Context: an optimization exercise on an open-source flow, tuned for small area. The choices shown serve that exercise and are no tape-out recipe.
The RTL was checked by simulation tests, not by an equivalence proof against the original design.
The series may have gaps, and a smaller design here may also do less where the tests do not look. No driver is modelled on the clock port, so clocking that relies on it looks cheaper here than on a real chip.

<file path="flow/run.sh">
#!/bin/bash
# synth_recipe.tcl (not shown) runs the flow's synth.tcl, then flattens the netlist and writes it again
# the make line also repeats each setting of config.mk as NAME=value (left out here)
make -C /OpenROAD-flow-scripts/flow DESIGN_CONFIG=/design/flow/config.mk WORK_HOME=/design/flow/orfs CLKGATE_MAP_FILE= SYNTH_SCRIPT=/design/flow/synth_recipe.tcl finish
</file>
<file path="flow/config.mk">
export PLATFORM = sky130hd
export DESIGN_NAME = viterbi_top
export DESIGN_NICKNAME = viterbi_top
export VERILOG_FILES = /design/flow/design.v
export SDC_FILE = /design/flow/constraint.sdc
export NUM_CORES = 4
export LEC_CHECK = 0
export CAP_MARGIN = 20
export CORE_MARGIN = 2
export CORE_UTILIZATION = 40
export SLEW_MARGIN = 20
</file>
<file path="flow/constraint.sdc">
create_clock -name core_clock -period 5.0 [get_ports {clk}]
set_input_delay 1.0000 -clock core_clock [delete_from_list [all_inputs] [get_ports {clk}]]
set_output_delay 1.0000 -clock core_clock [all_outputs]
set_load 0.01 [all_outputs]
</file>
<file path="flow/design.v">
module viterbi_top(input clk, input reset, input clk_enable, input [31:0] encoded, output [15:0] Out);
  Viterbi_Decoder1 u_bit15 (.clk(clk),
                                       .reset(reset),
                                       .enb(clk_enable),
                                       .Viterbi_Decoder1_in_0(encoded[31]),   
                                       .Viterbi_Decoder1_in_1(encoded[30]),   
                                       .decoded(Out[15])
                                       );
  Viterbi_Decoder1 u_bit14 (.clk(clk),
                                       .reset(reset),
                                       .enb(clk_enable),
                                       .Viterbi_Decoder1_in_0(encoded[29]),   
                                       .Viterbi_Decoder1_in_1(encoded[28]),   
                                       .decoded(Out[14])
                                       );
  Viterbi_Decoder1 u_bit13 (.clk(clk),
                                       .reset(reset),
                                       .enb(clk_enable),
                                       .Viterbi_Decoder1_in_0(encoded[27]),   
                                       .Viterbi_Decoder1_in_1(encoded[26]),   
                                       .decoded(Out[13])
                                       );
  Viterbi_Decoder1 u_bit12 (.clk(clk),
                                       .reset(reset),
                                       .enb(clk_enable),
                                       .Viterbi_Decoder1_in_0(encoded[25]),   
                                       .Viterbi_Decoder1_in_1(encoded[24]),   
                                       .decoded(Out[12])
                                       );
  Viterbi_Decoder1 u_bit11 (.clk(clk),
                                       .reset(reset),
                                       .enb(clk_enable),
                                       .Viterbi_Decoder1_in_0(encoded[23]),   
                                       .Viterbi_Decoder1_in_1(encoded[22]),   
                                       .decoded(Out[11])
                                       );
  Viterbi_Decoder1 u_bit10 (.clk(clk),
                                       .reset(reset),
                                       .enb(clk_enable),
                                       .Viterbi_Decoder1_in_0(encoded[21]),   
                                       .Viterbi_Decoder1_in_1(encoded[20]),   
                                       .decoded(Out[10])
                                       );
  Viterbi_Decoder1 u_bit9 (.clk(clk),
                                       .reset(reset),
                                       .enb(clk_enable),
                                       .Viterbi_Decoder1_in_0(encoded[19]),   
                                       .Viterbi_Decoder1_in_1(encoded[18]),   
                                       .decoded(Out[9])
                                       );
  Viterbi_Decoder1 u_bit8 (.clk(clk),
                                       .reset(reset),
                                       .enb(clk_enable),
                                       .Viterbi_Decoder1_in_0(encoded[17]),   
                                       .Viterbi_Decoder1_in_1(encoded[16]),   
                                       .decoded(Out[8])
                                       );
  Viterbi_Decoder1 u_bit7 (.clk(clk),
                                       .reset(reset),
                                       .enb(clk_enable),
                                       .Viterbi_Decoder1_in_0(encoded[15]),   
                                       .Viterbi_Decoder1_in_1(encoded[14]),   
                                       .decoded(Out[7])
                                       );
  Viterbi_Decoder1 u_bit6 (.clk(clk),
                                       .reset(reset),
                                       .enb(clk_enable),
                                       .Viterbi_Decoder1_in_0(encoded[13]),   
                                       .Viterbi_Decoder1_in_1(encoded[12]),   
                                       .decoded(Out[6])
                                       );
  Viterbi_Decoder1 u_bit5 (.clk(clk),
                                       .reset(reset),
                                       .enb(clk_enable),
                                       .Viterbi_Decoder1_in_0(encoded[11]),   
                                       .Viterbi_Decoder1_in_1(encoded[10]),   
                                       .decoded(Out[5])
                                       );
  Viterbi_Decoder1 u_bit4 (.clk(clk),
                                       .reset(reset),
                                       .enb(clk_enable),
                                       .Viterbi_Decoder1_in_0(encoded[9]),   
                                       .Viterbi_Decoder1_in_1(encoded[8]),   
                                       .decoded(Out[4])
                                       );
  Viterbi_Decoder1 u_bit3 (.clk(clk),
                                       .reset(reset),
                                       .enb(clk_enable),
                                       .Viterbi_Decoder1_in_0(encoded[7]),   
                                       .Viterbi_Decoder1_in_1(encoded[6]),   
                                       .decoded(Out[3])
                                       );
  Viterbi_Decoder1 u_bit2 (.clk(clk),
                                       .reset(reset),
                                       .enb(clk_enable),
                                       .Viterbi_Decoder1_in_0(encoded[5]),   
                                       .Viterbi_Decoder1_in_1(encoded[4]),   
                                       .decoded(Out[2])
                                       );
  Viterbi_Decoder1 u_bit1 (.clk(clk),
                                       .reset(reset),
                                       .enb(clk_enable),
                                       .Viterbi_Decoder1_in_0(encoded[3]),   
                                       .Viterbi_Decoder1_in_1(encoded[2]),   
                                       .decoded(Out[1])
                                       );
  Viterbi_Decoder1 u_bit0 (.clk(clk),
                                       .reset(reset),
                                       .enb(clk_enable),
                                       .Viterbi_Decoder1_in_0(encoded[1]),   
                                       .Viterbi_Decoder1_in_1(encoded[0]),   
                                       .decoded(Out[0])
                                       );
endmodule
`timescale 1 ns / 1 ns
module Viterbi_Decoder1
          (clk,
           reset,
           enb,
           Viterbi_Decoder1_in_0,
           Viterbi_Decoder1_in_1,
           decoded);
  input   clk;
  input   reset;
  input   enb;
  input   Viterbi_Decoder1_in_0;   
  input   Viterbi_Decoder1_in_1;   
  output  decoded;
  wire [1:0] Viterbi_Decoder1_in;   
  reg  [1:0] regin;   
  wire [1:0] bMet_0;   
  wire [1:0] bMet_1;   
  wire [1:0] bMet_2;   
  wire [1:0] bMet_3;   
  wire [1:0] bMet [0:3];   
  reg [1:0] regBMet [0:3];   
  wire dec_0;   
  wire dec_1;   
  wire dec_2;   
  wire dec_3;   
  wire [1:0] idx;   
  wire [3:0] dec;   
  reg  [3:0] regdec;   
  reg [1:0] regidx;   
  wire decoded_1;   
  reg  outreg;   
  reg signed [31:0] BMetRegister_t_0_0;   
  reg signed [31:0] BMetRegister_t_1;   
  assign Viterbi_Decoder1_in[0] = Viterbi_Decoder1_in_0;
  assign Viterbi_Decoder1_in[1] = Viterbi_Decoder1_in_1;
  always @(posedge clk or posedge reset)
    begin : InputRegister_process
      if (reset == 1'b1) begin
        regin <= {2{1'b0}};
      end
      else begin
        if (enb) begin
          regin <= Viterbi_Decoder1_in;
        end
      end
    end
  BranchMetric u_BMet_inst (.din_0(regin[0]),   
                            .din_1(regin[1]),   
                            .bMet_0(bMet_0),   
                            .bMet_1(bMet_1),   
                            .bMet_2(bMet_2),   
                            .bMet_3(bMet_3)   
                            );
  assign bMet[0] = bMet_0;
  assign bMet[1] = bMet_1;
  assign bMet[2] = bMet_2;
  assign bMet[3] = bMet_3;
  always @(posedge clk or posedge reset)
    begin : BMetRegister_process
      if (reset == 1'b1) begin
        for(BMetRegister_t_1 = 32'sd0; BMetRegister_t_1 <= 32'sd3; BMetRegister_t_1 = BMetRegister_t_1 + 32'sd1) begin
          regBMet[BMetRegister_t_1] <= 2'b00;
        end
      end
      else begin
        if (enb) begin
          for(BMetRegister_t_0_0 = 32'sd0; BMetRegister_t_0_0 <= 32'sd3; BMetRegister_t_0_0 = BMetRegister_t_0_0 + 32'sd1) begin
            regBMet[BMetRegister_t_0_0] <= bMet[BMetRegister_t_0_0];
          end
        end
      end
    end
  ACS u_ACS_inst (.clk(clk),
                  .reset(reset),
                  .enb(enb),
                  .acs_in_0(regBMet[0]),   
                  .acs_in_1(regBMet[1]),   
                  .acs_in_2(regBMet[2]),   
                  .acs_in_3(regBMet[3]),   
                  .dec_0(dec_0),   
                  .dec_1(dec_1),   
                  .dec_2(dec_2),   
                  .dec_3(dec_3),   
                  .idx(idx)   
                  );
  assign dec[0] = dec_0;
  assign dec[1] = dec_1;
  assign dec[2] = dec_2;
  assign dec[3] = dec_3;
  always @(posedge clk or posedge reset)
    begin : decRegister_process
      if (reset == 1'b1) begin
        regdec <= {4{1'b0}};
      end
      else begin
        if (enb) begin
          regdec <= dec;
        end
      end
    end
  always @(posedge clk or posedge reset)
    begin : idxRegister_process
      if (reset == 1'b1) begin
        regidx <= 2'b00;
      end
      else begin
        if (enb) begin
          regidx <= idx;
        end
      end
    end
  Traceback u_Traceback_inst (.clk(clk),
                              .reset(reset),
                              .enb(enb),
                              .dec_0(regdec[0]),   
                              .dec_1(regdec[1]),   
                              .dec_2(regdec[2]),   
                              .dec_3(regdec[3]),   
                              .idx(regidx),   
                              .decoded(decoded_1)   
                              );
  always @(posedge clk or posedge reset)
    begin : DecoderoutputRegister_process
      if (reset == 1'b1) begin
        outreg <= 1'b0;
      end
      else begin
        if (enb) begin
          outreg <= decoded_1;
        end
      end
    end
  assign decoded = outreg;
endmodule   
`timescale 1 ns / 1 ns
module BranchMetric
          (din_0,
           din_1,
           bMet_0,
           bMet_1,
           bMet_2,
           bMet_3);
  input   din_0;   
  input   din_1;   
  output  [1:0] bMet_0;   
  output  [1:0] bMet_1;   
  output  [1:0] bMet_2;   
  output  [1:0] bMet_3;   
  wire [1:0] BMet_adders_1;   
  wire [1:0] BMet_adders_2;   
  wire [1:0] bMet_entry1;   
  wire nsDecmax;
  wire maxsubin2;
  wire [1:0] BMet_adders_4;   
  wire [1:0] BMet_adders_5;   
  wire [1:0] bMet_entry2;   
  wire maxsubin1;
  wire [1:0] BMet_adders_7;   
  wire [1:0] BMet_adders_8;   
  wire [1:0] bMet_entry3;   
  wire [1:0] BMet_adders_10;   
  wire [1:0] BMet_adders_11;   
  wire [1:0] bMet_entry4;   
  assign BMet_adders_1 = {1'b0, din_1};
  assign BMet_adders_2 = {1'b0, din_0};
  assign bMet_entry1 = BMet_adders_1 + BMet_adders_2;
  assign bMet_0 = bMet_entry1;
  assign nsDecmax = 1'b1;
  assign maxsubin2 = nsDecmax ^ din_1;
  assign BMet_adders_4 = {1'b0, maxsubin2};
  assign BMet_adders_5 = {1'b0, din_0};
  assign bMet_entry2 = BMet_adders_4 + BMet_adders_5;
  assign bMet_1 = bMet_entry2;
  assign maxsubin1 = nsDecmax ^ din_0;
  assign BMet_adders_7 = {1'b0, din_1};
  assign BMet_adders_8 = {1'b0, maxsubin1};
  assign bMet_entry3 = BMet_adders_7 + BMet_adders_8;
  assign bMet_2 = bMet_entry3;
  assign BMet_adders_10 = {1'b0, maxsubin2};
  assign BMet_adders_11 = {1'b0, maxsubin1};
  assign bMet_entry4 = BMet_adders_10 + BMet_adders_11;
  assign bMet_3 = bMet_entry4;
endmodule   
`timescale 1 ns / 1 ns
module ACS
          (clk,
           reset,
           enb,
           acs_in_0,
           acs_in_1,
           acs_in_2,
           acs_in_3,
           dec_0,
           dec_1,
           dec_2,
           dec_3,
           idx);
  input   clk;
  input   reset;
  input   enb;
  input   [1:0] acs_in_0;   
  input   [1:0] acs_in_1;   
  input   [1:0] acs_in_2;   
  input   [1:0] acs_in_3;   
  output  dec_0;   
  output  dec_1;   
  output  dec_2;   
  output  dec_3;   
  output  [1:0] idx;   
  wire [1:0] acs_in [0:3];   
  reg [1:0] syncnt;   
  wire isCntLimit;   
  wire synaccu;   
  reg  dsyncaccu;   
  wire stMetregEnb;
  reg [3:0] stMet [0:3];   
  wire [3:0] nstMet_0;   
  wire [3:0] nstMet_1;   
  wire [3:0] nstMet_2;   
  wire [3:0] nstMet_3;   
  wire [3:0] nstMet [0:3];   
  reg [3:0] stMetRegister_1 [0:3];   
  wire [3:0] bMet_normed [0:3];   
  wire [3:0] normval;   
  reg [3:0] dnormval;   
  wire [3:0] BMet_adjustment_adders_1 [0:3];   
  wire acsdec_0;   
  wire acsdec_1;   
  wire acsdec_2;   
  wire acsdec_3;   
  wire intdelay_out_1;   
  reg  [3:0] intdelay_1_reg;   
  wire intdelay_out_2;   
  wire intdelay_out_3;   
  wire intdelay_out_4;   
  reg  [3:0] intdelay_1_reg_1;   
  reg  [3:0] intdelay_1_reg_2;   
  reg  [3:0] intdelay_1_reg_3;   
  reg signed [31:0] stMetRegister_t_0_0;   
  reg signed [31:0] stMetRegister_t_1;   
  assign acs_in[0] = acs_in_0;
  assign acs_in[1] = acs_in_1;
  assign acs_in[2] = acs_in_2;
  assign acs_in[3] = acs_in_3;
  always @(posedge clk or posedge reset)
    begin : counter_process
      if (reset == 1'b1) begin
        syncnt <= 2'b00;
      end
      else begin
        if (enb) begin
          if (syncnt >= 2'b10) begin
            syncnt <= 2'b00;
          end
          else begin
            syncnt <= syncnt + 2'b01;
          end
        end
      end
    end
  assign isCntLimit = syncnt >= 2'b10;
  always @(posedge clk or posedge reset)
    begin : synaccuRegister_process
      if (reset == 1'b1) begin
        dsyncaccu <= 1'b0;
      end
      else begin
        if (enb) begin
          dsyncaccu <= synaccu;
        end
      end
    end
  assign synaccu = isCntLimit | dsyncaccu;
  assign stMetregEnb = synaccu > 1'b0;
  assign nstMet[0] = nstMet_0;
  assign nstMet[1] = nstMet_1;
  assign nstMet[2] = nstMet_2;
  assign nstMet[3] = nstMet_3;
  always @(posedge clk or posedge reset)
    begin : stMetRegister_process
      if (reset == 1'b1) begin
        stMet[0] <= 4'b0000;
        stMet[1] <= 4'b0111;
        stMet[2] <= 4'b0111;
        stMet[3] <= 4'b0111;
      end
      else begin
        if (enb && stMetregEnb) begin
          for(stMetRegister_t_0_0 = 32'sd0; stMetRegister_t_0_0 <= 32'sd3; stMetRegister_t_0_0 = stMetRegister_t_0_0 + 32'sd1) begin
            stMet[stMetRegister_t_0_0] <= nstMet[stMetRegister_t_0_0];
          end
        end
      end
    end
  ACSRenorm u_ACSrenorm_inst (.clk(clk),
                              .reset(reset),
                              .enb(enb),
                              .stMet_0(nstMet_0),   
                              .stMet_1(nstMet_1),   
                              .stMet_2(nstMet_2),   
                              .stMet_3(nstMet_3),   
                              .normval(normval),   
                              .idx(idx)   
                              );
  always @(posedge clk or posedge reset)
    begin : NormvalRegister_process
      if (reset == 1'b1) begin
        dnormval <= 4'b0000;
      end
      else begin
        if (enb) begin
          dnormval <= normval;
        end
      end
    end
  genvar t_0_01;
  generate
    for(t_0_01 = 32'sd0; t_0_01 <= 32'sd3; t_0_01 = t_0_01 + 32'sd1) begin:bMet_normed_gen
      assign BMet_adjustment_adders_1[t_0_01] = {2'b0, acs_in[t_0_01]};
      assign bMet_normed[t_0_01] = BMet_adjustment_adders_1[t_0_01] + dnormval;
    end
  endgenerate
  ACSEngine u_ACSEngine (.branchMetric_0(bMet_normed[0]),   
                         .branchMetric_1(bMet_normed[1]),   
                         .branchMetric_2(bMet_normed[2]),   
                         .branchMetric_3(bMet_normed[3]),   
                         .stateMetric_0(stMet[0]),   
                         .stateMetric_1(stMet[1]),   
                         .stateMetric_2(stMet[2]),   
                         .stateMetric_3(stMet[3]),   
                         .acsDecision_0(acsdec_0),   
                         .acsDecision_1(acsdec_1),   
                         .acsDecision_2(acsdec_2),   
                         .acsDecision_3(acsdec_3),   
                         .nextStateMetric_0(nstMet_0),   
                         .nextStateMetric_1(nstMet_1),   
                         .nextStateMetric_2(nstMet_2),   
                         .nextStateMetric_3(nstMet_3)   
                         );
  always @(posedge clk or posedge reset)
    begin : intdelay_1_process
      if (reset == 1'b1) begin
        intdelay_1_reg <= {4{1'b0}};
        intdelay_1_reg_1 <= {4{1'b0}};
        intdelay_1_reg_2 <= {4{1'b0}};
        intdelay_1_reg_3 <= {4{1'b0}};
      end
      else begin
        if (enb) begin
          intdelay_1_reg[0] <= acsdec_0;
          intdelay_1_reg[32'sd3:32'sd1] <= intdelay_1_reg[32'sd2:32'sd0];
          intdelay_1_reg_1[0] <= acsdec_1;
          intdelay_1_reg_1[32'sd3:32'sd1] <= intdelay_1_reg_1[32'sd2:32'sd0];
          intdelay_1_reg_2[0] <= acsdec_2;
          intdelay_1_reg_2[32'sd3:32'sd1] <= intdelay_1_reg_2[32'sd2:32'sd0];
          intdelay_1_reg_3[0] <= acsdec_3;
          intdelay_1_reg_3[32'sd3:32'sd1] <= intdelay_1_reg_3[32'sd2:32'sd0];
        end
      end
    end
  assign intdelay_out_1 = intdelay_1_reg[3];
  assign intdelay_out_2 = intdelay_1_reg_1[3];
  assign intdelay_out_3 = intdelay_1_reg_2[3];
  assign intdelay_out_4 = intdelay_1_reg_3[3];
  assign dec_0 = intdelay_out_1;
  assign dec_1 = intdelay_out_2;
  assign dec_2 = intdelay_out_3;
  assign dec_3 = intdelay_out_4;
endmodule   
`timescale 1 ns / 1 ns
module ACSEngine
          (branchMetric_0,
           branchMetric_1,
           branchMetric_2,
           branchMetric_3,
           stateMetric_0,
           stateMetric_1,
           stateMetric_2,
           stateMetric_3,
           acsDecision_0,
           acsDecision_1,
           acsDecision_2,
           acsDecision_3,
           nextStateMetric_0,
           nextStateMetric_1,
           nextStateMetric_2,
           nextStateMetric_3);
  input   [3:0] branchMetric_0;   
  input   [3:0] branchMetric_1;   
  input   [3:0] branchMetric_2;   
  input   [3:0] branchMetric_3;   
  input   [3:0] stateMetric_0;   
  input   [3:0] stateMetric_1;   
  input   [3:0] stateMetric_2;   
  input   [3:0] stateMetric_3;   
  output  acsDecision_0;   
  output  acsDecision_1;   
  output  acsDecision_2;   
  output  acsDecision_3;   
  output  [3:0] nextStateMetric_0;   
  output  [3:0] nextStateMetric_1;   
  output  [3:0] nextStateMetric_2;   
  output  [3:0] nextStateMetric_3;   
  wire acsdec_entry0;   
  wire [3:0] nstMet_entry0;   
  wire acsdec_entry1;   
  wire [3:0] nstMet_entry1;   
  wire acsdec_entry2;   
  wire [3:0] nstMet_entry2;   
  wire acsdec_entry3;   
  wire [3:0] nstMet_entry3;   
  ACSUnit u_ACSUnit1 (.bmet0(branchMetric_0),   
                      .bmet1(branchMetric_1),   
                      .smet0(stateMetric_0),   
                      .smet1(stateMetric_1),   
                      .branchdec(acsdec_entry0),   
                      .nextsmet(nstMet_entry0)   
                      );
  assign acsDecision_0 = acsdec_entry0;
  ACSUnit u_ACSUnit2 (.bmet0(branchMetric_3),   
                      .bmet1(branchMetric_2),   
                      .smet0(stateMetric_2),   
                      .smet1(stateMetric_3),   
                      .branchdec(acsdec_entry1),   
                      .nextsmet(nstMet_entry1)   
                      );
  assign acsDecision_1 = acsdec_entry1;
  ACSUnit u_ACSUnit3 (.bmet0(branchMetric_3),   
                      .bmet1(branchMetric_2),   
                      .smet0(stateMetric_0),   
                      .smet1(stateMetric_1),   
                      .branchdec(acsdec_entry2),   
                      .nextsmet(nstMet_entry2)   
                      );
  assign acsDecision_2 = acsdec_entry2;
  ACSUnit u_ACSUnit4 (.bmet0(branchMetric_0),   
                      .bmet1(branchMetric_1),   
                      .smet0(stateMetric_2),   
                      .smet1(stateMetric_3),   
                      .branchdec(acsdec_entry3),   
                      .nextsmet(nstMet_entry3)   
                      );
  assign acsDecision_3 = acsdec_entry3;
  assign nextStateMetric_0 = nstMet_entry0;
  assign nextStateMetric_1 = nstMet_entry1;
  assign nextStateMetric_2 = nstMet_entry2;
  assign nextStateMetric_3 = nstMet_entry3;
endmodule   
`timescale 1 ns / 1 ns
module ACSUnit
          (bmet0,
           bmet1,
           smet0,
           smet1,
           branchdec,
           nextsmet);
  input   [3:0] bmet0;   
  input   [3:0] bmet1;   
  input   [3:0] smet0;   
  input   [3:0] smet1;   
  output  branchdec;   
  output  [3:0] nextsmet;   
  wire [3:0] sum0;   
  wire [3:0] sum1;   
  wire relop_relop1;
  assign sum0 = bmet0 + smet0;
  assign sum1 = bmet1 + smet1;
  assign relop_relop1 = sum0 > sum1;
  assign branchdec = relop_relop1;
  assign nextsmet = (relop_relop1 == 1'b0 ? sum0 :
              sum1);
endmodule   
`timescale 1 ns / 1 ns
module ACSRenorm
          (clk,
           reset,
           enb,
           stMet_0,
           stMet_1,
           stMet_2,
           stMet_3,
           normval,
           idx);
  input   clk;
  input   reset;
  input   enb;
  input   [3:0] stMet_0;   
  input   [3:0] stMet_1;   
  input   [3:0] stMet_2;   
  input   [3:0] stMet_3;   
  output  [3:0] normval;   
  output  [1:0] idx;   
  wire [3:0] stMet [0:3];   
  reg [3:0] stMetRegister_1 [0:3];   
  reg [3:0] dstMet [0:3];   
  wire [3:0] stMet_reorder [0:3];   
  reg [3:0] MininputRegister_1 [0:3];   
  reg [3:0] dstMet_reorder [0:3];   
  wire [1:0] const_idx [0:3];   
  wire [1:0] MinimumTree_treestage1_isless;   
  wire [3:0] MinimumTree_stage1_val [0:1];   
  wire [1:0] MinimumTree_stage1_idx [0:1];   
  reg [3:0] MinimumTree_stage1_val_reg [0:1];   
  reg [1:0] MinimumTree_stage1_idx_reg [0:1];   
  wire MinimumTree_treestage2_isless;
  wire [3:0] MinimumTree_stage2_val;   
  wire [1:0] MinimumTree_stage2_idx;   
  reg [3:0] MinimumTree_stage2_val_reg;   
  wire sel;   
  wire switch_compare_1;
  wire [3:0] conststep;   
  wire [3:0] constzero;   
  wire [1:0] idxmax;   
  reg [1:0] MinimumTree_stage2_idx_reg;   
  reg signed [31:0] stMetRegister_t_0_0;   
  reg signed [31:0] stMetRegister_t_1;   
  reg signed [31:0] MininputRegister_t_0_0;   
  reg signed [31:0] MininputRegister_t_1;   
  reg signed [31:0] MinimumTree_stage1_val_t_0_0;   
  reg signed [31:0] MinimumTree_stage1_val_t_1;   
  reg signed [31:0] MinimumTree_stage1_idx_t_0_0;   
  reg signed [31:0] MinimumTree_stage1_idx_t_1;   
  assign stMet[0] = stMet_0;
  assign stMet[1] = stMet_1;
  assign stMet[2] = stMet_2;
  assign stMet[3] = stMet_3;
  always @(posedge clk or posedge reset)
    begin : stMetRegister_process
      if (reset == 1'b1) begin
        dstMet[0] <= 4'b0111;
        dstMet[1] <= 4'b0111;
        dstMet[2] <= 4'b0111;
        dstMet[3] <= 4'b0000;
      end
      else begin
        if (enb) begin
          for(stMetRegister_t_0_0 = 32'sd0; stMetRegister_t_0_0 <= 32'sd3; stMetRegister_t_0_0 = stMetRegister_t_0_0 + 32'sd1) begin
            dstMet[stMetRegister_t_0_0] <= stMet[stMetRegister_t_0_0];
          end
        end
      end
    end
  assign stMet_reorder[0] = dstMet[3];
  assign stMet_reorder[1] = dstMet[2];
  assign stMet_reorder[2] = dstMet[1];
  assign stMet_reorder[3] = dstMet[0];
  always @(posedge clk or posedge reset)
    begin : MininputRegister_process
      if (reset == 1'b1) begin
        dstMet_reorder[0] <= 4'b0111;
        dstMet_reorder[1] <= 4'b0111;
        dstMet_reorder[2] <= 4'b0111;
        dstMet_reorder[3] <= 4'b0000;
      end
      else begin
        if (enb) begin
          for(MininputRegister_t_0_0 = 32'sd0; MininputRegister_t_0_0 <= 32'sd3; MininputRegister_t_0_0 = MininputRegister_t_0_0 + 32'sd1) begin
            dstMet_reorder[MininputRegister_t_0_0] <= stMet_reorder[MininputRegister_t_0_0];
          end
        end
      end
    end
  assign const_idx[0] = 2'b00;
  assign const_idx[1] = 2'b01;
  assign const_idx[2] = 2'b10;
  assign const_idx[3] = 2'b11;
  assign MinimumTree_treestage1_isless[0] = (dstMet_reorder[0] <= dstMet_reorder[1] ? 1'b1 :
              1'b0);
  assign MinimumTree_stage1_val[0] = (MinimumTree_treestage1_isless[0] ? dstMet_reorder[0] :
              dstMet_reorder[1]);
  assign MinimumTree_stage1_idx[0] = (MinimumTree_treestage1_isless[0] ? const_idx[0] :
              const_idx[1]);
  assign MinimumTree_treestage1_isless[1] = (dstMet_reorder[2] <= dstMet_reorder[3] ? 1'b1 :
              1'b0);
  assign MinimumTree_stage1_val[1] = (MinimumTree_treestage1_isless[1] ? dstMet_reorder[2] :
              dstMet_reorder[3]);
  assign MinimumTree_stage1_idx[1] = (MinimumTree_treestage1_isless[1] ? const_idx[2] :
              const_idx[3]);
  always @(posedge clk or posedge reset)
    begin : MinimumTree_stage1_val_1_process
      if (reset == 1'b1) begin
        for(MinimumTree_stage1_val_t_1 = 32'sd0; MinimumTree_stage1_val_t_1 <= 32'sd1; MinimumTree_stage1_val_t_1 = MinimumTree_stage1_val_t_1 + 32'sd1) begin
          MinimumTree_stage1_val_reg[MinimumTree_stage1_val_t_1] <= 4'b0000;
        end
      end
      else begin
        if (enb) begin
          for(MinimumTree_stage1_val_t_0_0 = 32'sd0; MinimumTree_stage1_val_t_0_0 <= 32'sd1; MinimumTree_stage1_val_t_0_0 = MinimumTree_stage1_val_t_0_0 + 32'sd1) begin
            MinimumTree_stage1_val_reg[MinimumTree_stage1_val_t_0_0] <= MinimumTree_stage1_val[MinimumTree_stage1_val_t_0_0];
          end
        end
      end
    end
  always @(posedge clk or posedge reset)
    begin : MinimumTree_stage1_idx_1_process
      if (reset == 1'b1) begin
        for(MinimumTree_stage1_idx_t_1 = 32'sd0; MinimumTree_stage1_idx_t_1 <= 32'sd1; MinimumTree_stage1_idx_t_1 = MinimumTree_stage1_idx_t_1 + 32'sd1) begin
          MinimumTree_stage1_idx_reg[MinimumTree_stage1_idx_t_1] <= 2'b00;
        end
      end
      else begin
        if (enb) begin
          for(MinimumTree_stage1_idx_t_0_0 = 32'sd0; MinimumTree_stage1_idx_t_0_0 <= 32'sd1; MinimumTree_stage1_idx_t_0_0 = MinimumTree_stage1_idx_t_0_0 + 32'sd1) begin
            MinimumTree_stage1_idx_reg[MinimumTree_stage1_idx_t_0_0] <= MinimumTree_stage1_idx[MinimumTree_stage1_idx_t_0_0];
          end
        end
      end
    end
  assign MinimumTree_treestage2_isless = MinimumTree_stage1_val_reg[0] <= MinimumTree_stage1_val_reg[1];
  assign MinimumTree_stage2_val = (MinimumTree_treestage2_isless ? MinimumTree_stage1_val_reg[0] :
              MinimumTree_stage1_val_reg[1]);
  assign MinimumTree_stage2_idx = (MinimumTree_treestage2_isless ? MinimumTree_stage1_idx_reg[0] :
              MinimumTree_stage1_idx_reg[1]);
  always @(posedge clk or posedge reset)
    begin : MinimumTree_stage2_val_1_process
      if (reset == 1'b1) begin
        MinimumTree_stage2_val_reg <= 4'b0000;
      end
      else begin
        if (enb) begin
          MinimumTree_stage2_val_reg <= MinimumTree_stage2_val;
        end
      end
    end
  assign sel = MinimumTree_stage2_val_reg < 4'b0101;
  assign switch_compare_1 = sel > 1'b0;
  assign conststep = 4'b1111;
  assign constzero = 4'b0000;
  assign normval = (switch_compare_1 == 1'b0 ? conststep :
              constzero);
  assign idxmax = 2'b11;
  always @(posedge clk or posedge reset)
    begin : MinimumTree_stage2_idx_1_process
      if (reset == 1'b1) begin
        MinimumTree_stage2_idx_reg <= 2'b00;
      end
      else begin
        if (enb) begin
          MinimumTree_stage2_idx_reg <= MinimumTree_stage2_idx;
        end
      end
    end
  assign idx = idxmax - MinimumTree_stage2_idx_reg;
endmodule   
`timescale 1 ns / 1 ns
module Traceback
          (clk,
           reset,
           enb,
           dec_0,
           dec_1,
           dec_2,
           dec_3,
           idx,
           decoded);
  input   clk;
  input   reset;
  input   enb;
  input   dec_0;   
  input   dec_1;   
  input   dec_2;   
  input   dec_3;   
  input   [1:0] idx;   
  output  decoded;   
  wire dec1_0;   
  wire dec1_1;   
  wire dec1_2;   
  wire dec1_3;   
  wire [1:0] idx1;   
  wire dec2_0;   
  wire dec2_1;   
  wire dec2_2;   
  wire dec2_3;   
  wire [1:0] idx2;   
  wire dec3_0;   
  wire dec3_1;   
  wire dec3_2;   
  wire dec3_3;   
  wire [1:0] idx3;   
  wire dec4_0;   
  wire dec4_1;   
  wire dec4_2;   
  wire dec4_3;   
  wire [1:0] idx4;   
  wire [3:0] dec4;   
  reg  [3:0] decpipereg1;   
  reg [1:0] idxpipereg1;   
  wire dec5_0;   
  wire dec5_1;   
  wire dec5_2;   
  wire dec5_3;   
  wire [1:0] idx5;   
  wire dec6_0;   
  wire dec6_1;   
  wire dec6_2;   
  wire dec6_3;   
  wire [1:0] idx6;   
  wire dec7_0;   
  wire dec7_1;   
  wire dec7_2;   
  wire dec7_3;   
  wire [1:0] idx7;   
  wire dec8_0;   
  wire dec8_1;   
  wire dec8_2;   
  wire dec8_3;   
  wire [1:0] idx8;   
  wire [3:0] dec8;   
  reg  [3:0] decpipereg2;   
  reg [1:0] idxpipereg2;   
  wire dec9_0;   
  wire dec9_1;   
  wire dec9_2;   
  wire dec9_3;   
  wire [1:0] idx9;   
  wire dec10_0;   
  wire dec10_1;   
  wire dec10_2;   
  wire dec10_3;   
  wire [1:0] idx10;   
  wire dec11_0;   
  wire dec11_1;   
  wire dec11_2;   
  wire dec11_3;   
  wire [1:0] idx11;   
  wire dec12_0;   
  wire dec12_1;   
  wire dec12_2;   
  wire dec12_3;   
  wire [1:0] idx12;   
  wire [3:0] dec12;   
  reg  [3:0] decpipereg3;   
  reg [1:0] idxpipereg3;   
  wire dec13_0;   
  wire dec13_1;   
  wire dec13_2;   
  wire dec13_3;   
  wire [1:0] idx13;   
  wire dec14_0;   
  wire dec14_1;   
  wire dec14_2;   
  wire dec14_3;   
  wire [1:0] idx14;   
  wire dec15_0;   
  wire dec15_1;   
  wire dec15_2;   
  wire dec15_3;   
  wire [1:0] idx15;   
  wire dec16_0;   
  wire dec16_1;   
  wire dec16_2;   
  wire dec16_3;   
  wire [1:0] idx16;   
  wire [3:0] dec16;   
  reg  [3:0] decpipereg4;   
  reg [1:0] idxpipereg4;   
  wire dec17_0;   
  wire dec17_1;   
  wire dec17_2;   
  wire dec17_3;   
  wire [1:0] idx17;   
  wire dec18_0;   
  wire dec18_1;   
  wire dec18_2;   
  wire dec18_3;   
  wire [1:0] idx18;   
  wire dec19_0;   
  wire dec19_1;   
  wire dec19_2;   
  wire dec19_3;   
  wire [1:0] idx19;   
  wire dec20_0;   
  wire dec20_1;   
  wire dec20_2;   
  wire dec20_3;   
  wire [1:0] idx20;   
  wire [3:0] dec20;   
  reg  [3:0] decpipereg5;   
  reg [1:0] idxpipereg5;   
  wire dec21_0;   
  wire dec21_1;   
  wire dec21_2;   
  wire dec21_3;   
  wire [1:0] idx21;   
  wire dec22_0;   
  wire dec22_1;   
  wire dec22_2;   
  wire dec22_3;   
  wire [1:0] idx22;   
  wire dec23_0;   
  wire dec23_1;   
  wire dec23_2;   
  wire dec23_3;   
  wire [1:0] idx23;   
  wire dec24_0;   
  wire dec24_1;   
  wire dec24_2;   
  wire dec24_3;   
  wire [1:0] idx24;   
  wire [3:0] dec24;   
  reg  [3:0] decpipereg6;   
  reg [1:0] idxpipereg6;   
  wire dec25_0;   
  wire dec25_1;   
  wire dec25_2;   
  wire dec25_3;   
  wire [1:0] idx25;   
  wire dec26_0;   
  wire dec26_1;   
  wire dec26_2;   
  wire dec26_3;   
  wire [1:0] idx26;   
  wire dec27_0;   
  wire dec27_1;   
  wire dec27_2;   
  wire dec27_3;   
  wire [1:0] idx27;   
  wire dec28_0;   
  wire dec28_1;   
  wire dec28_2;   
  wire dec28_3;   
  wire [1:0] idx28;   
  wire [3:0] dec28;   
  reg  [3:0] decpipereg7;   
  reg [1:0] idxpipereg7;   
  wire dec29_0;   
  wire dec29_1;   
  wire dec29_2;   
  wire dec29_3;   
  wire [1:0] idx29;   
  wire dec30_0;   
  wire dec30_1;   
  wire dec30_2;   
  wire dec30_3;   
  wire [1:0] idx30;   
  wire dec31_0;   
  wire dec31_1;   
  wire dec31_2;   
  wire dec31_3;   
  wire [1:0] idx31;   
  wire dec32deadOut_0;   
  wire dec32deadOut_1;   
  wire dec32deadOut_2;   
  wire dec32deadOut_3;   
  wire [1:0] idx32;   
  reg [1:0] idxpipereg8;   
  TracebackUnit u_TracebackComp_inst1 (.clk(clk),
                                       .reset(reset),
                                       .enb(enb),
                                       .dec_in_0(dec_0),   
                                       .dec_in_1(dec_1),   
                                       .dec_in_2(dec_2),   
                                       .dec_in_3(dec_3),   
                                       .idx_in(idx),   
                                       .dec_out_0(dec1_0),   
                                       .dec_out_1(dec1_1),   
                                       .dec_out_2(dec1_2),   
                                       .dec_out_3(dec1_3),   
                                       .idx_out(idx1)   
                                       );
  TracebackUnit u_TracebackComp_inst2 (.clk(clk),
                                       .reset(reset),
                                       .enb(enb),
                                       .dec_in_0(dec1_0),   
                                       .dec_in_1(dec1_1),   
                                       .dec_in_2(dec1_2),   
                                       .dec_in_3(dec1_3),   
                                       .idx_in(idx1),   
                                       .dec_out_0(dec2_0),   
                                       .dec_out_1(dec2_1),   
                                       .dec_out_2(dec2_2),   
                                       .dec_out_3(dec2_3),   
                                       .idx_out(idx2)   
                                       );
  TracebackUnit u_TracebackComp_inst3 (.clk(clk),
                                       .reset(reset),
                                       .enb(enb),
                                       .dec_in_0(dec2_0),   
                                       .dec_in_1(dec2_1),   
                                       .dec_in_2(dec2_2),   
                                       .dec_in_3(dec2_3),   
                                       .idx_in(idx2),   
                                       .dec_out_0(dec3_0),   
                                       .dec_out_1(dec3_1),   
                                       .dec_out_2(dec3_2),   
                                       .dec_out_3(dec3_3),   
                                       .idx_out(idx3)   
                                       );
  TracebackUnit u_TracebackComp_inst4 (.clk(clk),
                                       .reset(reset),
                                       .enb(enb),
                                       .dec_in_0(dec3_0),   
                                       .dec_in_1(dec3_1),   
                                       .dec_in_2(dec3_2),   
                                       .dec_in_3(dec3_3),   
                                       .idx_in(idx3),   
                                       .dec_out_0(dec4_0),   
                                       .dec_out_1(dec4_1),   
                                       .dec_out_2(dec4_2),   
                                       .dec_out_3(dec4_3),   
                                       .idx_out(idx4)   
                                       );
  assign dec4[0] = dec4_0;
  assign dec4[1] = dec4_1;
  assign dec4[2] = dec4_2;
  assign dec4[3] = dec4_3;
  always @(posedge clk or posedge reset)
    begin : decpipelineregister_process
      if (reset == 1'b1) begin
        decpipereg1 <= {4{1'b0}};
      end
      else begin
        if (enb) begin
          decpipereg1 <= dec4;
        end
      end
    end
  always @(posedge clk or posedge reset)
    begin : idxpipelineregister_process
      if (reset == 1'b1) begin
        idxpipereg1 <= 2'b00;
      end
      else begin
        if (enb) begin
          idxpipereg1 <= idx4;
        end
      end
    end
  TracebackUnit u_TracebackComp_inst5 (.clk(clk),
                                       .reset(reset),
                                       .enb(enb),
                                       .dec_in_0(decpipereg1[0]),   
                                       .dec_in_1(decpipereg1[1]),   
                                       .dec_in_2(decpipereg1[2]),   
                                       .dec_in_3(decpipereg1[3]),   
                                       .idx_in(idxpipereg1),   
                                       .dec_out_0(dec5_0),   
                                       .dec_out_1(dec5_1),   
                                       .dec_out_2(dec5_2),   
                                       .dec_out_3(dec5_3),   
                                       .idx_out(idx5)   
                                       );
  TracebackUnit u_TracebackComp_inst6 (.clk(clk),
                                       .reset(reset),
                                       .enb(enb),
                                       .dec_in_0(dec5_0),   
                                       .dec_in_1(dec5_1),   
                                       .dec_in_2(dec5_2),   
                                       .dec_in_3(dec5_3),   
                                       .idx_in(idx5),   
                                       .dec_out_0(dec6_0),   
                                       .dec_out_1(dec6_1),   
                                       .dec_out_2(dec6_2),   
                                       .dec_out_3(dec6_3),   
                                       .idx_out(idx6)   
                                       );
  TracebackUnit u_TracebackComp_inst7 (.clk(clk),
                                       .reset(reset),
                                       .enb(enb),
                                       .dec_in_0(dec6_0),   
                                       .dec_in_1(dec6_1),   
                                       .dec_in_2(dec6_2),   
                                       .dec_in_3(dec6_3),   
                                       .idx_in(idx6),   
                                       .dec_out_0(dec7_0),   
                                       .dec_out_1(dec7_1),   
                                       .dec_out_2(dec7_2),   
                                       .dec_out_3(dec7_3),   
                                       .idx_out(idx7)   
                                       );
  TracebackUnit u_TracebackComp_inst8 (.clk(clk),
                                       .reset(reset),
                                       .enb(enb),
                                       .dec_in_0(dec7_0),   
                                       .dec_in_1(dec7_1),   
                                       .dec_in_2(dec7_2),   
                                       .dec_in_3(dec7_3),   
                                       .idx_in(idx7),   
                                       .dec_out_0(dec8_0),   
                                       .dec_out_1(dec8_1),   
                                       .dec_out_2(dec8_2),   
                                       .dec_out_3(dec8_3),   
                                       .idx_out(idx8)   
                                       );
  assign dec8[0] = dec8_0;
  assign dec8[1] = dec8_1;
  assign dec8[2] = dec8_2;
  assign dec8[3] = dec8_3;
  always @(posedge clk or posedge reset)
    begin : decpipelineregister_1_process
      if (reset == 1'b1) begin
        decpipereg2 <= {4{1'b0}};
      end
      else begin
        if (enb) begin
          decpipereg2 <= dec8;
        end
      end
    end
  always @(posedge clk or posedge reset)
    begin : idxpipelineregister_1_process
      if (reset == 1'b1) begin
        idxpipereg2 <= 2'b00;
      end
      else begin
        if (enb) begin
          idxpipereg2 <= idx8;
        end
      end
    end
  TracebackUnit u_TracebackComp_inst9 (.clk(clk),
                                       .reset(reset),
                                       .enb(enb),
                                       .dec_in_0(decpipereg2[0]),   
                                       .dec_in_1(decpipereg2[1]),   
                                       .dec_in_2(decpipereg2[2]),   
                                       .dec_in_3(decpipereg2[3]),   
                                       .idx_in(idxpipereg2),   
                                       .dec_out_0(dec9_0),   
                                       .dec_out_1(dec9_1),   
                                       .dec_out_2(dec9_2),   
                                       .dec_out_3(dec9_3),   
                                       .idx_out(idx9)   
                                       );
  TracebackUnit u_TracebackComp_inst10 (.clk(clk),
                                        .reset(reset),
                                        .enb(enb),
                                        .dec_in_0(dec9_0),   
                                        .dec_in_1(dec9_1),   
                                        .dec_in_2(dec9_2),   
                                        .dec_in_3(dec9_3),   
                                        .idx_in(idx9),   
                                        .dec_out_0(dec10_0),   
                                        .dec_out_1(dec10_1),   
                                        .dec_out_2(dec10_2),   
                                        .dec_out_3(dec10_3),   
                                        .idx_out(idx10)   
                                        );
  TracebackUnit u_TracebackComp_inst11 (.clk(clk),
                                        .reset(reset),
                                        .enb(enb),
                                        .dec_in_0(dec10_0),   
                                        .dec_in_1(dec10_1),   
                                        .dec_in_2(dec10_2),   
                                        .dec_in_3(dec10_3),   
                                        .idx_in(idx10),   
                                        .dec_out_0(dec11_0),   
                                        .dec_out_1(dec11_1),   
                                        .dec_out_2(dec11_2),   
                                        .dec_out_3(dec11_3),   
                                        .idx_out(idx11)   
                                        );
  TracebackUnit u_TracebackComp_inst12 (.clk(clk),
                                        .reset(reset),
                                        .enb(enb),
                                        .dec_in_0(dec11_0),   
                                        .dec_in_1(dec11_1),   
                                        .dec_in_2(dec11_2),   
                                        .dec_in_3(dec11_3),   
                                        .idx_in(idx11),   
                                        .dec_out_0(dec12_0),   
                                        .dec_out_1(dec12_1),   
                                        .dec_out_2(dec12_2),   
                                        .dec_out_3(dec12_3),   
                                        .idx_out(idx12)   
                                        );
  assign dec12[0] = dec12_0;
  assign dec12[1] = dec12_1;
  assign dec12[2] = dec12_2;
  assign dec12[3] = dec12_3;
  always @(posedge clk or posedge reset)
    begin : decpipelineregister_2_process
      if (reset == 1'b1) begin
        decpipereg3 <= {4{1'b0}};
      end
      else begin
        if (enb) begin
          decpipereg3 <= dec12;
        end
      end
    end
  always @(posedge clk or posedge reset)
    begin : idxpipelineregister_2_process
      if (reset == 1'b1) begin
        idxpipereg3 <= 2'b00;
      end
      else begin
        if (enb) begin
          idxpipereg3 <= idx12;
        end
      end
    end
  TracebackUnit u_TracebackComp_inst13 (.clk(clk),
                                        .reset(reset),
                                        .enb(enb),
                                        .dec_in_0(decpipereg3[0]),   
                                        .dec_in_1(decpipereg3[1]),   
                                        .dec_in_2(decpipereg3[2]),   
                                        .dec_in_3(decpipereg3[3]),   
                                        .idx_in(idxpipereg3),   
                                        .dec_out_0(dec13_0),   
                                        .dec_out_1(dec13_1),   
                                        .dec_out_2(dec13_2),   
                                        .dec_out_3(dec13_3),   
                                        .idx_out(idx13)   
                                        );
  TracebackUnit u_TracebackComp_inst14 (.clk(clk),
                                        .reset(reset),
                                        .enb(enb),
                                        .dec_in_0(dec13_0),   
                                        .dec_in_1(dec13_1),   
                                        .dec_in_2(dec13_2),   
                                        .dec_in_3(dec13_3),   
                                        .idx_in(idx13),   
                                        .dec_out_0(dec14_0),   
                                        .dec_out_1(dec14_1),   
                                        .dec_out_2(dec14_2),   
                                        .dec_out_3(dec14_3),   
                                        .idx_out(idx14)   
                                        );
  TracebackUnit u_TracebackComp_inst15 (.clk(clk),
                                        .reset(reset),
                                        .enb(enb),
                                        .dec_in_0(dec14_0),   
                                        .dec_in_1(dec14_1),   
                                        .dec_in_2(dec14_2),   
                                        .dec_in_3(dec14_3),   
                                        .idx_in(idx14),   
                                        .dec_out_0(dec15_0),   
                                        .dec_out_1(dec15_1),   
                                        .dec_out_2(dec15_2),   
                                        .dec_out_3(dec15_3),   
                                        .idx_out(idx15)   
                                        );
  TracebackUnit u_TracebackComp_inst16 (.clk(clk),
                                        .reset(reset),
                                        .enb(enb),
                                        .dec_in_0(dec15_0),   
                                        .dec_in_1(dec15_1),   
                                        .dec_in_2(dec15_2),   
                                        .dec_in_3(dec15_3),   
                                        .idx_in(idx15),   
                                        .dec_out_0(dec16_0),   
                                        .dec_out_1(dec16_1),   
                                        .dec_out_2(dec16_2),   
                                        .dec_out_3(dec16_3),   
                                        .idx_out(idx16)   
                                        );
  assign dec16[0] = dec16_0;
  assign dec16[1] = dec16_1;
  assign dec16[2] = dec16_2;
  assign dec16[3] = dec16_3;
  always @(posedge clk or posedge reset)
    begin : decpipelineregister_3_process
      if (reset == 1'b1) begin
        decpipereg4 <= {4{1'b0}};
      end
      else begin
        if (enb) begin
          decpipereg4 <= dec16;
        end
      end
    end
  always @(posedge clk or posedge reset)
    begin : idxpipelineregister_3_process
      if (reset == 1'b1) begin
        idxpipereg4 <= 2'b00;
      end
      else begin
        if (enb) begin
          idxpipereg4 <= idx16;
        end
      end
    end
  TracebackUnit u_TracebackComp_inst17 (.clk(clk),
                                        .reset(reset),
                                        .enb(enb),
                                        .dec_in_0(decpipereg4[0]),   
                                        .dec_in_1(decpipereg4[1]),   
                                        .dec_in_2(decpipereg4[2]),   
                                        .dec_in_3(decpipereg4[3]),   
                                        .idx_in(idxpipereg4),   
                                        .dec_out_0(dec17_0),   
                                        .dec_out_1(dec17_1),   
                                        .dec_out_2(dec17_2),   
                                        .dec_out_3(dec17_3),   
                                        .idx_out(idx17)   
                                        );
  TracebackUnit u_TracebackComp_inst18 (.clk(clk),
                                        .reset(reset),
                                        .enb(enb),
                                        .dec_in_0(dec17_0),   
                                        .dec_in_1(dec17_1),   
                                        .dec_in_2(dec17_2),   
                                        .dec_in_3(dec17_3),   
                                        .idx_in(idx17),   
                                        .dec_out_0(dec18_0),   
                                        .dec_out_1(dec18_1),   
                                        .dec_out_2(dec18_2),   
                                        .dec_out_3(dec18_3),   
                                        .idx_out(idx18)   
                                        );
  TracebackUnit u_TracebackComp_inst19 (.clk(clk),
                                        .reset(reset),
                                        .enb(enb),
                                        .dec_in_0(dec18_0),   
                                        .dec_in_1(dec18_1),   
                                        .dec_in_2(dec18_2),   
                                        .dec_in_3(dec18_3),   
                                        .idx_in(idx18),   
                                        .dec_out_0(dec19_0),   
                                        .dec_out_1(dec19_1),   
                                        .dec_out_2(dec19_2),   
                                        .dec_out_3(dec19_3),   
                                        .idx_out(idx19)   
                                        );
  TracebackUnit u_TracebackComp_inst20 (.clk(clk),
                                        .reset(reset),
                                        .enb(enb),
                                        .dec_in_0(dec19_0),   
                                        .dec_in_1(dec19_1),   
                                        .dec_in_2(dec19_2),   
                                        .dec_in_3(dec19_3),   
                                        .idx_in(idx19),   
                                        .dec_out_0(dec20_0),   
                                        .dec_out_1(dec20_1),   
                                        .dec_out_2(dec20_2),   
                                        .dec_out_3(dec20_3),   
                                        .idx_out(idx20)   
                                        );
  assign dec20[0] = dec20_0;
  assign dec20[1] = dec20_1;
  assign dec20[2] = dec20_2;
  assign dec20[3] = dec20_3;
  always @(posedge clk or posedge reset)
    begin : decpipelineregister_4_process
      if (reset == 1'b1) begin
        decpipereg5 <= {4{1'b0}};
      end
      else begin
        if (enb) begin
          decpipereg5 <= dec20;
        end
      end
    end
  always @(posedge clk or posedge reset)
    begin : idxpipelineregister_4_process
      if (reset == 1'b1) begin
        idxpipereg5 <= 2'b00;
      end
      else begin
        if (enb) begin
          idxpipereg5 <= idx20;
        end
      end
    end
  TracebackUnit u_TracebackComp_inst21 (.clk(clk),
                                        .reset(reset),
                                        .enb(enb),
                                        .dec_in_0(decpipereg5[0]),   
                                        .dec_in_1(decpipereg5[1]),   
                                        .dec_in_2(decpipereg5[2]),   
                                        .dec_in_3(decpipereg5[3]),   
                                        .idx_in(idxpipereg5),   
                                        .dec_out_0(dec21_0),   
                                        .dec_out_1(dec21_1),   
                                        .dec_out_2(dec21_2),   
                                        .dec_out_3(dec21_3),   
                                        .idx_out(idx21)   
                                        );
  TracebackUnit u_TracebackComp_inst22 (.clk(clk),
                                        .reset(reset),
                                        .enb(enb),
                                        .dec_in_0(dec21_0),   
                                        .dec_in_1(dec21_1),   
                                        .dec_in_2(dec21_2),   
                                        .dec_in_3(dec21_3),   
                                        .idx_in(idx21),   
                                        .dec_out_0(dec22_0),   
                                        .dec_out_1(dec22_1),   
                                        .dec_out_2(dec22_2),   
                                        .dec_out_3(dec22_3),   
                                        .idx_out(idx22)   
                                        );
  TracebackUnit u_TracebackComp_inst23 (.clk(clk),
                                        .reset(reset),
                                        .enb(enb),
                                        .dec_in_0(dec22_0),   
                                        .dec_in_1(dec22_1),   
                                        .dec_in_2(dec22_2),   
                                        .dec_in_3(dec22_3),   
                                        .idx_in(idx22),   
                                        .dec_out_0(dec23_0),   
                                        .dec_out_1(dec23_1),   
                                        .dec_out_2(dec23_2),   
                                        .dec_out_3(dec23_3),   
                                        .idx_out(idx23)   
                                        );
  TracebackUnit u_TracebackComp_inst24 (.clk(clk),
                                        .reset(reset),
                                        .enb(enb),
                                        .dec_in_0(dec23_0),   
                                        .dec_in_1(dec23_1),   
                                        .dec_in_2(dec23_2),   
                                        .dec_in_3(dec23_3),   
                                        .idx_in(idx23),   
                                        .dec_out_0(dec24_0),   
                                        .dec_out_1(dec24_1),   
                                        .dec_out_2(dec24_2),   
                                        .dec_out_3(dec24_3),   
                                        .idx_out(idx24)   
                                        );
  assign dec24[0] = dec24_0;
  assign dec24[1] = dec24_1;
  assign dec24[2] = dec24_2;
  assign dec24[3] = dec24_3;
  always @(posedge clk or posedge reset)
    begin : decpipelineregister_5_process
      if (reset == 1'b1) begin
        decpipereg6 <= {4{1'b0}};
      end
      else begin
        if (enb) begin
          decpipereg6 <= dec24;
        end
      end
    end
  always @(posedge clk or posedge reset)
    begin : idxpipelineregister_5_process
      if (reset == 1'b1) begin
        idxpipereg6 <= 2'b00;
      end
      else begin
        if (enb) begin
          idxpipereg6 <= idx24;
        end
      end
    end
  TracebackUnit u_TracebackComp_inst25 (.clk(clk),
                                        .reset(reset),
                                        .enb(enb),
                                        .dec_in_0(decpipereg6[0]),   
                                        .dec_in_1(decpipereg6[1]),   
                                        .dec_in_2(decpipereg6[2]),   
                                        .dec_in_3(decpipereg6[3]),   
                                        .idx_in(idxpipereg6),   
                                        .dec_out_0(dec25_0),   
                                        .dec_out_1(dec25_1),   
                                        .dec_out_2(dec25_2),   
                                        .dec_out_3(dec25_3),   
                                        .idx_out(idx25)   
                                        );
  TracebackUnit u_TracebackComp_inst26 (.clk(clk),
                                        .reset(reset),
                                        .enb(enb),
                                        .dec_in_0(dec25_0),   
                                        .dec_in_1(dec25_1),   
                                        .dec_in_2(dec25_2),   
                                        .dec_in_3(dec25_3),   
                                        .idx_in(idx25),   
                                        .dec_out_0(dec26_0),   
                                        .dec_out_1(dec26_1),   
                                        .dec_out_2(dec26_2),   
                                        .dec_out_3(dec26_3),   
                                        .idx_out(idx26)   
                                        );
  TracebackUnit u_TracebackComp_inst27 (.clk(clk),
                                        .reset(reset),
                                        .enb(enb),
                                        .dec_in_0(dec26_0),   
                                        .dec_in_1(dec26_1),   
                                        .dec_in_2(dec26_2),   
                                        .dec_in_3(dec26_3),   
                                        .idx_in(idx26),   
                                        .dec_out_0(dec27_0),   
                                        .dec_out_1(dec27_1),   
                                        .dec_out_2(dec27_2),   
                                        .dec_out_3(dec27_3),   
                                        .idx_out(idx27)   
                                        );
  TracebackUnit u_TracebackComp_inst28 (.clk(clk),
                                        .reset(reset),
                                        .enb(enb),
                                        .dec_in_0(dec27_0),   
                                        .dec_in_1(dec27_1),   
                                        .dec_in_2(dec27_2),   
                                        .dec_in_3(dec27_3),   
                                        .idx_in(idx27),   
                                        .dec_out_0(dec28_0),   
                                        .dec_out_1(dec28_1),   
                                        .dec_out_2(dec28_2),   
                                        .dec_out_3(dec28_3),   
                                        .idx_out(idx28)   
                                        );
  assign dec28[0] = dec28_0;
  assign dec28[1] = dec28_1;
  assign dec28[2] = dec28_2;
  assign dec28[3] = dec28_3;
  always @(posedge clk or posedge reset)
    begin : decpipelineregister_6_process
      if (reset == 1'b1) begin
        decpipereg7 <= {4{1'b0}};
      end
      else begin
        if (enb) begin
          decpipereg7 <= dec28;
        end
      end
    end
  always @(posedge clk or posedge reset)
    begin : idxpipelineregister_6_process
      if (reset == 1'b1) begin
        idxpipereg7 <= 2'b00;
      end
      else begin
        if (enb) begin
          idxpipereg7 <= idx28;
        end
      end
    end
  TracebackUnit u_TracebackComp_inst29 (.clk(clk),
                                        .reset(reset),
                                        .enb(enb),
                                        .dec_in_0(decpipereg7[0]),   
                                        .dec_in_1(decpipereg7[1]),   
                                        .dec_in_2(decpipereg7[2]),   
                                        .dec_in_3(decpipereg7[3]),   
                                        .idx_in(idxpipereg7),   
                                        .dec_out_0(dec29_0),   
                                        .dec_out_1(dec29_1),   
                                        .dec_out_2(dec29_2),   
                                        .dec_out_3(dec29_3),   
                                        .idx_out(idx29)   
                                        );
  TracebackUnit u_TracebackComp_inst30 (.clk(clk),
                                        .reset(reset),
                                        .enb(enb),
                                        .dec_in_0(dec29_0),   
                                        .dec_in_1(dec29_1),   
                                        .dec_in_2(dec29_2),   
                                        .dec_in_3(dec29_3),   
                                        .idx_in(idx29),   
                                        .dec_out_0(dec30_0),   
                                        .dec_out_1(dec30_1),   
                                        .dec_out_2(dec30_2),   
                                        .dec_out_3(dec30_3),   
                                        .idx_out(idx30)   
                                        );
  TracebackUnit u_TracebackComp_inst31 (.clk(clk),
                                        .reset(reset),
                                        .enb(enb),
                                        .dec_in_0(dec30_0),   
                                        .dec_in_1(dec30_1),   
                                        .dec_in_2(dec30_2),   
                                        .dec_in_3(dec30_3),   
                                        .idx_in(idx30),   
                                        .dec_out_0(dec31_0),   
                                        .dec_out_1(dec31_1),   
                                        .dec_out_2(dec31_2),   
                                        .dec_out_3(dec31_3),   
                                        .idx_out(idx31)   
                                        );
  TracebackUnit u_TracebackComp_inst32 (.clk(clk),
                                        .reset(reset),
                                        .enb(enb),
                                        .dec_in_0(dec31_0),   
                                        .dec_in_1(dec31_1),   
                                        .dec_in_2(dec31_2),   
                                        .dec_in_3(dec31_3),   
                                        .idx_in(idx31),   
                                        .dec_out_0(dec32deadOut_0),   
                                        .dec_out_1(dec32deadOut_1),   
                                        .dec_out_2(dec32deadOut_2),   
                                        .dec_out_3(dec32deadOut_3),   
                                        .idx_out(idx32)   
                                        );
  always @(posedge clk or posedge reset)
    begin : idxpipelineregister_7_process
      if (reset == 1'b1) begin
        idxpipereg8 <= 2'b00;
      end
      else begin
        if (enb) begin
          idxpipereg8 <= idx32;
        end
      end
    end
  assign decoded = idxpipereg8[1];
endmodule   
`timescale 1 ns / 1 ns
module TracebackUnit
          (clk,
           reset,
           enb,
           dec_in_0,
           dec_in_1,
           dec_in_2,
           dec_in_3,
           idx_in,
           dec_out_0,
           dec_out_1,
           dec_out_2,
           dec_out_3,
           idx_out);
  input   clk;
  input   reset;
  input   enb;
  input   dec_in_0;   
  input   dec_in_1;   
  input   dec_in_2;   
  input   dec_in_3;   
  input   [1:0] idx_in;   
  output  dec_out_0;   
  output  dec_out_1;   
  output  dec_out_2;   
  output  dec_out_3;   
  output  [1:0] idx_out;   
  wire [3:0] dec_in;   
  reg  [3:0] dec_out;   
  wire slicedidx;   
  wire thread;   
  assign dec_in[0] = dec_in_0;
  assign dec_in[1] = dec_in_1;
  assign dec_in[2] = dec_in_2;
  assign dec_in[3] = dec_in_3;
  always @(posedge clk or posedge reset)
    begin : decshiftRegister_process
      if (reset == 1'b1) begin
        dec_out <= {4{1'b0}};
      end
      else begin
        if (enb) begin
          dec_out <= dec_in;
        end
      end
    end
  assign dec_out_0 = dec_out[0];
  assign dec_out_1 = dec_out[1];
  assign dec_out_2 = dec_out[2];
  assign dec_out_3 = dec_out[3];
  assign slicedidx = idx_in[0];
  assign thread = (idx_in == 2'b00 ? dec_in[0] :
              (idx_in == 2'b01 ? dec_in[1] :
              (idx_in == 2'b10 ? dec_in[2] :
              dec_in[3])));
  assign idx_out = {slicedidx, thread};
endmodule   
</file>
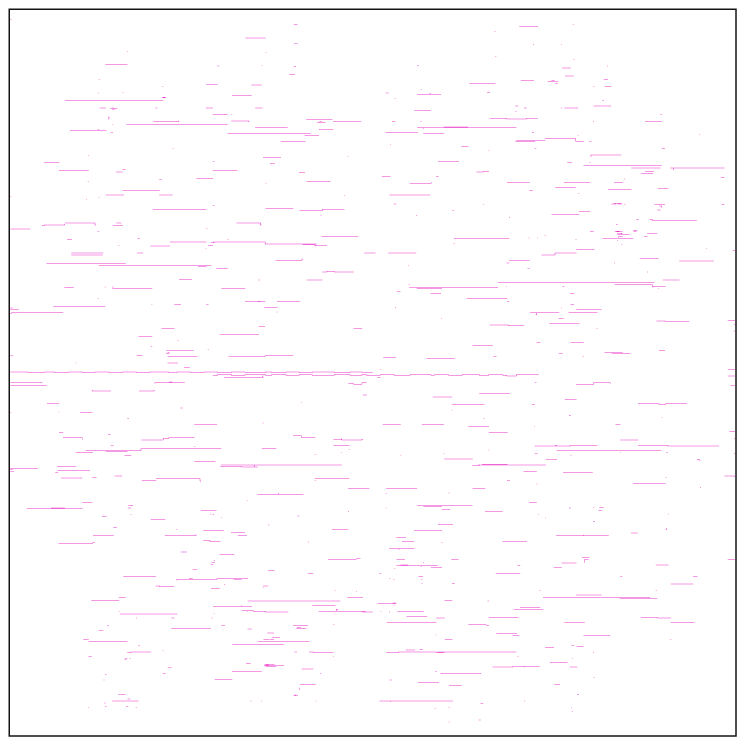
*M3 wires, run 1*
Scale: 1 px per µm.
The wires run mostly horizontal. The longest straight run is 156 µm. 228 nets have wire on it. The layer holds 2.6% of the routed length. The layer carries 9880 µm of wire.
GR Util met3: 1.72%
DR vias: 120302
final wirelength: 380000 µm

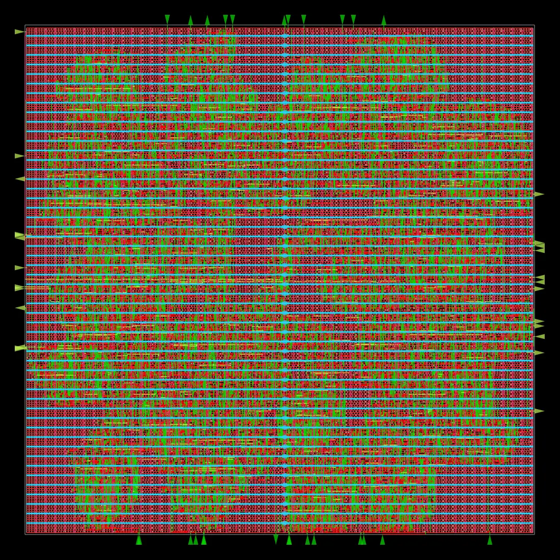
*The whole layout, all layers, run 1*
row count: 264
Die ar.: 526000 µm²
I/O pin cnt: 51

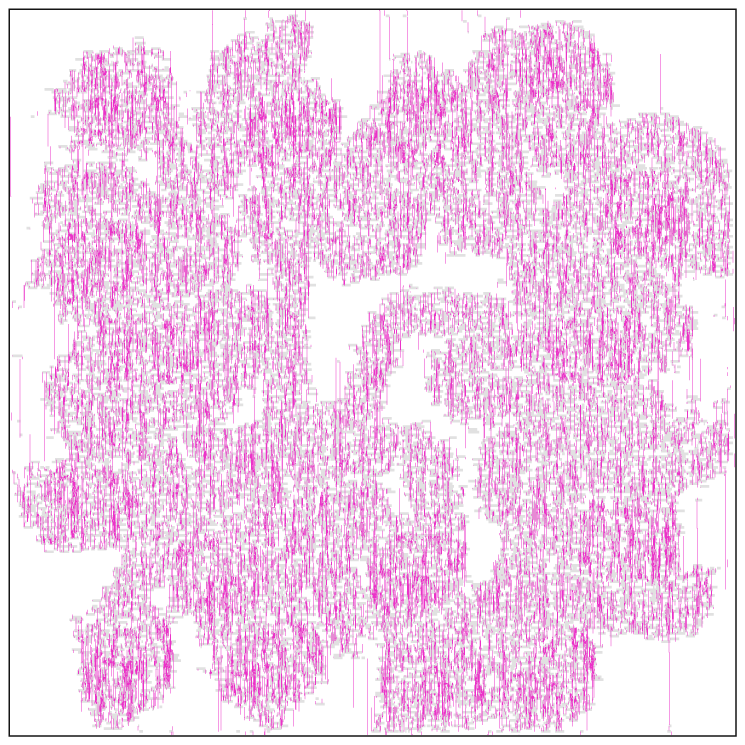
*Signal wires on met2, run 1*
Scale: 1 px per µm.
The layer holds 45% of the routed length. The wires run mostly vertical.

==> flow_summary_export.csv, run 1 <==
group,metric,value,unit
placed_design,place_inst,22725,
global_route,antenna_found_initial,5,
global_route,grt_pass1_vias,125004,
clock_tree,htreeDepth,5,
route,vias_per_cell,5.10,
clock_tree,cts_tree,"built",
global_route,grt_use_total,14.4,%
setup_path,crit_family,"adder cells",
yosys,synthMuxAreaShare,25.5,%
clock_tree,clkSinkCount,4193,
yosys,synth_common_cells,"3761 x dfrtp_1, 3233 x mux2_2, 1332 x mux2i_1",
finish,final_nets,17478,
clock_tree,cts_resized,0,
global_route,overflow,0,
setup_path,cpPeakStageDelay,610,ps
timing,hold_viol,0,
yosys,synth_top_area_share,45.2,%
yosys,synth_compound_area_share,6.83,%
placed_design,gp_congestion,0.818,
timing,setup_slack,880,ps
clock_tree,postCtsSetupRepairBufs,0,
timing,skew,51.8,ps
placed_design,io_buffers,50,
clock_tree,clockBufferDepth,4,
yosys,synthAdderAreaFrac,7.71,%
timing,setup_viol,0,
finish,syn2layout_area_growth,12.0,%
yosys,synth_area_leaders,"dfrtp_1 45%, mux2_2 17%, mux2i_1 6.4%, ha_1 5.9%, dfstp_2 5.5%",
route,postRouteAntennaNets,0,
placed_design,hpwl,250000,µm
yosys,ys.warnings.count,13,
timing,worst_slew_pin_slew,1080,ps
setup_path,reg2reg_from,"u_bit12.u_ACS_inst.dnormval[2]",
setup_path,arrival,5000,ps
setup_path,crit_chain,"ha_1 -> fa_1 -> inv_1 -> fa_1 -> xnor2_1 -> inv_1 -> ha_1 -> and4_1 -> a21oi_1 -> mux2i_1 -> mux2_2",
setup_path,r2r-end,"u_bit12.u_ACS_inst.stMet[0][1]",
yosys,synth_most_common_cell,"dfrtp_1",
die,die_w,725,µm
outcome,outcome,"timing/DRC/antenna clean",
min_path,min-delay-path-class,"register to register",
clock_tree,clock_tree.root_cell,"clkbuf_16",
route,wl_per_cell,16.1,µm
yosys,synthSimpleGateAreaFrac,4.33,%
yosys,synth_top_family_by_area,"multiplexers",
setup_path,critPathBufInv,2,
yosys,synthFlopType,"dfrtp_1",
yosys,yosysTopAreaCell,"dfrtp_1",
die,start_util,40.2,%
yosys,ys_async_sr_fraction,100,%
clock_tree,numCtsBuffers,464,
timing,fin_crit,4120,ps
setup_path,critPathLaunchType,"register",
global_route,grt_max_degree,205,
yosys,synth-edff-count,0,
timing,setup_tns,0,ps
die,core_region_area,518000,µm²
timing,relSlewSlack,27.9,%
finish,layout.cells.non_filler,23599,
finish,drive_gt1_share,28.8,%
yosys,synth-seq-cells,4193,
timing,max_freq,0.243,GHz
global_route,grt_pass1_wl,656000,µm
clock_tree,clk-insertion-delay-late,1010,ps
setup_path,worstPathRequired,5880,ps
placed_design,dp_slack,877,ps
yosys,netlist_area,208000,µm²
timing,rsz0062_at_grt,"false",
yosys,synthXorXnorAreaFrac,2.15,%
clock_tree,postCtsHoldBufs,0,
min_path,holdPathStages,1,
setup_path,crit_fanout,14,
die,dieHeight,725,µm
yosys,syn_area_per_cell,12.9,µm²
setup_path,ff2ff_setup_slack,880,ps
min_path,hold_path_end,"u_bit14.regidx[1]",
setup_path,slowest_stage,"fa_1",
route,first_iter_violations,6029,
yosys,ys_types,46,
timing,whs,417,ps
setup_path,rr_worst_depth,11,
timing,finalMaxSlewViolations,0,
clock_tree,path_clk_slew,60,ps
yosys,syn_inst,16179,
route,drc,0,
setup_path,crit_path_end_kind,"register",
route,drt-pass1-iter-count,7,
setup_path,path_class,"register to register",
yosys,yosysSeqAreaShare,50.7,%
timing,period_share,82.4,%
run,max-cap-violations,0,
[run 1: per-stage QoR]
| step | util, % | instance area (µm²) |
|---|---|---|
| finish | 45.1 | 233000 |
| global route | 45.1 | 233000 |
| CTS | 45.0 | 233000 |
| detailed placement | 41.9 | 217000 |
| global placement | 41.9 | 217000 |
| floorplan | - | 208000 |
[run 1: area by class of cell]
| type | count | area, µm² |
|---|---|---|
| fill | 46984 | 284000 |
| timing repair buffer | 265 | 2960 |
| clock inverter | 178 | 2470 |
| sequential | 4193 | 105000 |
| clock buffer | 694 | 13600 |
| tap | 6916 | 8650 |
| inverter | 804 | 3030 |
| multi-input combinational | 10547 | 97000 |
| antenna | 2 | 5.00 |
[run 1: how the worst max path moves through the flow]
| stage | startpoint | endpoint | slack, ps | cells after the start |
|---|---|---|---|---|
| after floorplan | reset | u_bit0.outreg | -54080 | 1 |
| after global placement | u_bit0.u_ACS_inst.dnormval[2] | u_bit0.u_ACS_inst.stMet[1][0] | 950 | 12 |
| after detailed placement | u_bit0.u_ACS_inst.dnormval[2] | u_bit0.u_ACS_inst.stMet[1][0] | 880 | 12 |
| after CTS | u_bit0.u_ACS_inst.dnormval[2] | u_bit0.u_ACS_inst.stMet[1][0] | 850 | 12 |
| after global routing | u_bit0.u_ACS_inst.dnormval[2] | u_bit0.u_ACS_inst.stMet[1][0] | 580 | 12 |
| final | u_bit12.u_ACS_inst.dnormval[2] | u_bit12.u_ACS_inst.stMet[0][1] | 880 | 11 |
[run 1: layout by cell type, fill, tap and decap left out, types with 139 or more instances in the layout]
cell       Yosys  final
and3_1       140    140
clkbuf_16      0    473
o211ai_1     211    211
inv_1        804    802
dfstp_2      432    432
fa_1         192    192
o21a_1       157    157
a21oi_1      499    499
o31ai_1      139    139
nor2b_1      241    241
mux2i_1     1332   1332
o2111ai_1    208    208
a21o_1       157    157
mux4_2       146    146
dfrtp_1     3761   3761
mux2_2      3233   3233
buf_4         16    149
nor2_1       423    423
nand2_1      956    956
ha_1         976    976
o21ai_0      449    449
xnor2_1      424    424
[run 1: logic make-up (layout without fill, tap and decap cells)]
| logic type | after synthesis | count (layout) |
|---|---|---|
| mux | 4721 | 4721 |
| flops | 4193 | 4193 |
| compound gates | 2169 | 2169 |
| simple gates | 1977 | 1977 |
| buf+inv | 1439 | 1941 |
| fa+ha+maj | 1168 | 1168 |
| xor+xnor | 512 | 512 |
| other cells | 0 | 2 |
[run 1: metal layers]
| layer | wire, µm | up-vias | part of all wire, % | track usage, % |
|---|---|---|---|---|
| met3 | 9880 | 591 | 2.6 | 1.72 |
| met4 | 9150 | 0 | 2.4 | 3.71 |
| li1 | - | 58292 | - | - |
| met1 | 191000 | 60479 | 50 | 21.1 |
| met5 | 0 | - | 0 | 0 |
| met2 | 170000 | 940 | 45 | 22.7 |
--- run 2 (changed files replaced; the others as in run 1) ---
==> flow/design.v <==
module viterbi_top(input clk, input reset, input clk_enable, input [31:0] encoded, output [15:0] Out);
  reg  [5:0] cnt;
  always @(posedge clk or posedge reset)
    if (reset)
      cnt <= 6'd0;
    else if (clk_enable && cnt != 6'd45)
      cnt <= cnt + 6'd1;
  wire warm  = cnt >= 6'd4;    
  wire valid = cnt == 6'd45;   
  genvar k;
  generate
    for (k = 0; k < 16; k = k + 1) begin : lane
      Viterbi_Decoder1 u_dec (.clk(clk), .enb(clk_enable), .reset(reset),
                              .c0(encoded[2*k+1]), .c1(encoded[2*k]),
                              .warm(warm), .valid(valid), .decoded(Out[k]));
    end
  endgenerate
endmodule
module Viterbi_Decoder1 (input clk, input enb, input reset, input c0, input c1,
                         input warm, input valid, output decoded);
  wire [1:0] bm0 = {1'b0, c1} + {1'b0, c0};
  wire [1:0] bm1 = {1'b0, ~c1} + {1'b0, c0};
  wire [1:0] bm2 = {1'b0, c1} + {1'b0, ~c0};
  wire [1:0] bm3 = {1'b0, ~c1} + {1'b0, ~c0};
  reg  [3:0] sm0, sm1, sm2, sm3;
  reg  [4:1] fl;               
  wire norm = fl[4] & warm;
  wire [3:0] u0 = sm0 + {4{norm}};
  wire [3:0] u1 = sm1 + {4{norm}};
  wire [3:0] u2 = sm2 + {4{norm}};
  wire [3:0] u3 = sm3 + {4{norm}};
  wire [3:0] a0 = u0 + {2'b00, bm0}, b0 = u1 + {2'b00, bm1};
  wire [3:0] a1 = u2 + {2'b00, bm3}, b1 = u3 + {2'b00, bm2};
  wire [3:0] a2 = u0 + {2'b00, bm3}, b2 = u1 + {2'b00, bm2};
  wire [3:0] a3 = u2 + {2'b00, bm0}, b3 = u3 + {2'b00, bm1};
  wire [3:0] d = {a3 > b3, a2 > b2, a1 > b1, a0 > b0};
  wire [3:0] n0 = d[0] ? b0 : a0;
  wire [3:0] n1 = d[1] ? b1 : a1;
  wire [3:0] n2 = d[2] ? b2 : a2;
  wire [3:0] n3 = d[3] ? b3 : a3;
  wire ge5 = (sm0 >= 4'd5) & (sm1 >= 4'd5) & (sm2 >= 4'd5) & (sm3 >= 4'd5);
  always @(posedge clk or posedge reset)
    if (reset) begin
      sm0 <= 4'd0; sm1 <= 4'd7; sm2 <= 4'd7; sm3 <= 4'd7;
    end else if (enb) begin
      sm0 <= n0; sm1 <= n1; sm2 <= n2; sm3 <= n3;
    end
  always @(posedge clk)
    if (enb) fl <= {fl[3:1], ge5};
  wire p1 = n3 <= n2;
  wire [3:0] v1 = p1 ? n3 : n2;
  wire p0 = n1 <= n0;
  wire [3:0] v0 = p0 ? n1 : n0;
  wire pf = v1 <= v0;
  wire [1:0] m = pf ? {1'b1, p1} : {1'b0, p0};
  reg  [3:0] r [0:29];
  integer j;
  always @(posedge clk or posedge reset)
    if (reset)
      r[0] <= 4'b0010;
    else if (enb)
      r[0] <= d;
  always @(posedge clk)
    if (enb)
      for (j = 1; j < 30; j = j + 1) begin
        r[j][0] <= d[0] ? r[j-1][1] : r[j-1][0];
        r[j][2] <= d[2] ? r[j-1][1] : r[j-1][0];
        r[j][1] <= d[1] ? r[j-1][3] : r[j-1][2];
        r[j][3] <= d[3] ? r[j-1][3] : r[j-1][2];
      end
  wire [1:0] pm = {m[0], d[m]};
  wire t = r[29][pm];
  reg [15:0] dl;
  always @(posedge clk)
    if (enb) dl <= {dl[14:0], t};
  assign decoded = dl[15] & valid;
endmodule
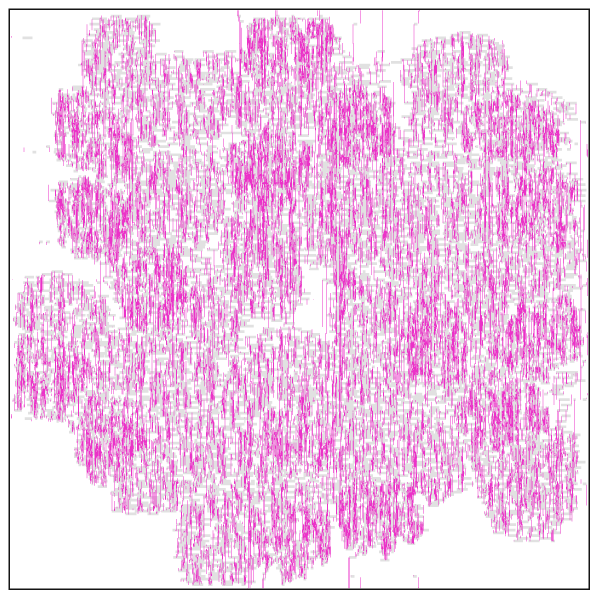
*Signal wires on met2, run 2*
Scale: 1 px per µm.
The wires run mostly vertical. The layer holds 49% of the routed length. 11219 nets have wire on it. The longest straight run is 131 µm.
final wirelength: 282000 µm
DR vias: 81602
GRT met2 Usage: 27.9%

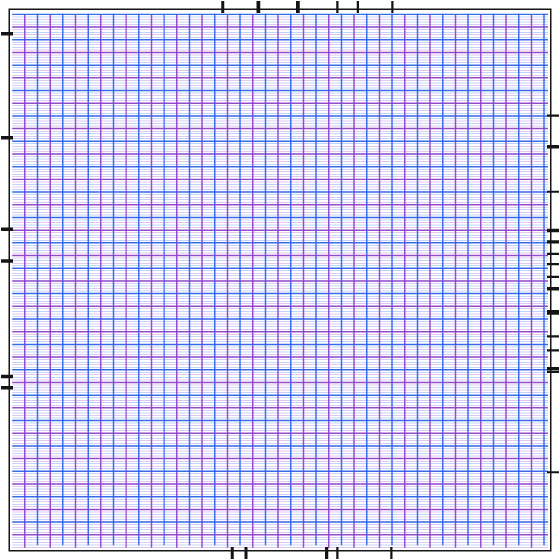
*Supply network, run 2*
Pins as bars on the die edge.
Key: VSS = purple; VDD = blue
211 met1 rails follow the rows. 42 straps on met5. 51 signal pins sit on the boundary.

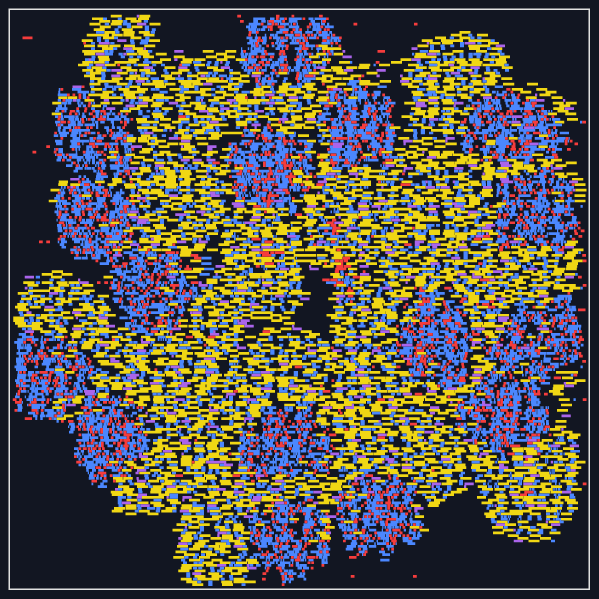
*Cell classes on the final placement, run 2*
Scale: 1 px per µm.
Key: other buffers and delay cells = red [cells 2134]; all other logic = blue [cells 6699]; clock drivers and dummy loads = purple [cells 518]; flip-flops = yellow [cells 2502]

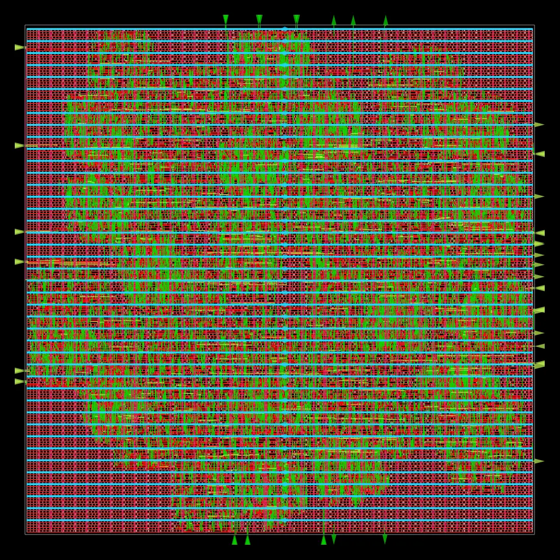
*The whole layout, all layers, run 2*
fin cells: 16206
Die ar.: 335000 µm²
die width: 579 µm
row count: 210

==> flow_summary_export.csv, run 2 <==
group,metric,value,unit
yosys,netlist_area,132000,µm²
clock_tree,clkSinkCount,2502,
setup_path,slowest_stage,"o41ai_4",
route,vias_per_cell,5.04,
setup_path,worstPathRequired,5590,ps
global_route,grt_use_total,16.4,%
timing,rsz0062_at_grt,"true",
timing,setup_slack,-2270,ps
die,start_util,40.3,%
placed_design,place_area,153000,µm²
die,core_region_area,328000,µm²
placed_design,dp_slack,-2710,ps
finish,seq_area,73700,µm²
finish,drive_gt1_share,47.4,%
yosys,synth_common_cells,"2176 x edfxtp_1, 1931 x mux2_2, 731 x ha_1",
yosys,ys_types,101,
clock_tree,cts_tree,"built",
route,drc,0,
route,first_iter_violations,4343,
global_route,grt_max_degree,163,
setup_path,crit_fanout,5,
yosys,yosysTopAreaCell,"edfxtp_1",
yosys,ys_async_sr_fraction,13.0,%
finish,multiInputGateArea,60900,µm²
min_path,holdPathStages,0,
finish,final_nets,12517,
global_route,antenna_found_initial,4,
finish,syn2layout_area_growth,28.1,%
placed_design,gp_congestion,0.856,
placed_design,hpwl,185000,µm
clock_tree,clock_tree.root_cell,"clkbuf_16",
setup_path,reg2reg_from,"cnt[2]",
finish,utilization,51.6,%
timing,finalMaxSlewViolations,0,
setup_path,critPathLaunchType,"register",
timing,relSlewSlack,33.5,%
setup_path,ff2ff_setup_slack,-2270,ps
clock_tree,clockBufferDepth,4,
setup_path,r2r-end,"lane[9].u_dec.dl[0]",
run,max-cap-violations,0,
timing,max_freq,0.138,GHz
outcome,outcome,"complete, but fails checks",
min_path,min-delay-path-class,"register to register",
timing,fin_crit,7270,ps
placed_design,io_buffers,50,
route,wl_per_cell,17.4,µm
route,postRouteAntennaNets,0,
setup_path,cp-startpoint,"cnt[2]",
yosys,syn_inst,9542,
yosys,synth_area_leaders,"edfxtp_1 49%, mux2_2 16%, ha_1 6.9%, dfstp_2 3.2%, dfrtp_1 3.1%",
setup_path,cpPeakStageDelay,620,ps
yosys,synthFlopType,"edfxtp_1",
global_route,grt_pass1_wl,451000,µm
timing,setup_viol,45,
finish,final_cell_mix,"2176 x edfxtp_1, 1908 x buf_4, 1885 x mux2_2, 488 x inv_1, 487 x nand2_1",
yosys,synth-seq-cells,2502,
timing,hold_viol,0,
clock_tree,postCtsHoldBufs,0,
finish,fill_cells,27323,
yosys,synth_top_area_share,49.5,%
finish,final_common_cell,"edfxtp_1",
outcome,failed_checks,"setup timing",
setup_path,rr_worst_depth,28,
timing,worst_slew_pin_slew,998,ps
==> run 2: cell count changes after synthesis, moves of 184 or more <==
cell / change
inv_1: -185
nand2_1: -458
mux2_2: -1302
clkbuf_1: -184
dfrtp_1: -3595
edfxtp_1: +2176
o21ai_0: -263
dfstp_2: -272
mux2i_1: -1088
o211ai_1: -203
o2111ai_1: -203
ha_1: -245
==> run 2: metrics by stage <==
step	hold slack [ps]	TNS (ps)
6_report	379	-36550
5_1_grt	405	-46190
4_1_cts	376	-36720
3_5_place_dp	405	-135730
3_3_place_gp	401	-95910
2_1_floorplan	400	-63900
==> run 2: area by class of cell <==
class	instances	share of cell area (%)
diodes	7	0.0104
clock buffers	386	4.68
clock inverters	132	0.739
inverters	625	1.45
multi-input cells	6074	36.0
flip-flops and latches	2502	43.6
well taps	4346	3.21
repair buffers	2134	10.4
==> run 2: metal layers <==
layer	global-route usage (%)	up-vias	wire length (µm)
li1	-	39561	-
met1	21.7	40717	128000
met2	27.9	928	139000
met3	2.19	396	8600
met4	4.82	0	7060
met5	0	-	0
==> run 2: repair_timing <==
item	CTS	global route
gates cloned	1	12
setup endpoints to repair	363	895
pin swaps	272	272
resized for setup	481	570
buffers inserted	136	96
==> run 2: critical path, delay by kind of cell, from the launching register on <==
kind,cells,cell delay (ps)
adder cells (fa/ha/maj),6,1910
AO/OA/AOI/OAI,8,1660
AND/OR/NAND/NOR,7,1370
multiplexers,3,1070
flip-flops,1,510
buffers and inverters,4,420
==> run 2: cells by family after synthesis <==
group                      count (synthesis)  synth area share [%]
and+or+nand+nor                         1353                  4.75
muxes                                   2194                  18.6
adders and majority gates                910                  9.27
buffers and inverters                    966                  2.86
DFF                                     2502                  55.8
AOI/OAI and AO/OA                       1180                  5.66
xor gates and xnor gates                 437                  3.07
==> run 2: worst max path at each step <==
stage | end | slack [ps]
3_5_place_dp | lane[9].u_dec.dl[0] | -2710
6_report | lane[9].u_dec.dl[0] | -2270
4_1_cts | lane[9].u_dec.dl[0] | -2340
3_3_place_gp | lane[9].u_dec.dl[0] | -2730
5_1_grt | lane[9].u_dec.dl[0] | -2560
2_1_floorplan | lane[9].u_dec.dl[0] | -2080
## Run 3: files that changed since run 2, shown whole
==> flow/design.v <==
module viterbi_top(input clk, input reset, input clk_enable, input [31:0] encoded, output [15:0] Out);
  reg  [5:0] cnt;
  always @(posedge clk or posedge reset)
    if (reset)
      cnt <= 6'd0;
    else if (clk_enable && cnt != 6'd45)
      cnt <= cnt + 6'd1;
  wire valid = cnt == 6'd45;
  wire run   = cnt != 6'd0;
  genvar k;
  generate
    for (k = 0; k < 16; k = k + 1) begin : lane
      Viterbi_Decoder1 u_dec (.clk(clk), .enb(clk_enable), .reset(reset), .run(run),
                              .c0(encoded[2*k+1]), .c1(encoded[2*k]),
                              .valid(valid), .decoded(Out[k]));
    end
  endgenerate
endmodule
module Viterbi_Decoder1 (input clk, input enb, input reset, input run, input c0, input c1,
                         input valid, output decoded);
  reg x0, x1;
  always @(posedge clk or posedge reset)
    if (reset) begin
      x0 <= 1'b0; x1 <= 1'b0;
    end else if (enb) begin
      x0 <= c0; x1 <= c1;
    end
  reg  [4:0] s;         
  reg  [4:0] ns;
  reg  [3:0] d;         
  reg  [1:0] pm;        
  always @* begin
    case ({s, x1, x0})
      7'd76: begin ns = 5'd17; d = 4'd2; pm = 2'd0; end
      7'd77: begin ns = 5'd23; d = 4'd2; pm = 2'd0; end
      7'd78: begin ns = 5'd23; d = 4'd8; pm = 2'd0; end
      7'd79: begin ns = 5'd27; d = 4'd8; pm = 2'd0; end
      7'd68: begin ns = 5'd18; d = 4'd0; pm = 2'd0; end
      7'd69: begin ns = 5'd23; d = 4'd0; pm = 2'd0; end
      7'd70: begin ns = 5'd23; d = 4'd0; pm = 2'd0; end
      7'd71: begin ns = 5'd31; d = 4'd0; pm = 2'd0; end
      7'd92: begin ns = 5'd0; d = 4'd0; pm = 2'd2; end
      7'd93: begin ns = 5'd22; d = 4'd0; pm = 2'd2; end
      7'd94: begin ns = 5'd22; d = 4'd0; pm = 2'd2; end
      7'd95: begin ns = 5'd15; d = 4'd0; pm = 2'd0; end
      7'd108: begin ns = 5'd28; d = 4'd0; pm = 2'd2; end
      7'd109: begin ns = 5'd3; d = 4'd0; pm = 2'd2; end
      7'd110: begin ns = 5'd3; d = 4'd0; pm = 2'd2; end
      7'd111: begin ns = 5'd9; d = 4'd0; pm = 2'd2; end
      7'd72: begin ns = 5'd18; d = 4'd2; pm = 2'd0; end
      7'd73: begin ns = 5'd23; d = 4'd2; pm = 2'd0; end
      7'd74: begin ns = 5'd23; d = 4'd8; pm = 2'd0; end
      7'd75: begin ns = 5'd31; d = 4'd8; pm = 2'd0; end
      7'd124: begin ns = 5'd28; d = 4'd4; pm = 2'd2; end
      7'd125: begin ns = 5'd11; d = 4'd4; pm = 2'd2; end
      7'd126: begin ns = 5'd1; d = 4'd1; pm = 2'd2; end
      7'd127: begin ns = 5'd9; d = 4'd1; pm = 2'd2; end
      7'd0: begin ns = 5'd26; d = 4'd10; pm = 2'd0; end
      7'd1: begin ns = 5'd14; d = 4'd10; pm = 2'd3; end
      7'd2: begin ns = 5'd12; d = 4'd10; pm = 2'd3; end
      7'd3: begin ns = 5'd24; d = 4'd10; pm = 2'd0; end
      7'd88: begin ns = 5'd8; d = 4'd6; pm = 2'd2; end
      7'd89: begin ns = 5'd4; d = 4'd6; pm = 2'd1; end
      7'd90: begin ns = 5'd8; d = 4'd9; pm = 2'd3; end
      7'd91: begin ns = 5'd4; d = 4'd9; pm = 2'd0; end
      7'd60: begin ns = 5'd12; d = 4'd5; pm = 2'd2; end
      7'd61: begin ns = 5'd24; d = 4'd5; pm = 2'd1; end
      7'd62: begin ns = 5'd26; d = 4'd5; pm = 2'd1; end
      7'd63: begin ns = 5'd14; d = 4'd5; pm = 2'd2; end
      7'd112: begin ns = 5'd1; d = 4'd14; pm = 2'd3; end
      7'd113: begin ns = 5'd9; d = 4'd14; pm = 2'd3; end
      7'd114: begin ns = 5'd28; d = 4'd11; pm = 2'd3; end
      7'd115: begin ns = 5'd11; d = 4'd11; pm = 2'd3; end
      7'd12: begin ns = 5'd22; d = 4'd15; pm = 2'd3; end
      7'd13: begin ns = 5'd15; d = 4'd15; pm = 2'd1; end
      7'd14: begin ns = 5'd0; d = 4'd15; pm = 2'd3; end
      7'd15: begin ns = 5'd22; d = 4'd15; pm = 2'd3; end
      7'd36: begin ns = 5'd23; d = 4'd7; pm = 2'd1; end
      7'd37: begin ns = 5'd31; d = 4'd7; pm = 2'd1; end
      7'd38: begin ns = 5'd18; d = 4'd13; pm = 2'd1; end
      7'd39: begin ns = 5'd23; d = 4'd13; pm = 2'd1; end
      7'd4: begin ns = 5'd22; d = 4'd14; pm = 2'd3; end
      7'd5: begin ns = 5'd15; d = 4'd14; pm = 2'd1; end
      7'd6: begin ns = 5'd0; d = 4'd11; pm = 2'd3; end
      7'd7: begin ns = 5'd22; d = 4'd11; pm = 2'd3; end
      7'd44: begin ns = 5'd22; d = 4'd7; pm = 2'd2; end
      7'd45: begin ns = 5'd15; d = 4'd7; pm = 2'd1; end
      7'd46: begin ns = 5'd0; d = 4'd13; pm = 2'd3; end
      7'd47: begin ns = 5'd22; d = 4'd13; pm = 2'd3; end
      7'd104: begin ns = 5'd18; d = 4'd2; pm = 2'd0; end
      7'd105: begin ns = 5'd6; d = 4'd2; pm = 2'd0; end
      7'd106: begin ns = 5'd30; d = 4'd8; pm = 2'd3; end
      7'd107: begin ns = 5'd31; d = 4'd8; pm = 2'd0; end
      7'd48: begin ns = 5'd10; d = 4'd2; pm = 2'd2; end
      7'd49: begin ns = 5'd9; d = 4'd2; pm = 2'd3; end
      7'd50: begin ns = 5'd28; d = 4'd8; pm = 2'd3; end
      7'd51: begin ns = 5'd13; d = 4'd8; pm = 2'd3; end
      7'd56: begin ns = 5'd30; d = 4'd4; pm = 2'd2; end
      7'd57: begin ns = 5'd31; d = 4'd4; pm = 2'd1; end
      7'd58: begin ns = 5'd18; d = 4'd1; pm = 2'd1; end
      7'd59: begin ns = 5'd6; d = 4'd1; pm = 2'd0; end
      7'd96: begin ns = 5'd28; d = 4'd4; pm = 2'd2; end
      7'd97: begin ns = 5'd13; d = 4'd4; pm = 2'd2; end
      7'd98: begin ns = 5'd10; d = 4'd1; pm = 2'd2; end
      7'd99: begin ns = 5'd9; d = 4'd1; pm = 2'd2; end
      7'd32: begin ns = 5'd26; d = 4'd2; pm = 2'd0; end
      7'd33: begin ns = 5'd14; d = 4'd2; pm = 2'd3; end
      7'd34: begin ns = 5'd12; d = 4'd8; pm = 2'd3; end
      7'd35: begin ns = 5'd24; d = 4'd8; pm = 2'd0; end
      7'd16: begin ns = 5'd12; d = 4'd4; pm = 2'd2; end
      7'd17: begin ns = 5'd24; d = 4'd4; pm = 2'd1; end
      7'd18: begin ns = 5'd26; d = 4'd1; pm = 2'd1; end
      7'd19: begin ns = 5'd14; d = 4'd1; pm = 2'd2; end
      7'd120: begin ns = 5'd0; d = 4'd2; pm = 2'd2; end
      7'd121: begin ns = 5'd29; d = 4'd2; pm = 2'd3; end
      7'd122: begin ns = 5'd20; d = 4'd8; pm = 2'd3; end
      7'd123: begin ns = 5'd15; d = 4'd8; pm = 2'd0; end
      7'd24: begin ns = 5'd8; d = 4'd4; pm = 2'd2; end
      7'd25: begin ns = 5'd25; d = 4'd4; pm = 2'd1; end
      7'd26: begin ns = 5'd16; d = 4'd1; pm = 2'd1; end
      7'd27: begin ns = 5'd4; d = 4'd1; pm = 2'd0; end
      7'd40: begin ns = 5'd16; d = 4'd14; pm = 2'd0; end
      7'd41: begin ns = 5'd4; d = 4'd14; pm = 2'd1; end
      7'd42: begin ns = 5'd8; d = 4'd11; pm = 2'd3; end
      7'd43: begin ns = 5'd25; d = 4'd11; pm = 2'd0; end
      7'd52: begin ns = 5'd20; d = 4'd7; pm = 2'd2; end
      7'd53: begin ns = 5'd15; d = 4'd7; pm = 2'd1; end
      7'd54: begin ns = 5'd0; d = 4'd13; pm = 2'd3; end
      7'd55: begin ns = 5'd29; d = 4'd13; pm = 2'd2; end
      7'd80: begin ns = 5'd2; d = 4'd6; pm = 2'd2; end
      7'd81: begin ns = 5'd21; d = 4'd6; pm = 2'd3; end
      7'd82: begin ns = 5'd7; d = 4'd9; pm = 2'd3; end
      7'd83: begin ns = 5'd5; d = 4'd9; pm = 2'd3; end
      7'd116: begin ns = 5'd30; d = 4'd6; pm = 2'd2; end
      7'd117: begin ns = 5'd24; d = 4'd6; pm = 2'd1; end
      7'd118: begin ns = 5'd26; d = 4'd9; pm = 2'd1; end
      7'd119: begin ns = 5'd6; d = 4'd9; pm = 2'd0; end
      7'd64: begin ns = 5'd26; d = 4'd2; pm = 2'd0; end
      7'd65: begin ns = 5'd6; d = 4'd2; pm = 2'd0; end
      7'd66: begin ns = 5'd30; d = 4'd8; pm = 2'd3; end
      7'd67: begin ns = 5'd24; d = 4'd8; pm = 2'd0; end
      7'd100: begin ns = 5'd7; d = 4'd4; pm = 2'd2; end
      7'd101: begin ns = 5'd5; d = 4'd4; pm = 2'd2; end
      7'd102: begin ns = 5'd2; d = 4'd1; pm = 2'd2; end
      7'd103: begin ns = 5'd21; d = 4'd1; pm = 2'd2; end
      7'd8: begin ns = 5'd16; d = 4'd6; pm = 2'd0; end
      7'd9: begin ns = 5'd4; d = 4'd6; pm = 2'd1; end
      7'd10: begin ns = 5'd8; d = 4'd9; pm = 2'd3; end
      7'd11: begin ns = 5'd25; d = 4'd9; pm = 2'd0; end
      7'd28: begin ns = 5'd10; d = 4'd10; pm = 2'd3; end
      7'd29: begin ns = 5'd9; d = 4'd10; pm = 2'd3; end
      7'd30: begin ns = 5'd28; d = 4'd10; pm = 2'd3; end
      7'd31: begin ns = 5'd13; d = 4'd10; pm = 2'd3; end
      7'd84: begin ns = 5'd30; d = 4'd5; pm = 2'd2; end
      7'd85: begin ns = 5'd31; d = 4'd5; pm = 2'd1; end
      7'd86: begin ns = 5'd18; d = 4'd5; pm = 2'd1; end
      7'd87: begin ns = 5'd6; d = 4'd5; pm = 2'd1; end
      7'd20: begin ns = 5'd20; d = 4'd6; pm = 2'd2; end
      7'd21: begin ns = 5'd15; d = 4'd6; pm = 2'd1; end
      7'd22: begin ns = 5'd0; d = 4'd9; pm = 2'd3; end
      7'd23: begin ns = 5'd29; d = 4'd9; pm = 2'd2; end
    endcase
  end
  always @(posedge clk or posedge reset)
    if (reset)
      s <= 5'd19;
    else if (enb && run)      
      s <= ns;
  reg  [3:0] q [0:2];
  reg  [3:0] r [0:26];
  integer j;
  always @(posedge clk)
    if (enb) begin
      q[0] <= d;
      for (j = 1; j < 3; j = j + 1) q[j] <= q[j-1];
      r[0] <= q[2];
      for (j = 1; j < 27; j = j + 1) begin
        r[j][0] <= ~(q[2][0] ? r[j-1][1] : r[j-1][0]);
        r[j][2] <= ~(q[2][2] ? r[j-1][1] : r[j-1][0]);
        r[j][1] <= ~(q[2][1] ? r[j-1][3] : r[j-1][2]);
        r[j][3] <= ~(q[2][3] ? r[j-1][3] : r[j-1][2]);
      end
    end
  wire [1:0] st1 = {pm[0], q[0][pm]};
  wire [1:0] st2 = {st1[0], q[1][st1]};
  wire [1:0] st3 = {st2[0], q[2][st2]};
  wire t = r[26][st3];
  reg  [14:0] dl;
  always @(posedge clk)
    if (enb)
      dl <= {dl[13:0], t};
  assign decoded = dl[14] & valid;
endmodule
==> flow/config.mk <==
export PLATFORM = sky130hd
export DESIGN_NAME = viterbi_top
export DESIGN_NICKNAME = viterbi_top
export VERILOG_FILES = /design/flow/design.v
export SDC_FILE = /design/flow/constraint.sdc
export NUM_CORES = 4
export LEC_CHECK = 0
export CAP_MARGIN = 20
export CORE_MARGIN = 2
export CORE_UTILIZATION = 60
export CTS_BUF_LIST = sky130_fd_sc_hd__clkbuf_8
export CTS_CLUSTER_SIZE = 30
export GPL_TIMING_DRIVEN = 0
export SLEW_MARGIN = 20
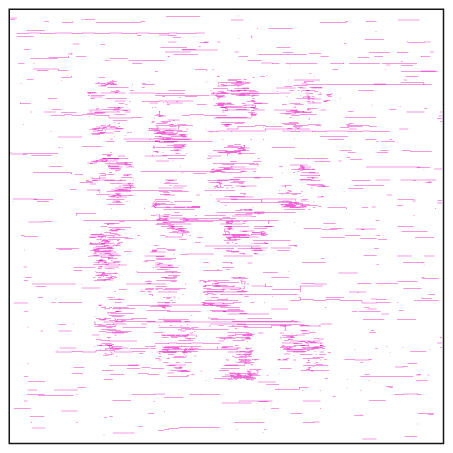
*M3 wires, run 3*
Scale: 1 px per µm.
1047 nets have wire on it. The wires run mostly horizontal.

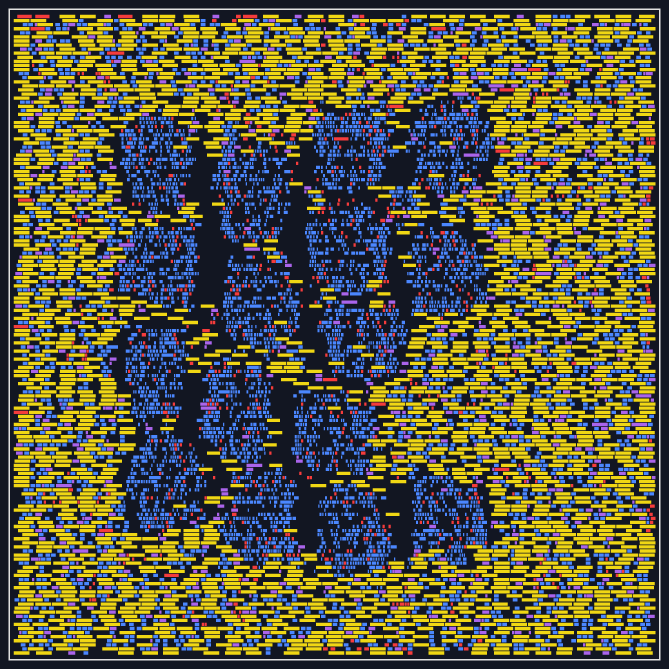
*Cell classes on the final placement, run 3*
Scale: 1.5 px per µm.
Key: all other logic = blue [cells 5433]; flip-flops = yellow [cells 2278]; clock drivers and dummy loads = purple [cells 660]; other buffers and delay cells = red [cells 768]

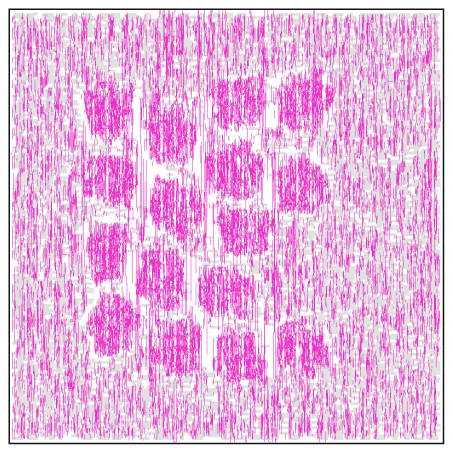
*Signal wires on met2, run 3*
Scale: 1 px per µm.
The longest straight run is 180 µm. The layer carries 115 mm of wire. The layer holds 45% of the routed length. 7935 nets have wire on it.
DR vias: 73210
GRT met2 Usage: 40.3%
final wirelength: 254000 µm

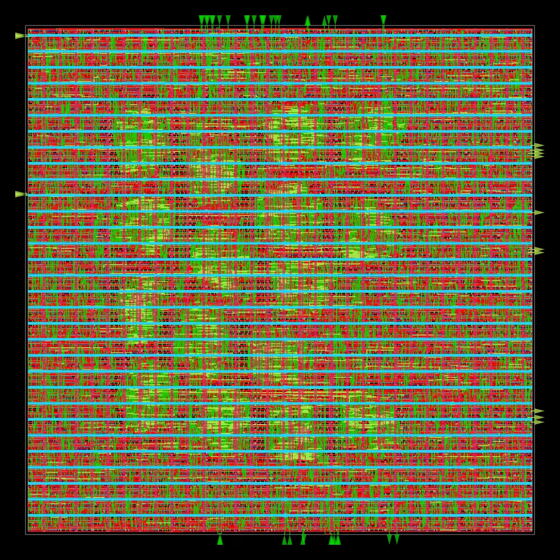
*The whole layout, all layers, run 3*
die width: 433 µm
row count: 157
post-route cell area: 121000 µm²

==> flow_summary_export.csv, run 3 <==
group,metric,value,unit
outcome,outcome,"timing/DRC/antenna clean",
yosys,synthFlopType,"edfxtp_1",
setup_path,arrival,3780,ps
timing,period_share,95.6,%
setup_path,cp-endpoint,"Out[10]",
clock_tree,postCtsHoldBufs,0,
setup_path,reg2reg_from,"lane[8].u_dec.x0",
clock_tree,clockBufferDepth,4,
die,io_pins,51,
yosys,synth_most_common_cell,"edfxtp_1",
clock_tree,clk-insertion-delay-late,1100,ps
setup_path,r2r-end,"lane[8].u_dec.dl[0]",
clock_tree,numCtsBuffers,379,
yosys,syn_area_per_cell,13.1,µm²
die,start_util,60.3,%
finish,final_nets,9018,
timing,worst_slew_pin_slew,1180,ps
setup_path,cp-startpoint,"cnt[1]",
min_path,min-delay-path-class,"input pin to asynchronous set/reset pin",
yosys,yosysSeqAreaShare,61.5,%
clock_tree,htreeDepth,5,
setup_path,path_class,"register to output pin",
global_route,grt_use_total,26.5,%
setup_path,worstPathRequired,4000,ps
placed_design,hpwl,160000,µm
timing,whs,350,ps
clock_tree,cts_tree,"built",
timing,setup_tns,0,ps
yosys,yosysTopAreaCell,"edfxtp_1",
placed_design,place_area,114000,µm²
timing,skew,66.3,ps
yosys,synth_top_area_share,58.8,%
yosys,ys_types,98,
yosys,synth-seq-cells,2278,
yosys,synth-edff-count,2160,
route,drc,0,
timing,max_freq,0.209,GHz
finish,largest_register_ffs,1728,
clock_tree,path_clk_slew,70,ps
finish,final_cell_mix,"2160 x edfxtp_1, 1859 x mux2i_1, 531 x a21oi_1, 527 x o21ai_0, 508 x nand2_1",
route,drt-pass1-iter-count,7,
global_route,grt_pass1_vias,71156,
yosys,synth_common_cells,"2160 x edfxtp_1, 1859 x mux2i_1, 531 x a21oi_1",
die,core_region_area,183000,µm²
global_route,antenna_found_initial,9,
finish,top_register,"lane.u_dec.r",
yosys,synth_area_leaders,"edfxtp_1 59%, mux2i_1 17%, a21oi_1 2.4%, o21ai_0 2.4%, nand2_1 1.7%",
timing,hold_viol,0,
placed_design,gp_congestion,0.991,
finish,syn2layout_area_growth,10.1,%
clock_tree,clkSinkCount,2278,
finish,largestRegisters,"lane.u_dec.r x1728, lane.u_dec.dl x240, lane.u_dec.q x192",
route,wl_per_cell,21.8,µm
timing,finalMaxSlewViolations,0,
route,vias_per_cell,6.30,
finish,final_common_cell,"edfxtp_1",
yosys,netlist_area,110000,µm²
setup_path,crit_fanout,10,
clock_tree,clock_tree.root_cell,"clkbuf_8",
setup_path,critPathLaunchType,"register",
placed_design,io_buffers,50,
global_route,grt_max_degree,163,
yosys,ys.warnings.count,4,
timing,rsz0062_at_grt,"false",
setup_path,rr_worst_depth,12,
yosys,ys_async_sr_fraction,5.18,%
route,postRouteAntennaNets,0,
timing,fin_crit,4780,ps
global_route,overflow,0,
finish,drive_gt1_share,8.20,%
setup_path,crit_path_end_kind,"output pin",
global_route,grt_pass1_wl,398000,µm
finish,utilization,66.4,%
timing,setup_viol,0,
yosys,syn_inst,8408,
run,max-cap-violations,0,
route,first_iter_violations,8668,
setup_path,ff2ff_setup_slack,310,ps
die,die_area,187000,µm²
timing,relSlewSlack,21.7,%
[run 3: cell count changes after synthesis, moves of 257 or more]
| cell | change |
|---|---|
| inv_1 | -512 |
| o21ai_0 | +341 |
| mux2i_1 | +1615 |
| mux2_2 | -1910 |
| ha_1 | -608 |
| xnor2_1 | -257 |
[run 3: worst min path at each step]
stage / startpoint / endpoint / slack, ps / cells past startpoint
detailed placement: lane[11].u_dec.dl[11] / lane[11].u_dec.dl[12] / 400 / 0
global route: clk_enable / lane[13].u_dec.q[0][1] / 310 / 1
global placement: lane[12].u_dec.dl[9] / lane[12].u_dec.dl[10] / 400 / 0
CTS: reset / lane[14].u_dec.x1 / 280 / 2
floorplan: lane[0].u_dec.dl[9] / lane[0].u_dec.dl[10] / 400 / 0
finish: reset / lane[12].u_dec.x1 / 350 / 2
[run 3: area by class of cell]
type	count	area (µm²)
multi-input combinational	5293	39100
sequential	2278	67900
fill	13390	61400
buffer	697	2810
tap	2464	3080
clock inverter	270	1550
antenna	9	22.5
timing repair buffer	71	1090
clock buffer	390	5370
inverter	140	533
[run 3: repair_timing]
item,4_1_cts,5_1_grt
setup endpoints to repair,63,13
setup buffers,0,0
resized for setup,6,4
cloned,1,1
[run 3: metal layers]
layer,part of all wire (%),global-route usage (%)
met1,43,37.8
met2,45,40.3
met3,7.1,4.65
met4,4.0,11.5
met5,0,0
[run 3: cells by family after synthesis]
| kind of cell | share of synthesized area (%) |
|---|---|
| flip-flops | 61.5 |
| multiplexers | 17.6 |
| AO/OA/AOI/OAI | 10.7 |
| AND/OR/NAND/NOR | 5.59 |
| buffers and inverters | 2.99 |
| adder cells (fa/ha/maj) | 1.40 |
| XOR/XNOR | 0.143 |
[run 3: stage by stage]
step,std cells,setup WS [ps]
after floorplan,8408,950
after global placement,10922,-66960
after detailed placement,10941,-1470
after CTS,11602,79.6
after global routing,11611,51.7
final,11612,218
[run 3: critical path, cell delays in order, from the launching register on]
cell,delay (ps)
dfrtp_1,400
inv_1,90
ha_1,160
and4b_2,550
clkbuf_4,500
and2_1,310
buf_4,140
clkdlybuf4s50_1,520
--- run 4 (diff from run 3) ---
==> flow/flow/run.sh (new file) <==
#!/bin/bash
# Own layout flow: the standard flow, with two changes after the standard
# synthesis: the buffers that ABC inserted during synthesis are removed at
# floorplan (the placer's repair re-buffers where needed), and the clock tree
# is built without dummy balancing loads and with larger sink clusters.
set -euo pipefail
bash standard.sh synth > synth.log 2>&1
bash standard.sh REMOVE_ABC_BUFFERS=1 \
  "CTS_ARGS=-sink_clustering_enable -repair_clock_nets -dont_use_dummy_load -buf_list sky130_fd_sc_hd__clkbuf_8 -sink_clustering_size 30" \
  finish > layout.log 2>&1
==> flow/standard.sh (new file) <==
#!/bin/bash
# synth_recipe.tcl (not shown) runs the flow's synth.tcl, then flattens the netlist and writes it again
# the make line also repeats each setting of config.mk as NAME=value (left out here)
make -C /OpenROAD-flow-scripts/flow DESIGN_CONFIG=/design/flow/config.mk WORK_HOME=/design/flow/orfs CLKGATE_MAP_FILE= SYNTH_SCRIPT=/design/flow/synth_recipe.tcl "${@:-finish}"
removed: flow/run.sh
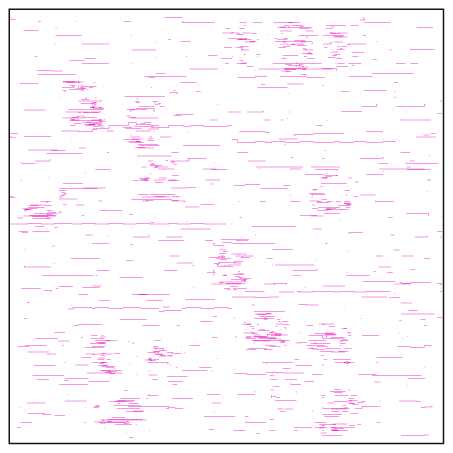
*M3 wires, run 4*
Scale: 1 px per µm.
The longest straight run is 74.1 µm. The layer carries 10900 µm of wire. The layer holds 5.1% of the routed length. 545 nets have wire on it.
GR Util met3: 3.41%
DR vias: 67934
final wirelength: 212000 µm

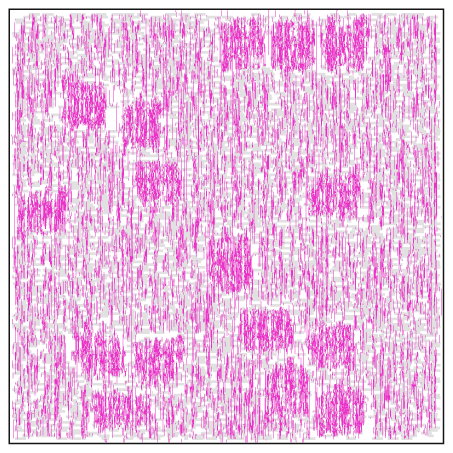
*Signal wires on met2, run 4*
Scale: 1 px per µm.
The wires run mostly vertical. 7349 nets have wire on it.

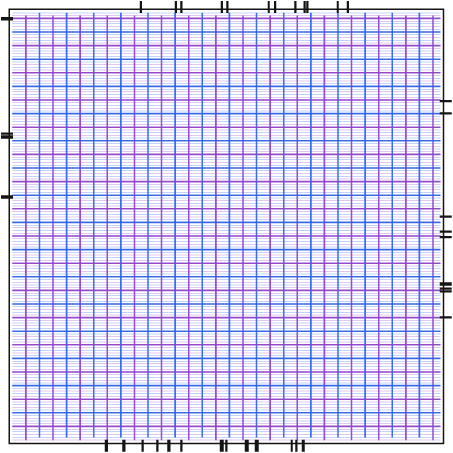
*Supply network, run 4*
Scale: 1 px per µm. Pins as bars on the die edge.
Key: VDD = blue; VSS = purple
The core has 157 rows. 31 straps on met5. 31 straps on met4. 51 signal pins sit on the boundary. 158 met1 rails follow the rows.

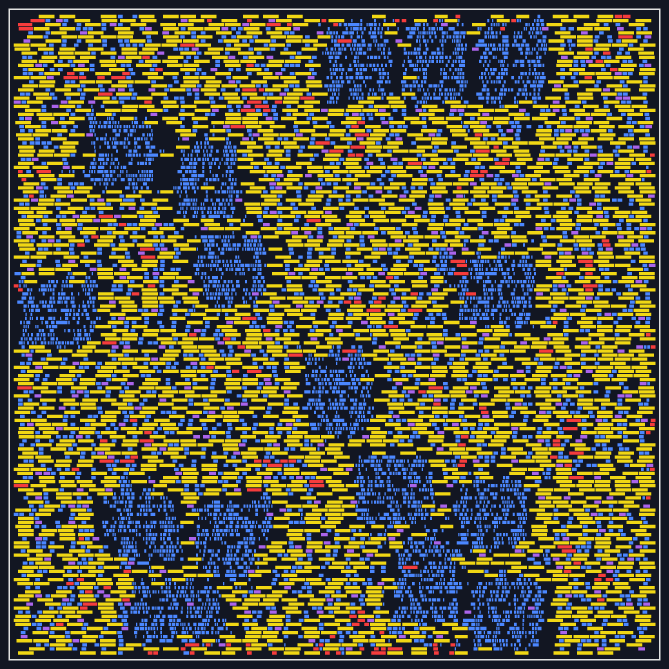
*Cell classes on the final placement, run 4*
Scale: 1.5 px per µm.
Key: all other logic = blue [cells 5433]; flip-flops = yellow [cells 2278]; other buffers and delay cells = red [cells 206]; cells driving clock nets = purple [cells 386]
final core occ: 65.4%
core area: 183000 µm²
post-route cell area: 120000 µm²

==> flow_summary_export.csv, run 4 <==
group,metric,value,unit
clock_tree,path_clk_slew,50,ps
yosys,synth_area_leaders,"edfxtp_1 59%, mux2i_1 17%, a21oi_1 2.4%, o21ai_0 2.4%, nand2_1 1.7%",
placed_design,place_area,114000,µm²
finish,largest_register_ffs,1728,
clock_tree,htreeDepth,5,
yosys,ys_async_sr_fraction,5.18,%
finish,multiInputGateArea,39100,µm²
route,wl_per_cell,19.7,µm
yosys,ys.warnings.count,4,
global_route,antenna_found_initial,2,
global_route,grt_use_total,22.3,%
die,die_w,433,µm
route,postRouteAntennaNets,0,
yosys,yosysTopAreaCell,"edfxtp_1",
yosys,syn_area_per_cell,13.1,µm²
die,start_util,60.3,%
setup_path,cp_common_cell,"mux2i_1",
finish,final_nets,8463,
die,std_cell_rows,157,
yosys,synth-seq-cells,2278,
global_route,grt_pass1_wl,346000,µm
setup_path,critPathLaunchType,"register",
yosys,synthFlopType,"edfxtp_1",
clock_tree,postCtsSetupRepairBufs,0,
finish,final_common_cell,"edfxtp_1",
die,io_pins,51,
setup_path,slowest_stage,"dfrtp_1",
setup_path,path_class,"register to register",
setup_path,crit_chain,"clkinv_1 -> ha_1 -> nor2_1 -> o31a_1 -> o32ai_1 -> mux4_2 -> mux2i_1 -> mux2i_1 -> mux2i_1",
route,drc,0,
setup_path,worstPathRequired,5760,ps
timing,setup_tns,0,ps
outcome,outcome,"timing/DRC/antenna clean",
route,drt-pass1-iter-count,7,
finish,layout.cells.non_filler,10773,
setup_path,arrival,5410,ps
clock_tree,clkSinkCount,2278,
global_route,grt_pass1_vias,66110,
finish,largestRegisters,"lane.u_dec.r x1728, lane.u_dec.dl x240, lane.u_dec.q x192",
timing,relSlewSlack,24.6,%
timing,setup_viol,0,
yosys,synth-edff-count,2160,
finish,syn2layout_area_growth,8.44,%
setup_path,crit_fanout,18,
yosys,synth_most_common_cell,"edfxtp_1",
placed_design,gp_congestion,0.893,
timing,hold_viol,0,
clock_tree,clock_tree.root_cell,"clkbuf_8",
global_route,overflow,0,
clock_tree,clockBufferDepth,4,
yosys,synth_common_cells,"2160 x edfxtp_1, 1859 x mux2i_1, 531 x a21oi_1",
die,die_area,187000,µm²
timing,rsz0062_at_grt,"false",
finish,final_cell_mix,"2160 x edfxtp_1, 1859 x mux2i_1, 531 x a21oi_1, 527 x o21ai_0, 507 x nand2_1",
timing,finalMaxSlewViolations,0,
timing,worst_slew_pin_slew,1130,ps
setup_path,cpPeakStageDelay,820,ps
finish,drive_gt1_share,8.53,%
timing,skew,86.9,ps
finish,fill_cells,13467,
yosys,netlist_area,110000,µm²
clock_tree,clk-insertion-delay-late,1040,ps
route,first_iter_violations,6649,
finish,top_register,"lane.u_dec.r",
route,vias_per_cell,6.31,
min_path,min-delay-path-class,"register to register",
timing,fin_crit,4650,ps
run,max-cap-violations,0,
die,dieHeight,433,µm
placed_design,place_inst,10381,
yosys,ys_types,98,
placed_design,hpwl,127000,µm
global_route,grt_max_degree,156,
yosys,synth_top_area_share,58.8,%
clock_tree,postCtsHoldBufs,0,
timing,max_freq,0.215,GHz
clock_tree,numCtsBuffers,386,
clock_tree,cts_tree,"built",
placed_design,io_buffers,50,
finish,seq_area,67900,µm²
clock_tree,cts_resized,0,
timing,period_share,93.0,%
yosys,yosysSeqAreaShare,61.5,%
yosys,syn_inst,8408,
setup_path,crit_path_end_kind,"register",
[run 4: layout make-up]
class	count	share of cell area (%)
multi-input combinational	5293	32.7
timing repair buffer	206	3.03
clock buffer	386	4.44
antenna	6	0.0126
sequential	2278	56.8
inverter	140	0.446
tap	2464	2.58
[run 4: per-stage QoR]
| stage | utilization (%) | setup slack (ps) | hold WS [ps] |
|---|---|---|---|
| finish | 65.4 | 349 | 359 |
| global route | 65.4 | 52.2 | 362 |
| CTS | 65.4 | 397 | 309 |
| detailed placement | 62.5 | 425 | 405 |
| global placement | 60.7 | -130190 | 400 |
| floorplan | - | 950 | 400 |
[run 4: worst paths after layout]
| check | start | end | slack, ps | cells after the start |
|---|---|---|---|---|
| max | lane[6].u_dec.x1 | lane[6].u_dec.dl[0] | 350 | 9 |
| min | lane[10].u_dec.dl[5] | lane[10].u_dec.dl[6] | 360 | 0 |
| max reg2reg | lane[6].u_dec.x1 | lane[6].u_dec.dl[0] | 350 | 9 |
| min reg2reg | lane[10].u_dec.dl[5] | lane[10].u_dec.dl[6] | 360 | 0 |
| max in group asynchronous | reset | lane[7].u_dec.s[2] | 3660 | 3 |
| min in group asynchronous | reset | lane[13].u_dec.s[3] | 380 | 2 |
[run 4: critical path, delay by kind of cell (launching register included)]
family | cells | cell delay (ps)
compound gates | 2 | 850
fa+ha+maj | 1 | 750
buf+inv | 1 | 560
flops | 1 | 820
mux | 4 | 1220
simple gates | 1 | 220
[run 4: logic make-up (layout without fill, tap and decap cells)]
family / after synthesis / in the layout / synth area share, %
compound gates: 1892 / 1892 / 10.7
xor+xnor: 18 / 18 / 0.143
fa+ha+maj: 124 / 124 / 1.40
buf+inv: 837 / 732 / 2.99
flops: 2278 / 2278 / 61.5
mux: 1910 / 1910 / 17.6
other cells: 0 / 6 / 0
simple gates: 1349 / 1349 / 5.59
[run 4: per-layer routing]
layer  routed length (µm)  track usage, %
met5                    0               0
met4                 5210            7.16
met3                10900            3.41
met2                99800            35.0
met1                96000            32.1
--- run 5 (diff from run 4) ---
--- a/flow/flow/run.sh
+++ b/flow/flow/run.sh
@@ -6,5 +6,5 @@
 set -euo pipefail
 bash standard.sh synth > synth.log 2>&1
 bash standard.sh REMOVE_ABC_BUFFERS=1 \
-  "CTS_ARGS=-sink_clustering_enable -repair_clock_nets -dont_use_dummy_load -buf_list sky130_fd_sc_hd__clkbuf_8 -sink_clustering_size 30" \
+  "CTS_ARGS=-sink_clustering_enable -repair_clock_nets -dont_use_dummy_load -buf_list sky130_fd_sc_hd__clkbuf_16 -sink_clustering_size 28 -sink_clustering_max_diameter 150" \
   finish > layout.log 2>&1
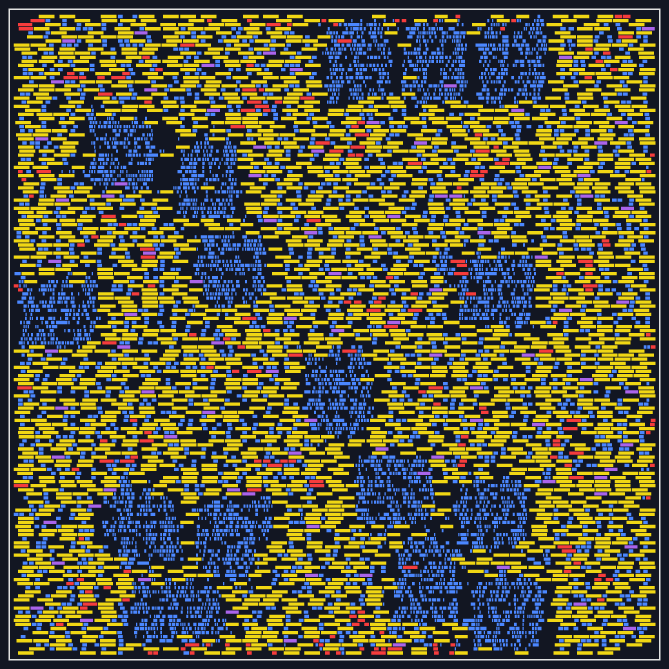
*Cell classes on the final placement, run 5*
Scale: 1.5 px per µm.
Key: flip-flops = yellow [cells 2278]; all other logic = blue [cells 5433]; other buffers and delay cells = red [cells 206]; cells driving clock nets = purple [cells 91]

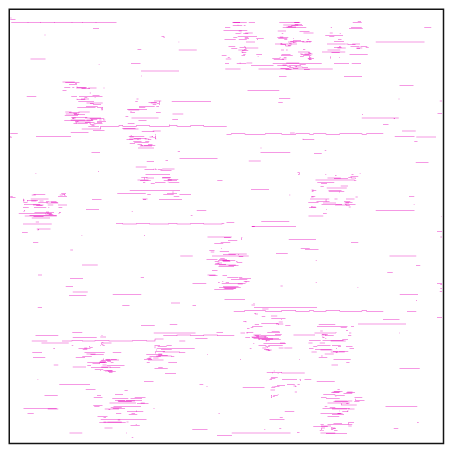
*M3 wires, run 5*
Scale: 1 px per µm.
The longest straight run is 74.1 µm. 485 nets have wire on it.
GR Util met3: 2.26%
final wirelength: 206000 µm
DR vias: 66355

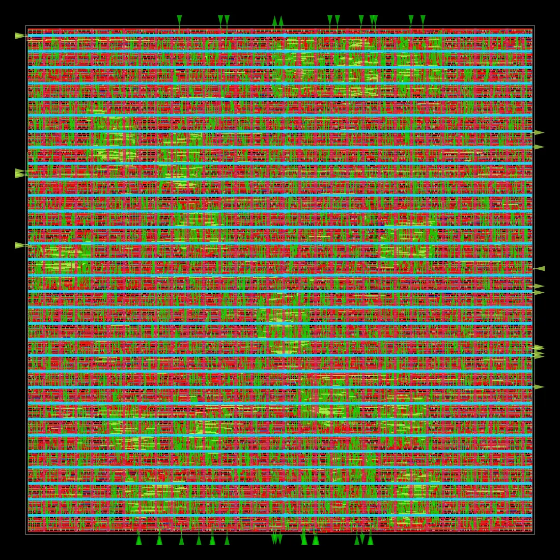
*The whole layout, all layers, run 5*
fin cells: 10472
final core occ: 63.7%
post-route cell area: 117000 µm²
Die Y: 433 µm
Die ar.: 187000 µm²

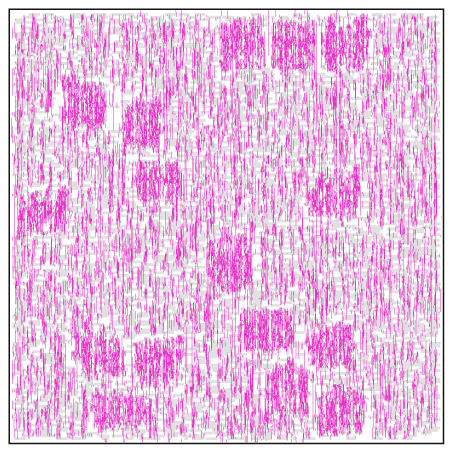
*Signal wires on met2, run 5*
Scale: 1 px per µm.
The layer carries 98.8 mm of wire. The layer holds 48% of the routed length.

==> flow_summary_export.csv, run 5 <==
group,metric,value,unit
timing,setup_slack,329,ps
yosys,syn_inst,8408,
timing,relSlewSlack,24.1,%
yosys,ys_async_sr_fraction,5.18,%
yosys,synthXorXnorAreaFrac,0.143,%
setup_path,worstPathRequired,5490,ps
clock_tree,numCtsBuffers,91,
route,routed.top_layer,"met4",
timing,setup_tns,0,ps
finish,final_nets,8168,
timing,period_share,93.4,%
finish,largestRegisters,"lane.u_dec.r x1728, lane.u_dec.dl x240, lane.u_dec.q x192",
finish,drive_gt1_share,5.16,%
yosys,synth_common_cells,"2160 x edfxtp_1, 1859 x mux2i_1, 531 x a21oi_1",
yosys,netlist_area,110000,µm²
clock_tree,cts_tree,"built",
yosys,yosysTopAreaCell,"edfxtp_1",
route,drc,0,
yosys,ys.warnings.count,4,
setup_path,crit_path_end_kind,"register",
setup_path,r2r-end,"lane[6].u_dec.dl[0]",
clock_tree,htreeDepth,3,
route,wl_met3,8270,µm
die,std_cell_rows,157,
placed_design,dp_slack,425,ps
route,postRouteAntennaNets,0,
timing,setup_viol,0,
timing,worst_slew_pin_slew,1140,ps
global_route,grt_use_total,21.6,%
setup_path,rr_worst_depth,9,
finish,final_common_cell,"edfxtp_1",
route,wl_per_cell,19.7,µm
clock_tree,postCtsHoldBufs,0,
yosys,yosysSeqAreaShare,61.5,%
setup_path,cp-endpoint,"lane[6].u_dec.dl[0]",
clock_tree,clkSinkCount,2278,
min_path,min-delay-path-class,"register to register",
die,io_pins,51,
route,drt-pass1-iter-count,6,
finish,final_cell_mix,"2160 x edfxtp_1, 1859 x mux2i_1, 531 x a21oi_1, 527 x o21ai_0, 507 x nand2_1",
yosys,syn_area_per_cell,13.1,µm²
route,drt-met1-wl,95500,µm
yosys,synth-edff-count,2160,
yosys,synthFlopType,"edfxtp_1",
timing,whs,402,ps
global_route,overflow,0,
yosys,synth_top_area_share,58.8,%
clock_tree,postCtsSetupRepairBufs,0,
placed_design,gp_congestion,0.893,
setup_path,arrival,5160,ps
die,die_w,433,µm
setup_path,crit_fanout,18,
global_route,grt_pass1_vias,63667,
route,wl_met2,98800,µm
setup_path,critPathLaunchType,"register",
timing,skew,63.1,ps
setup_path,reg2reg_from,"lane[6].u_dec.x1",
die,core_region_area,183000,µm²
setup_path,path_class,"register to register",
yosys,ys_types,98,
placed_design,io_buffers,50,
yosys,synthMuxAreaShare,17.6,%
timing,finalMaxSlewViolations,0,
timing,fin_crit,4670,ps
clock_tree,cts_resized,0,
yosys,synthAdderAreaFrac,1.40,%
global_route,antenna_found_initial,0,
timing,hold_viol,0,
setup_path,cp-startpoint,"lane[6].u_dec.x1",
yosys,synthSimpleGateAreaFrac,5.59,%
yosys,synth_most_common_cell,"edfxtp_1",
timing,max_freq,0.214,GHz
yosys,synth_compound_area_share,10.7,%
clock_tree,clockBufferDepth,3,
clock_tree,clk-insertion-delay-late,770,ps
finish,top_register,"lane.u_dec.r",
finish,antenna_cells,0,
outcome,outcome,"timing/DRC/antenna clean",
global_route,grt_max_degree,156,
route,vias_per_cell,6.34,
run,max-cap-violations,0,
global_route,grt_pass1_wl,337000,µm
finish,syn2layout_area_growth,5.67,%
yosys,synth-seq-cells,2278,
yosys,synth_top_family_by_area,"multiplexers",
clock_tree,path_clk_slew,120,ps
die,start_util,60.3,%
placed_design,hpwl,127000,µm
clock_tree,clock_tree.root_cell,"clkbuf_16",
route,first_iter_violations,7087,
yosys,synth_area_leaders,"edfxtp_1 59%, mux2i_1 17%, a21oi_1 2.4%, o21ai_0 2.4%, nand2_1 1.7%",
finish,largest_register_ffs,1728,
setup_path,ff2ff_setup_slack,330,ps
run 5: final cells by class:
class,count,area (µm²)
Timing Repair Buffer,206,3630
Inverter,140,533
Fill cell,13676,66300
Multi-Input combinational cell,5293,39100
Sequential cell,2278,67900
Clock buffer,91,2280
Tap cell,2464,3080
run 5: kinds of logic after synthesis:
| group | after synthesis |
|---|---|
| xor gates and xnor gates | 18 |
| AOI/OAI and AO/OA | 1892 |
| and+or+nand+nor | 1349 |
| adders and majority gates | 124 |
| DFF | 2278 |
| buffers and inverters | 837 |
| muxes | 1910 |
run 5: metrics by stage:
step           util (%)  std cells  area, µm²
2_1_floorplan         -       7711     108000
3_3_place_gp       60.7      10225     111000
3_5_place_dp       62.5      10381     114000
4_1_cts            63.7      10472     117000
5_1_grt            63.7      10472     117000
6_report           63.7      10472     117000
run 5: worst max-delay path, stage by stage, from the launching register on:
cell and delay, ps:
dfrtp_1 820, clkinv_1 550, ha_1 740, nor2_1 220, o31a_1 320, o32ai_1 540
mux4_2 640, mux2i_1 210, mux2i_1 230, mux2i_1 120
run 5: how the worst min path moves through the flow:
stage / start / end / slack (ps) / cells past startpoint
floorplan: lane[0].u_dec.dl[9] / lane[0].u_dec.dl[10] / 400 / 0
global placement: lane[15].u_dec.dl[4] / lane[15].u_dec.dl[5] / 400 / 0
detailed placement: lane[10].u_dec.dl[5] / lane[10].u_dec.dl[6] / 400 / 0
CTS: lane[5].u_dec.dl[3] / lane[5].u_dec.dl[4] / 390 / 0
global route: lane[5].u_dec.dl[3] / lane[5].u_dec.dl[4] / 400 / 0
finish: lane[5].u_dec.dl[3] / lane[5].u_dec.dl[4] / 400 / 0
run 5: per-layer routing:
metal / track usage [%] / up-vias
met4: 4.79 / 0
met3: 2.26 / 227
li1: - / 31438
met1: 31.8 / 33008
met5: 0 / -
met2: 34.9 / 1682
--- run 6 (diff from run 5) ---
==> flow/config.mk (replaced) <==
export PLATFORM = sky130hd
export DESIGN_NAME = viterbi_top
export DESIGN_NICKNAME = viterbi_top
export VERILOG_FILES = /design/flow/design.v
export SDC_FILE = /design/flow/constraint.sdc
export NUM_CORES = 4
export LEC_CHECK = 0
export CAP_MARGIN = 5
export CORE_MARGIN = 2
export CORE_UTILIZATION = 60
export GPL_TIMING_DRIVEN = 0
export SLEW_MARGIN = 5
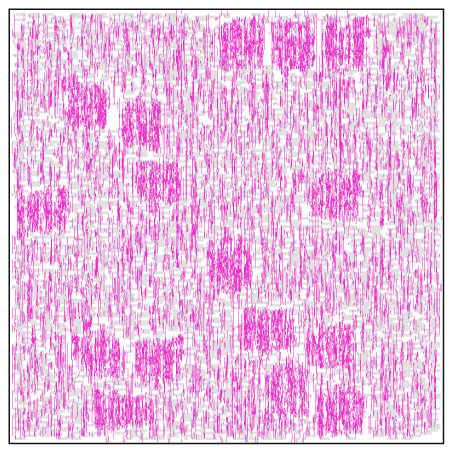
*Signal wires on met2, run 6*
Scale: 1 px per µm.
The wires run mostly vertical. 7011 nets have wire on it. The layer carries 98.8 mm of wire.

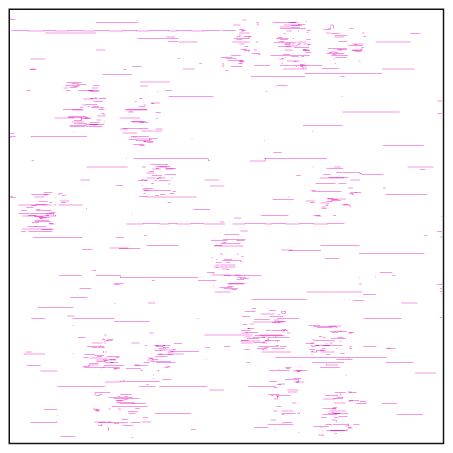
*M3 wires, run 6*
Scale: 1 px per µm.
The layer carries 8580 µm of wire. The layer holds 4.2% of the routed length. 476 nets have wire on it. The wires run mostly horizontal.
final wirelength: 206000 µm
GR Util met3: 2.11%
DR vias: 66245

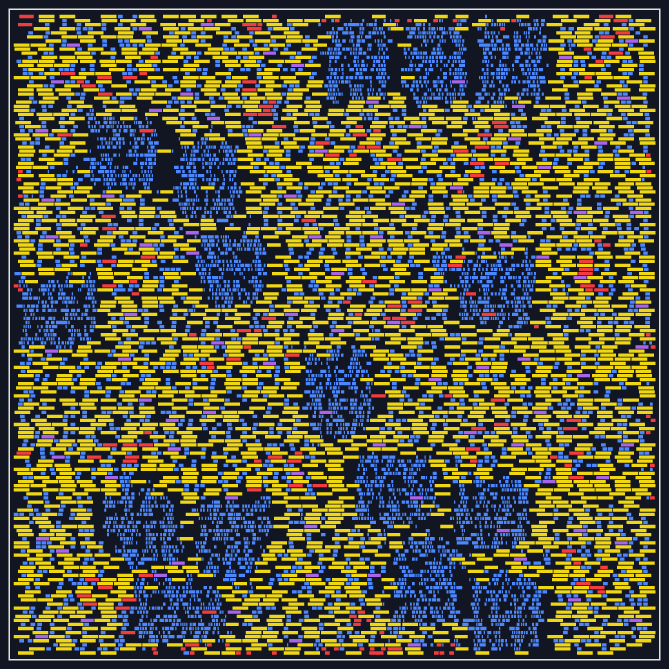
*Cell classes on the final placement, run 6*
Scale: 1.5 px per µm.
Key: flip-flops = yellow [cells 2278]; all other logic = blue [cells 5433]; cells driving clock nets = purple [cells 91]; other buffers and delay cells = red [cells 185]

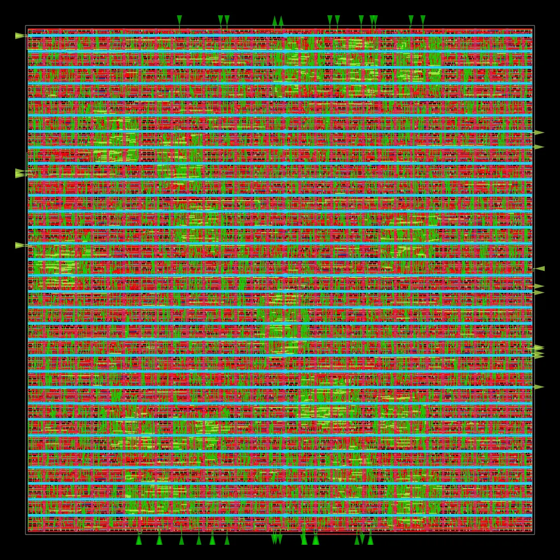
*The whole layout, all layers, run 6*
final core occ: 63.8%
post-route cell area: 117000 µm²
fin cells: 10452

==> flow_summary_export.csv, run 6 <==
group,metric,value,unit
die,start_util,60.3,%
setup_path,cp_common_cell,"mux2i_1",
global_route,antenna_found_initial,0,
route,drt-pass1-iter-count,6,
finish,final_common_cell,"edfxtp_1",
die,die_area,187000,µm²
finish,syn2layout_area_growth,5.76,%
finish,final_nets,8147,
setup_path,crit_fanout,20,
placed_design,hpwl,125000,µm
min_path,hold_path_end,"lane[11].u_dec.dl[8]",
die,io_pins,51,
timing,setup_tns,0,ps
yosys,synth_compound_area_share,10.7,%
setup_path,ff2ff_setup_slack,280,ps
clock_tree,cts_tree,"built",
clock_tree,clock_tree.root_cell,"clkbuf_16",
setup_path,rr_worst_depth,13,
die,core_region_area,183000,µm²
clock_tree,clockBufferDepth,3,
yosys,syn_area_per_cell,13.1,µm²
timing,max_freq,0.212,GHz
min_path,min-delay-path-class,"register to register",
run,max-cap-violations,0,
yosys,ys.warnings.count,4,
setup_path,arrival,5220,ps
yosys,synth_area_leaders,"edfxtp_1 59%, mux2i_1 17%, a21oi_1 2.4%, o21ai_0 2.4%, nand2_1 1.7%",
placed_design,io_buffers,50,
yosys,ys_types,98,
yosys,synth-seq-cells,2278,
setup_path,cpPeakStageDelay,860,ps
yosys,yosysTopAreaCell,"edfxtp_1",
global_route,grt_use_total,21.6,%
placed_design,dp_slack,90.1,ps
timing,finalMaxSlewViolations,0,
timing,setup_slack,278,ps
route,vias_per_cell,6.34,
clock_tree,postCtsSetupRepairBufs,0,
min_path,holdPathStages,0,
clock_tree,path_clk_slew,120,ps
setup_path,path_class,"register to register",
finish,top_register,"lane.u_dec.r",
yosys,yosysSeqAreaShare,61.5,%
global_route,overflow,0,
outcome,outcome,"timing/DRC/antenna clean",
yosys,synth-edff-count,2160,
min_path,hold_start,"lane[11].u_dec.dl[7]",
yosys,synthFlopType,"edfxtp_1",
yosys,synthMuxAreaShare,17.6,%
timing,fin_crit,4720,ps
placed_design,gp_congestion,0.893,
finish,final_cell_mix,"2160 x edfxtp_1, 1859 x mux2i_1, 531 x a21oi_1, 527 x o21ai_0, 507 x nand2_1",
yosys,synthXorXnorAreaFrac,0.143,%
clock_tree,clkSinkCount,2278,
yosys,netlist_area,110000,µm²
setup_path,crit_chain,"inv_1 -> ha_1 -> inv_1 -> ha_1 -> nor2_1 -> a32oi_1 -> a22oi_1 -> a221oi_1 -> mux2_2 -> mux2i_1 -> mux2i_1 -> mux2i_1 -> mux2i_1",
timing,rsz0062_at_grt,"false",
die,dieHeight,433,µm
setup_path,crit_path_end_kind,"register",
-- run 6: cell count changes in the layout (fill, tap and decap cells not counted) --
cell     before  now
dfstp_4       1    0
ha_2          0    1
buf_16       63   95
dfstp_2      47   48
diode_2       0    1
ha_1        123  122
dfrtp_1      52   60
dfrtp_2      18   10
buf_8        87   39
buf_6         5    0
-- run 6: worst max path at each step --
stage / startpoint / end / slack [ps] / depth (start not counted)
final: lane[14].u_dec.x1 / lane[14].u_dec.dl[0] / 280 / 13
after global routing: lane[14].u_dec.x1 / lane[14].u_dec.dl[0] / 20 / 13
after CTS: lane[14].u_dec.x1 / lane[14].u_dec.dl[0] / 370 / 13
after detailed placement: clk_enable / lane[3].u_dec.s[2] / 90 / 9
after global placement: clk_enable / lane[7].u_dec.s[3] / -130190 / 5
after floorplan: reset / cnt[0] / 950 / 1
-- run 6: area by class of cell --
| cell class | count | area, µm² |
|---|---|---|
| flip-flops and latches | 2278 | 67900 |
| fillers | 13635 | 66200 |
| multi-input cells | 5293 | 39100 |
| repair buffers | 185 | 3730 |
| well taps | 2464 | 3080 |
| clock buffers | 91 | 2280 |
| inverters | 140 | 533 |
| diodes | 1 | 2.50 |
-- run 6: kinds of logic after synthesis --
family                   Yosys count
AO/OA/AOI/OAI                   1892
XOR/XNOR                          18
adder cells (fa/ha/maj)          124
buffers and inverters            837
flip-flops                      2278
multiplexers                    1910
AND/OR/NAND/NOR                 1349
-- run 6: routing by layer --
layer | track usage, % | routed length [µm] | vias up
li1 | - | - | 31376
met1 | 31.8 | 95700 | 33043
met2 | 35.0 | 98800 | 1597
met3 | 2.11 | 8580 | 229
met4 | 4.70 | 3180 | 0
met5 | 0 | 0 | -
-- run 6: critical path: cells and delay by family (launching register included) --
| kind | cells | cell delay [ps] |
|---|---|---|
| multiplexers | 5 | 1320 |
| flip-flops | 1 | 860 |
| AO/OA/AOI/OAI | 3 | 840 |
| adder cells (fa/ha/maj) | 2 | 760 |
| buffers and inverters | 2 | 570 |
| AND/OR/NAND/NOR | 1 | 110 |
-- run 6: metrics by stage --
step	cells	hold slack [ps]
2_1_floorplan	7711	400
3_3_place_gp	10225	400
3_5_place_dp	10358	405
4_1_cts	10449	356
5_1_grt	10451	373
6_report	10452	359
-- run 6: repair_timing --
item                                    4_1_cts  5_1_grt
endpoints found under the setup margin        0        1
hold buffers                                  0        0
gates resized for setup                       0        1

[static timing again, ports no longer ideal]
The flow's constraints put no driver on any port. The routed layouts listed below were extracted and timed again, unchanged, in two steps. Step 1: set_driving_cell puts a clkbuf_16 on clk and a buf_2 on each other input, an assumption about the parent block. Step 2 times the ports against the registers' clock, not the clock port: input delays grow and output delays shrink by t, the midpoint of the rising clock arrivals with the driver on. a / b / c = ideal ports / drivers / drivers and shift; a / b = the first two.
run	t, ns	setup WS [ns]	slew at the worst register clock pin (ns)	worst slew at a driven data input, ns	cell pins on the clock port's net
run 1	1.096	0.880 / 0.880 / 0.880	0.07 / 0.07	0.09	1
run 2	0.979	-2.266 / -2.266 / -2.675	0.07 / 0.07	0.13	1
run 3	1.154	0.218 / 0.126 / -0.760	0.08 / 0.08	0.16	1
run 4	1.087	0.349 / 0.349 / 0.349	0.07 / 0.07	0.09	1
run 5	0.820	0.329 / 0.329 / 0.329	0.12 / 0.12	0.10	1
run 6	0.835	0.278 / 0.278 / 0.016	0.12 / 0.12	0.10	1
With both steps, setup timing fails in run 3, where it was met with ideal ports. For run 3, which loses most, drivers alone change the setup slack by -0.092 ns; drivers and shift together by -0.978 ns.
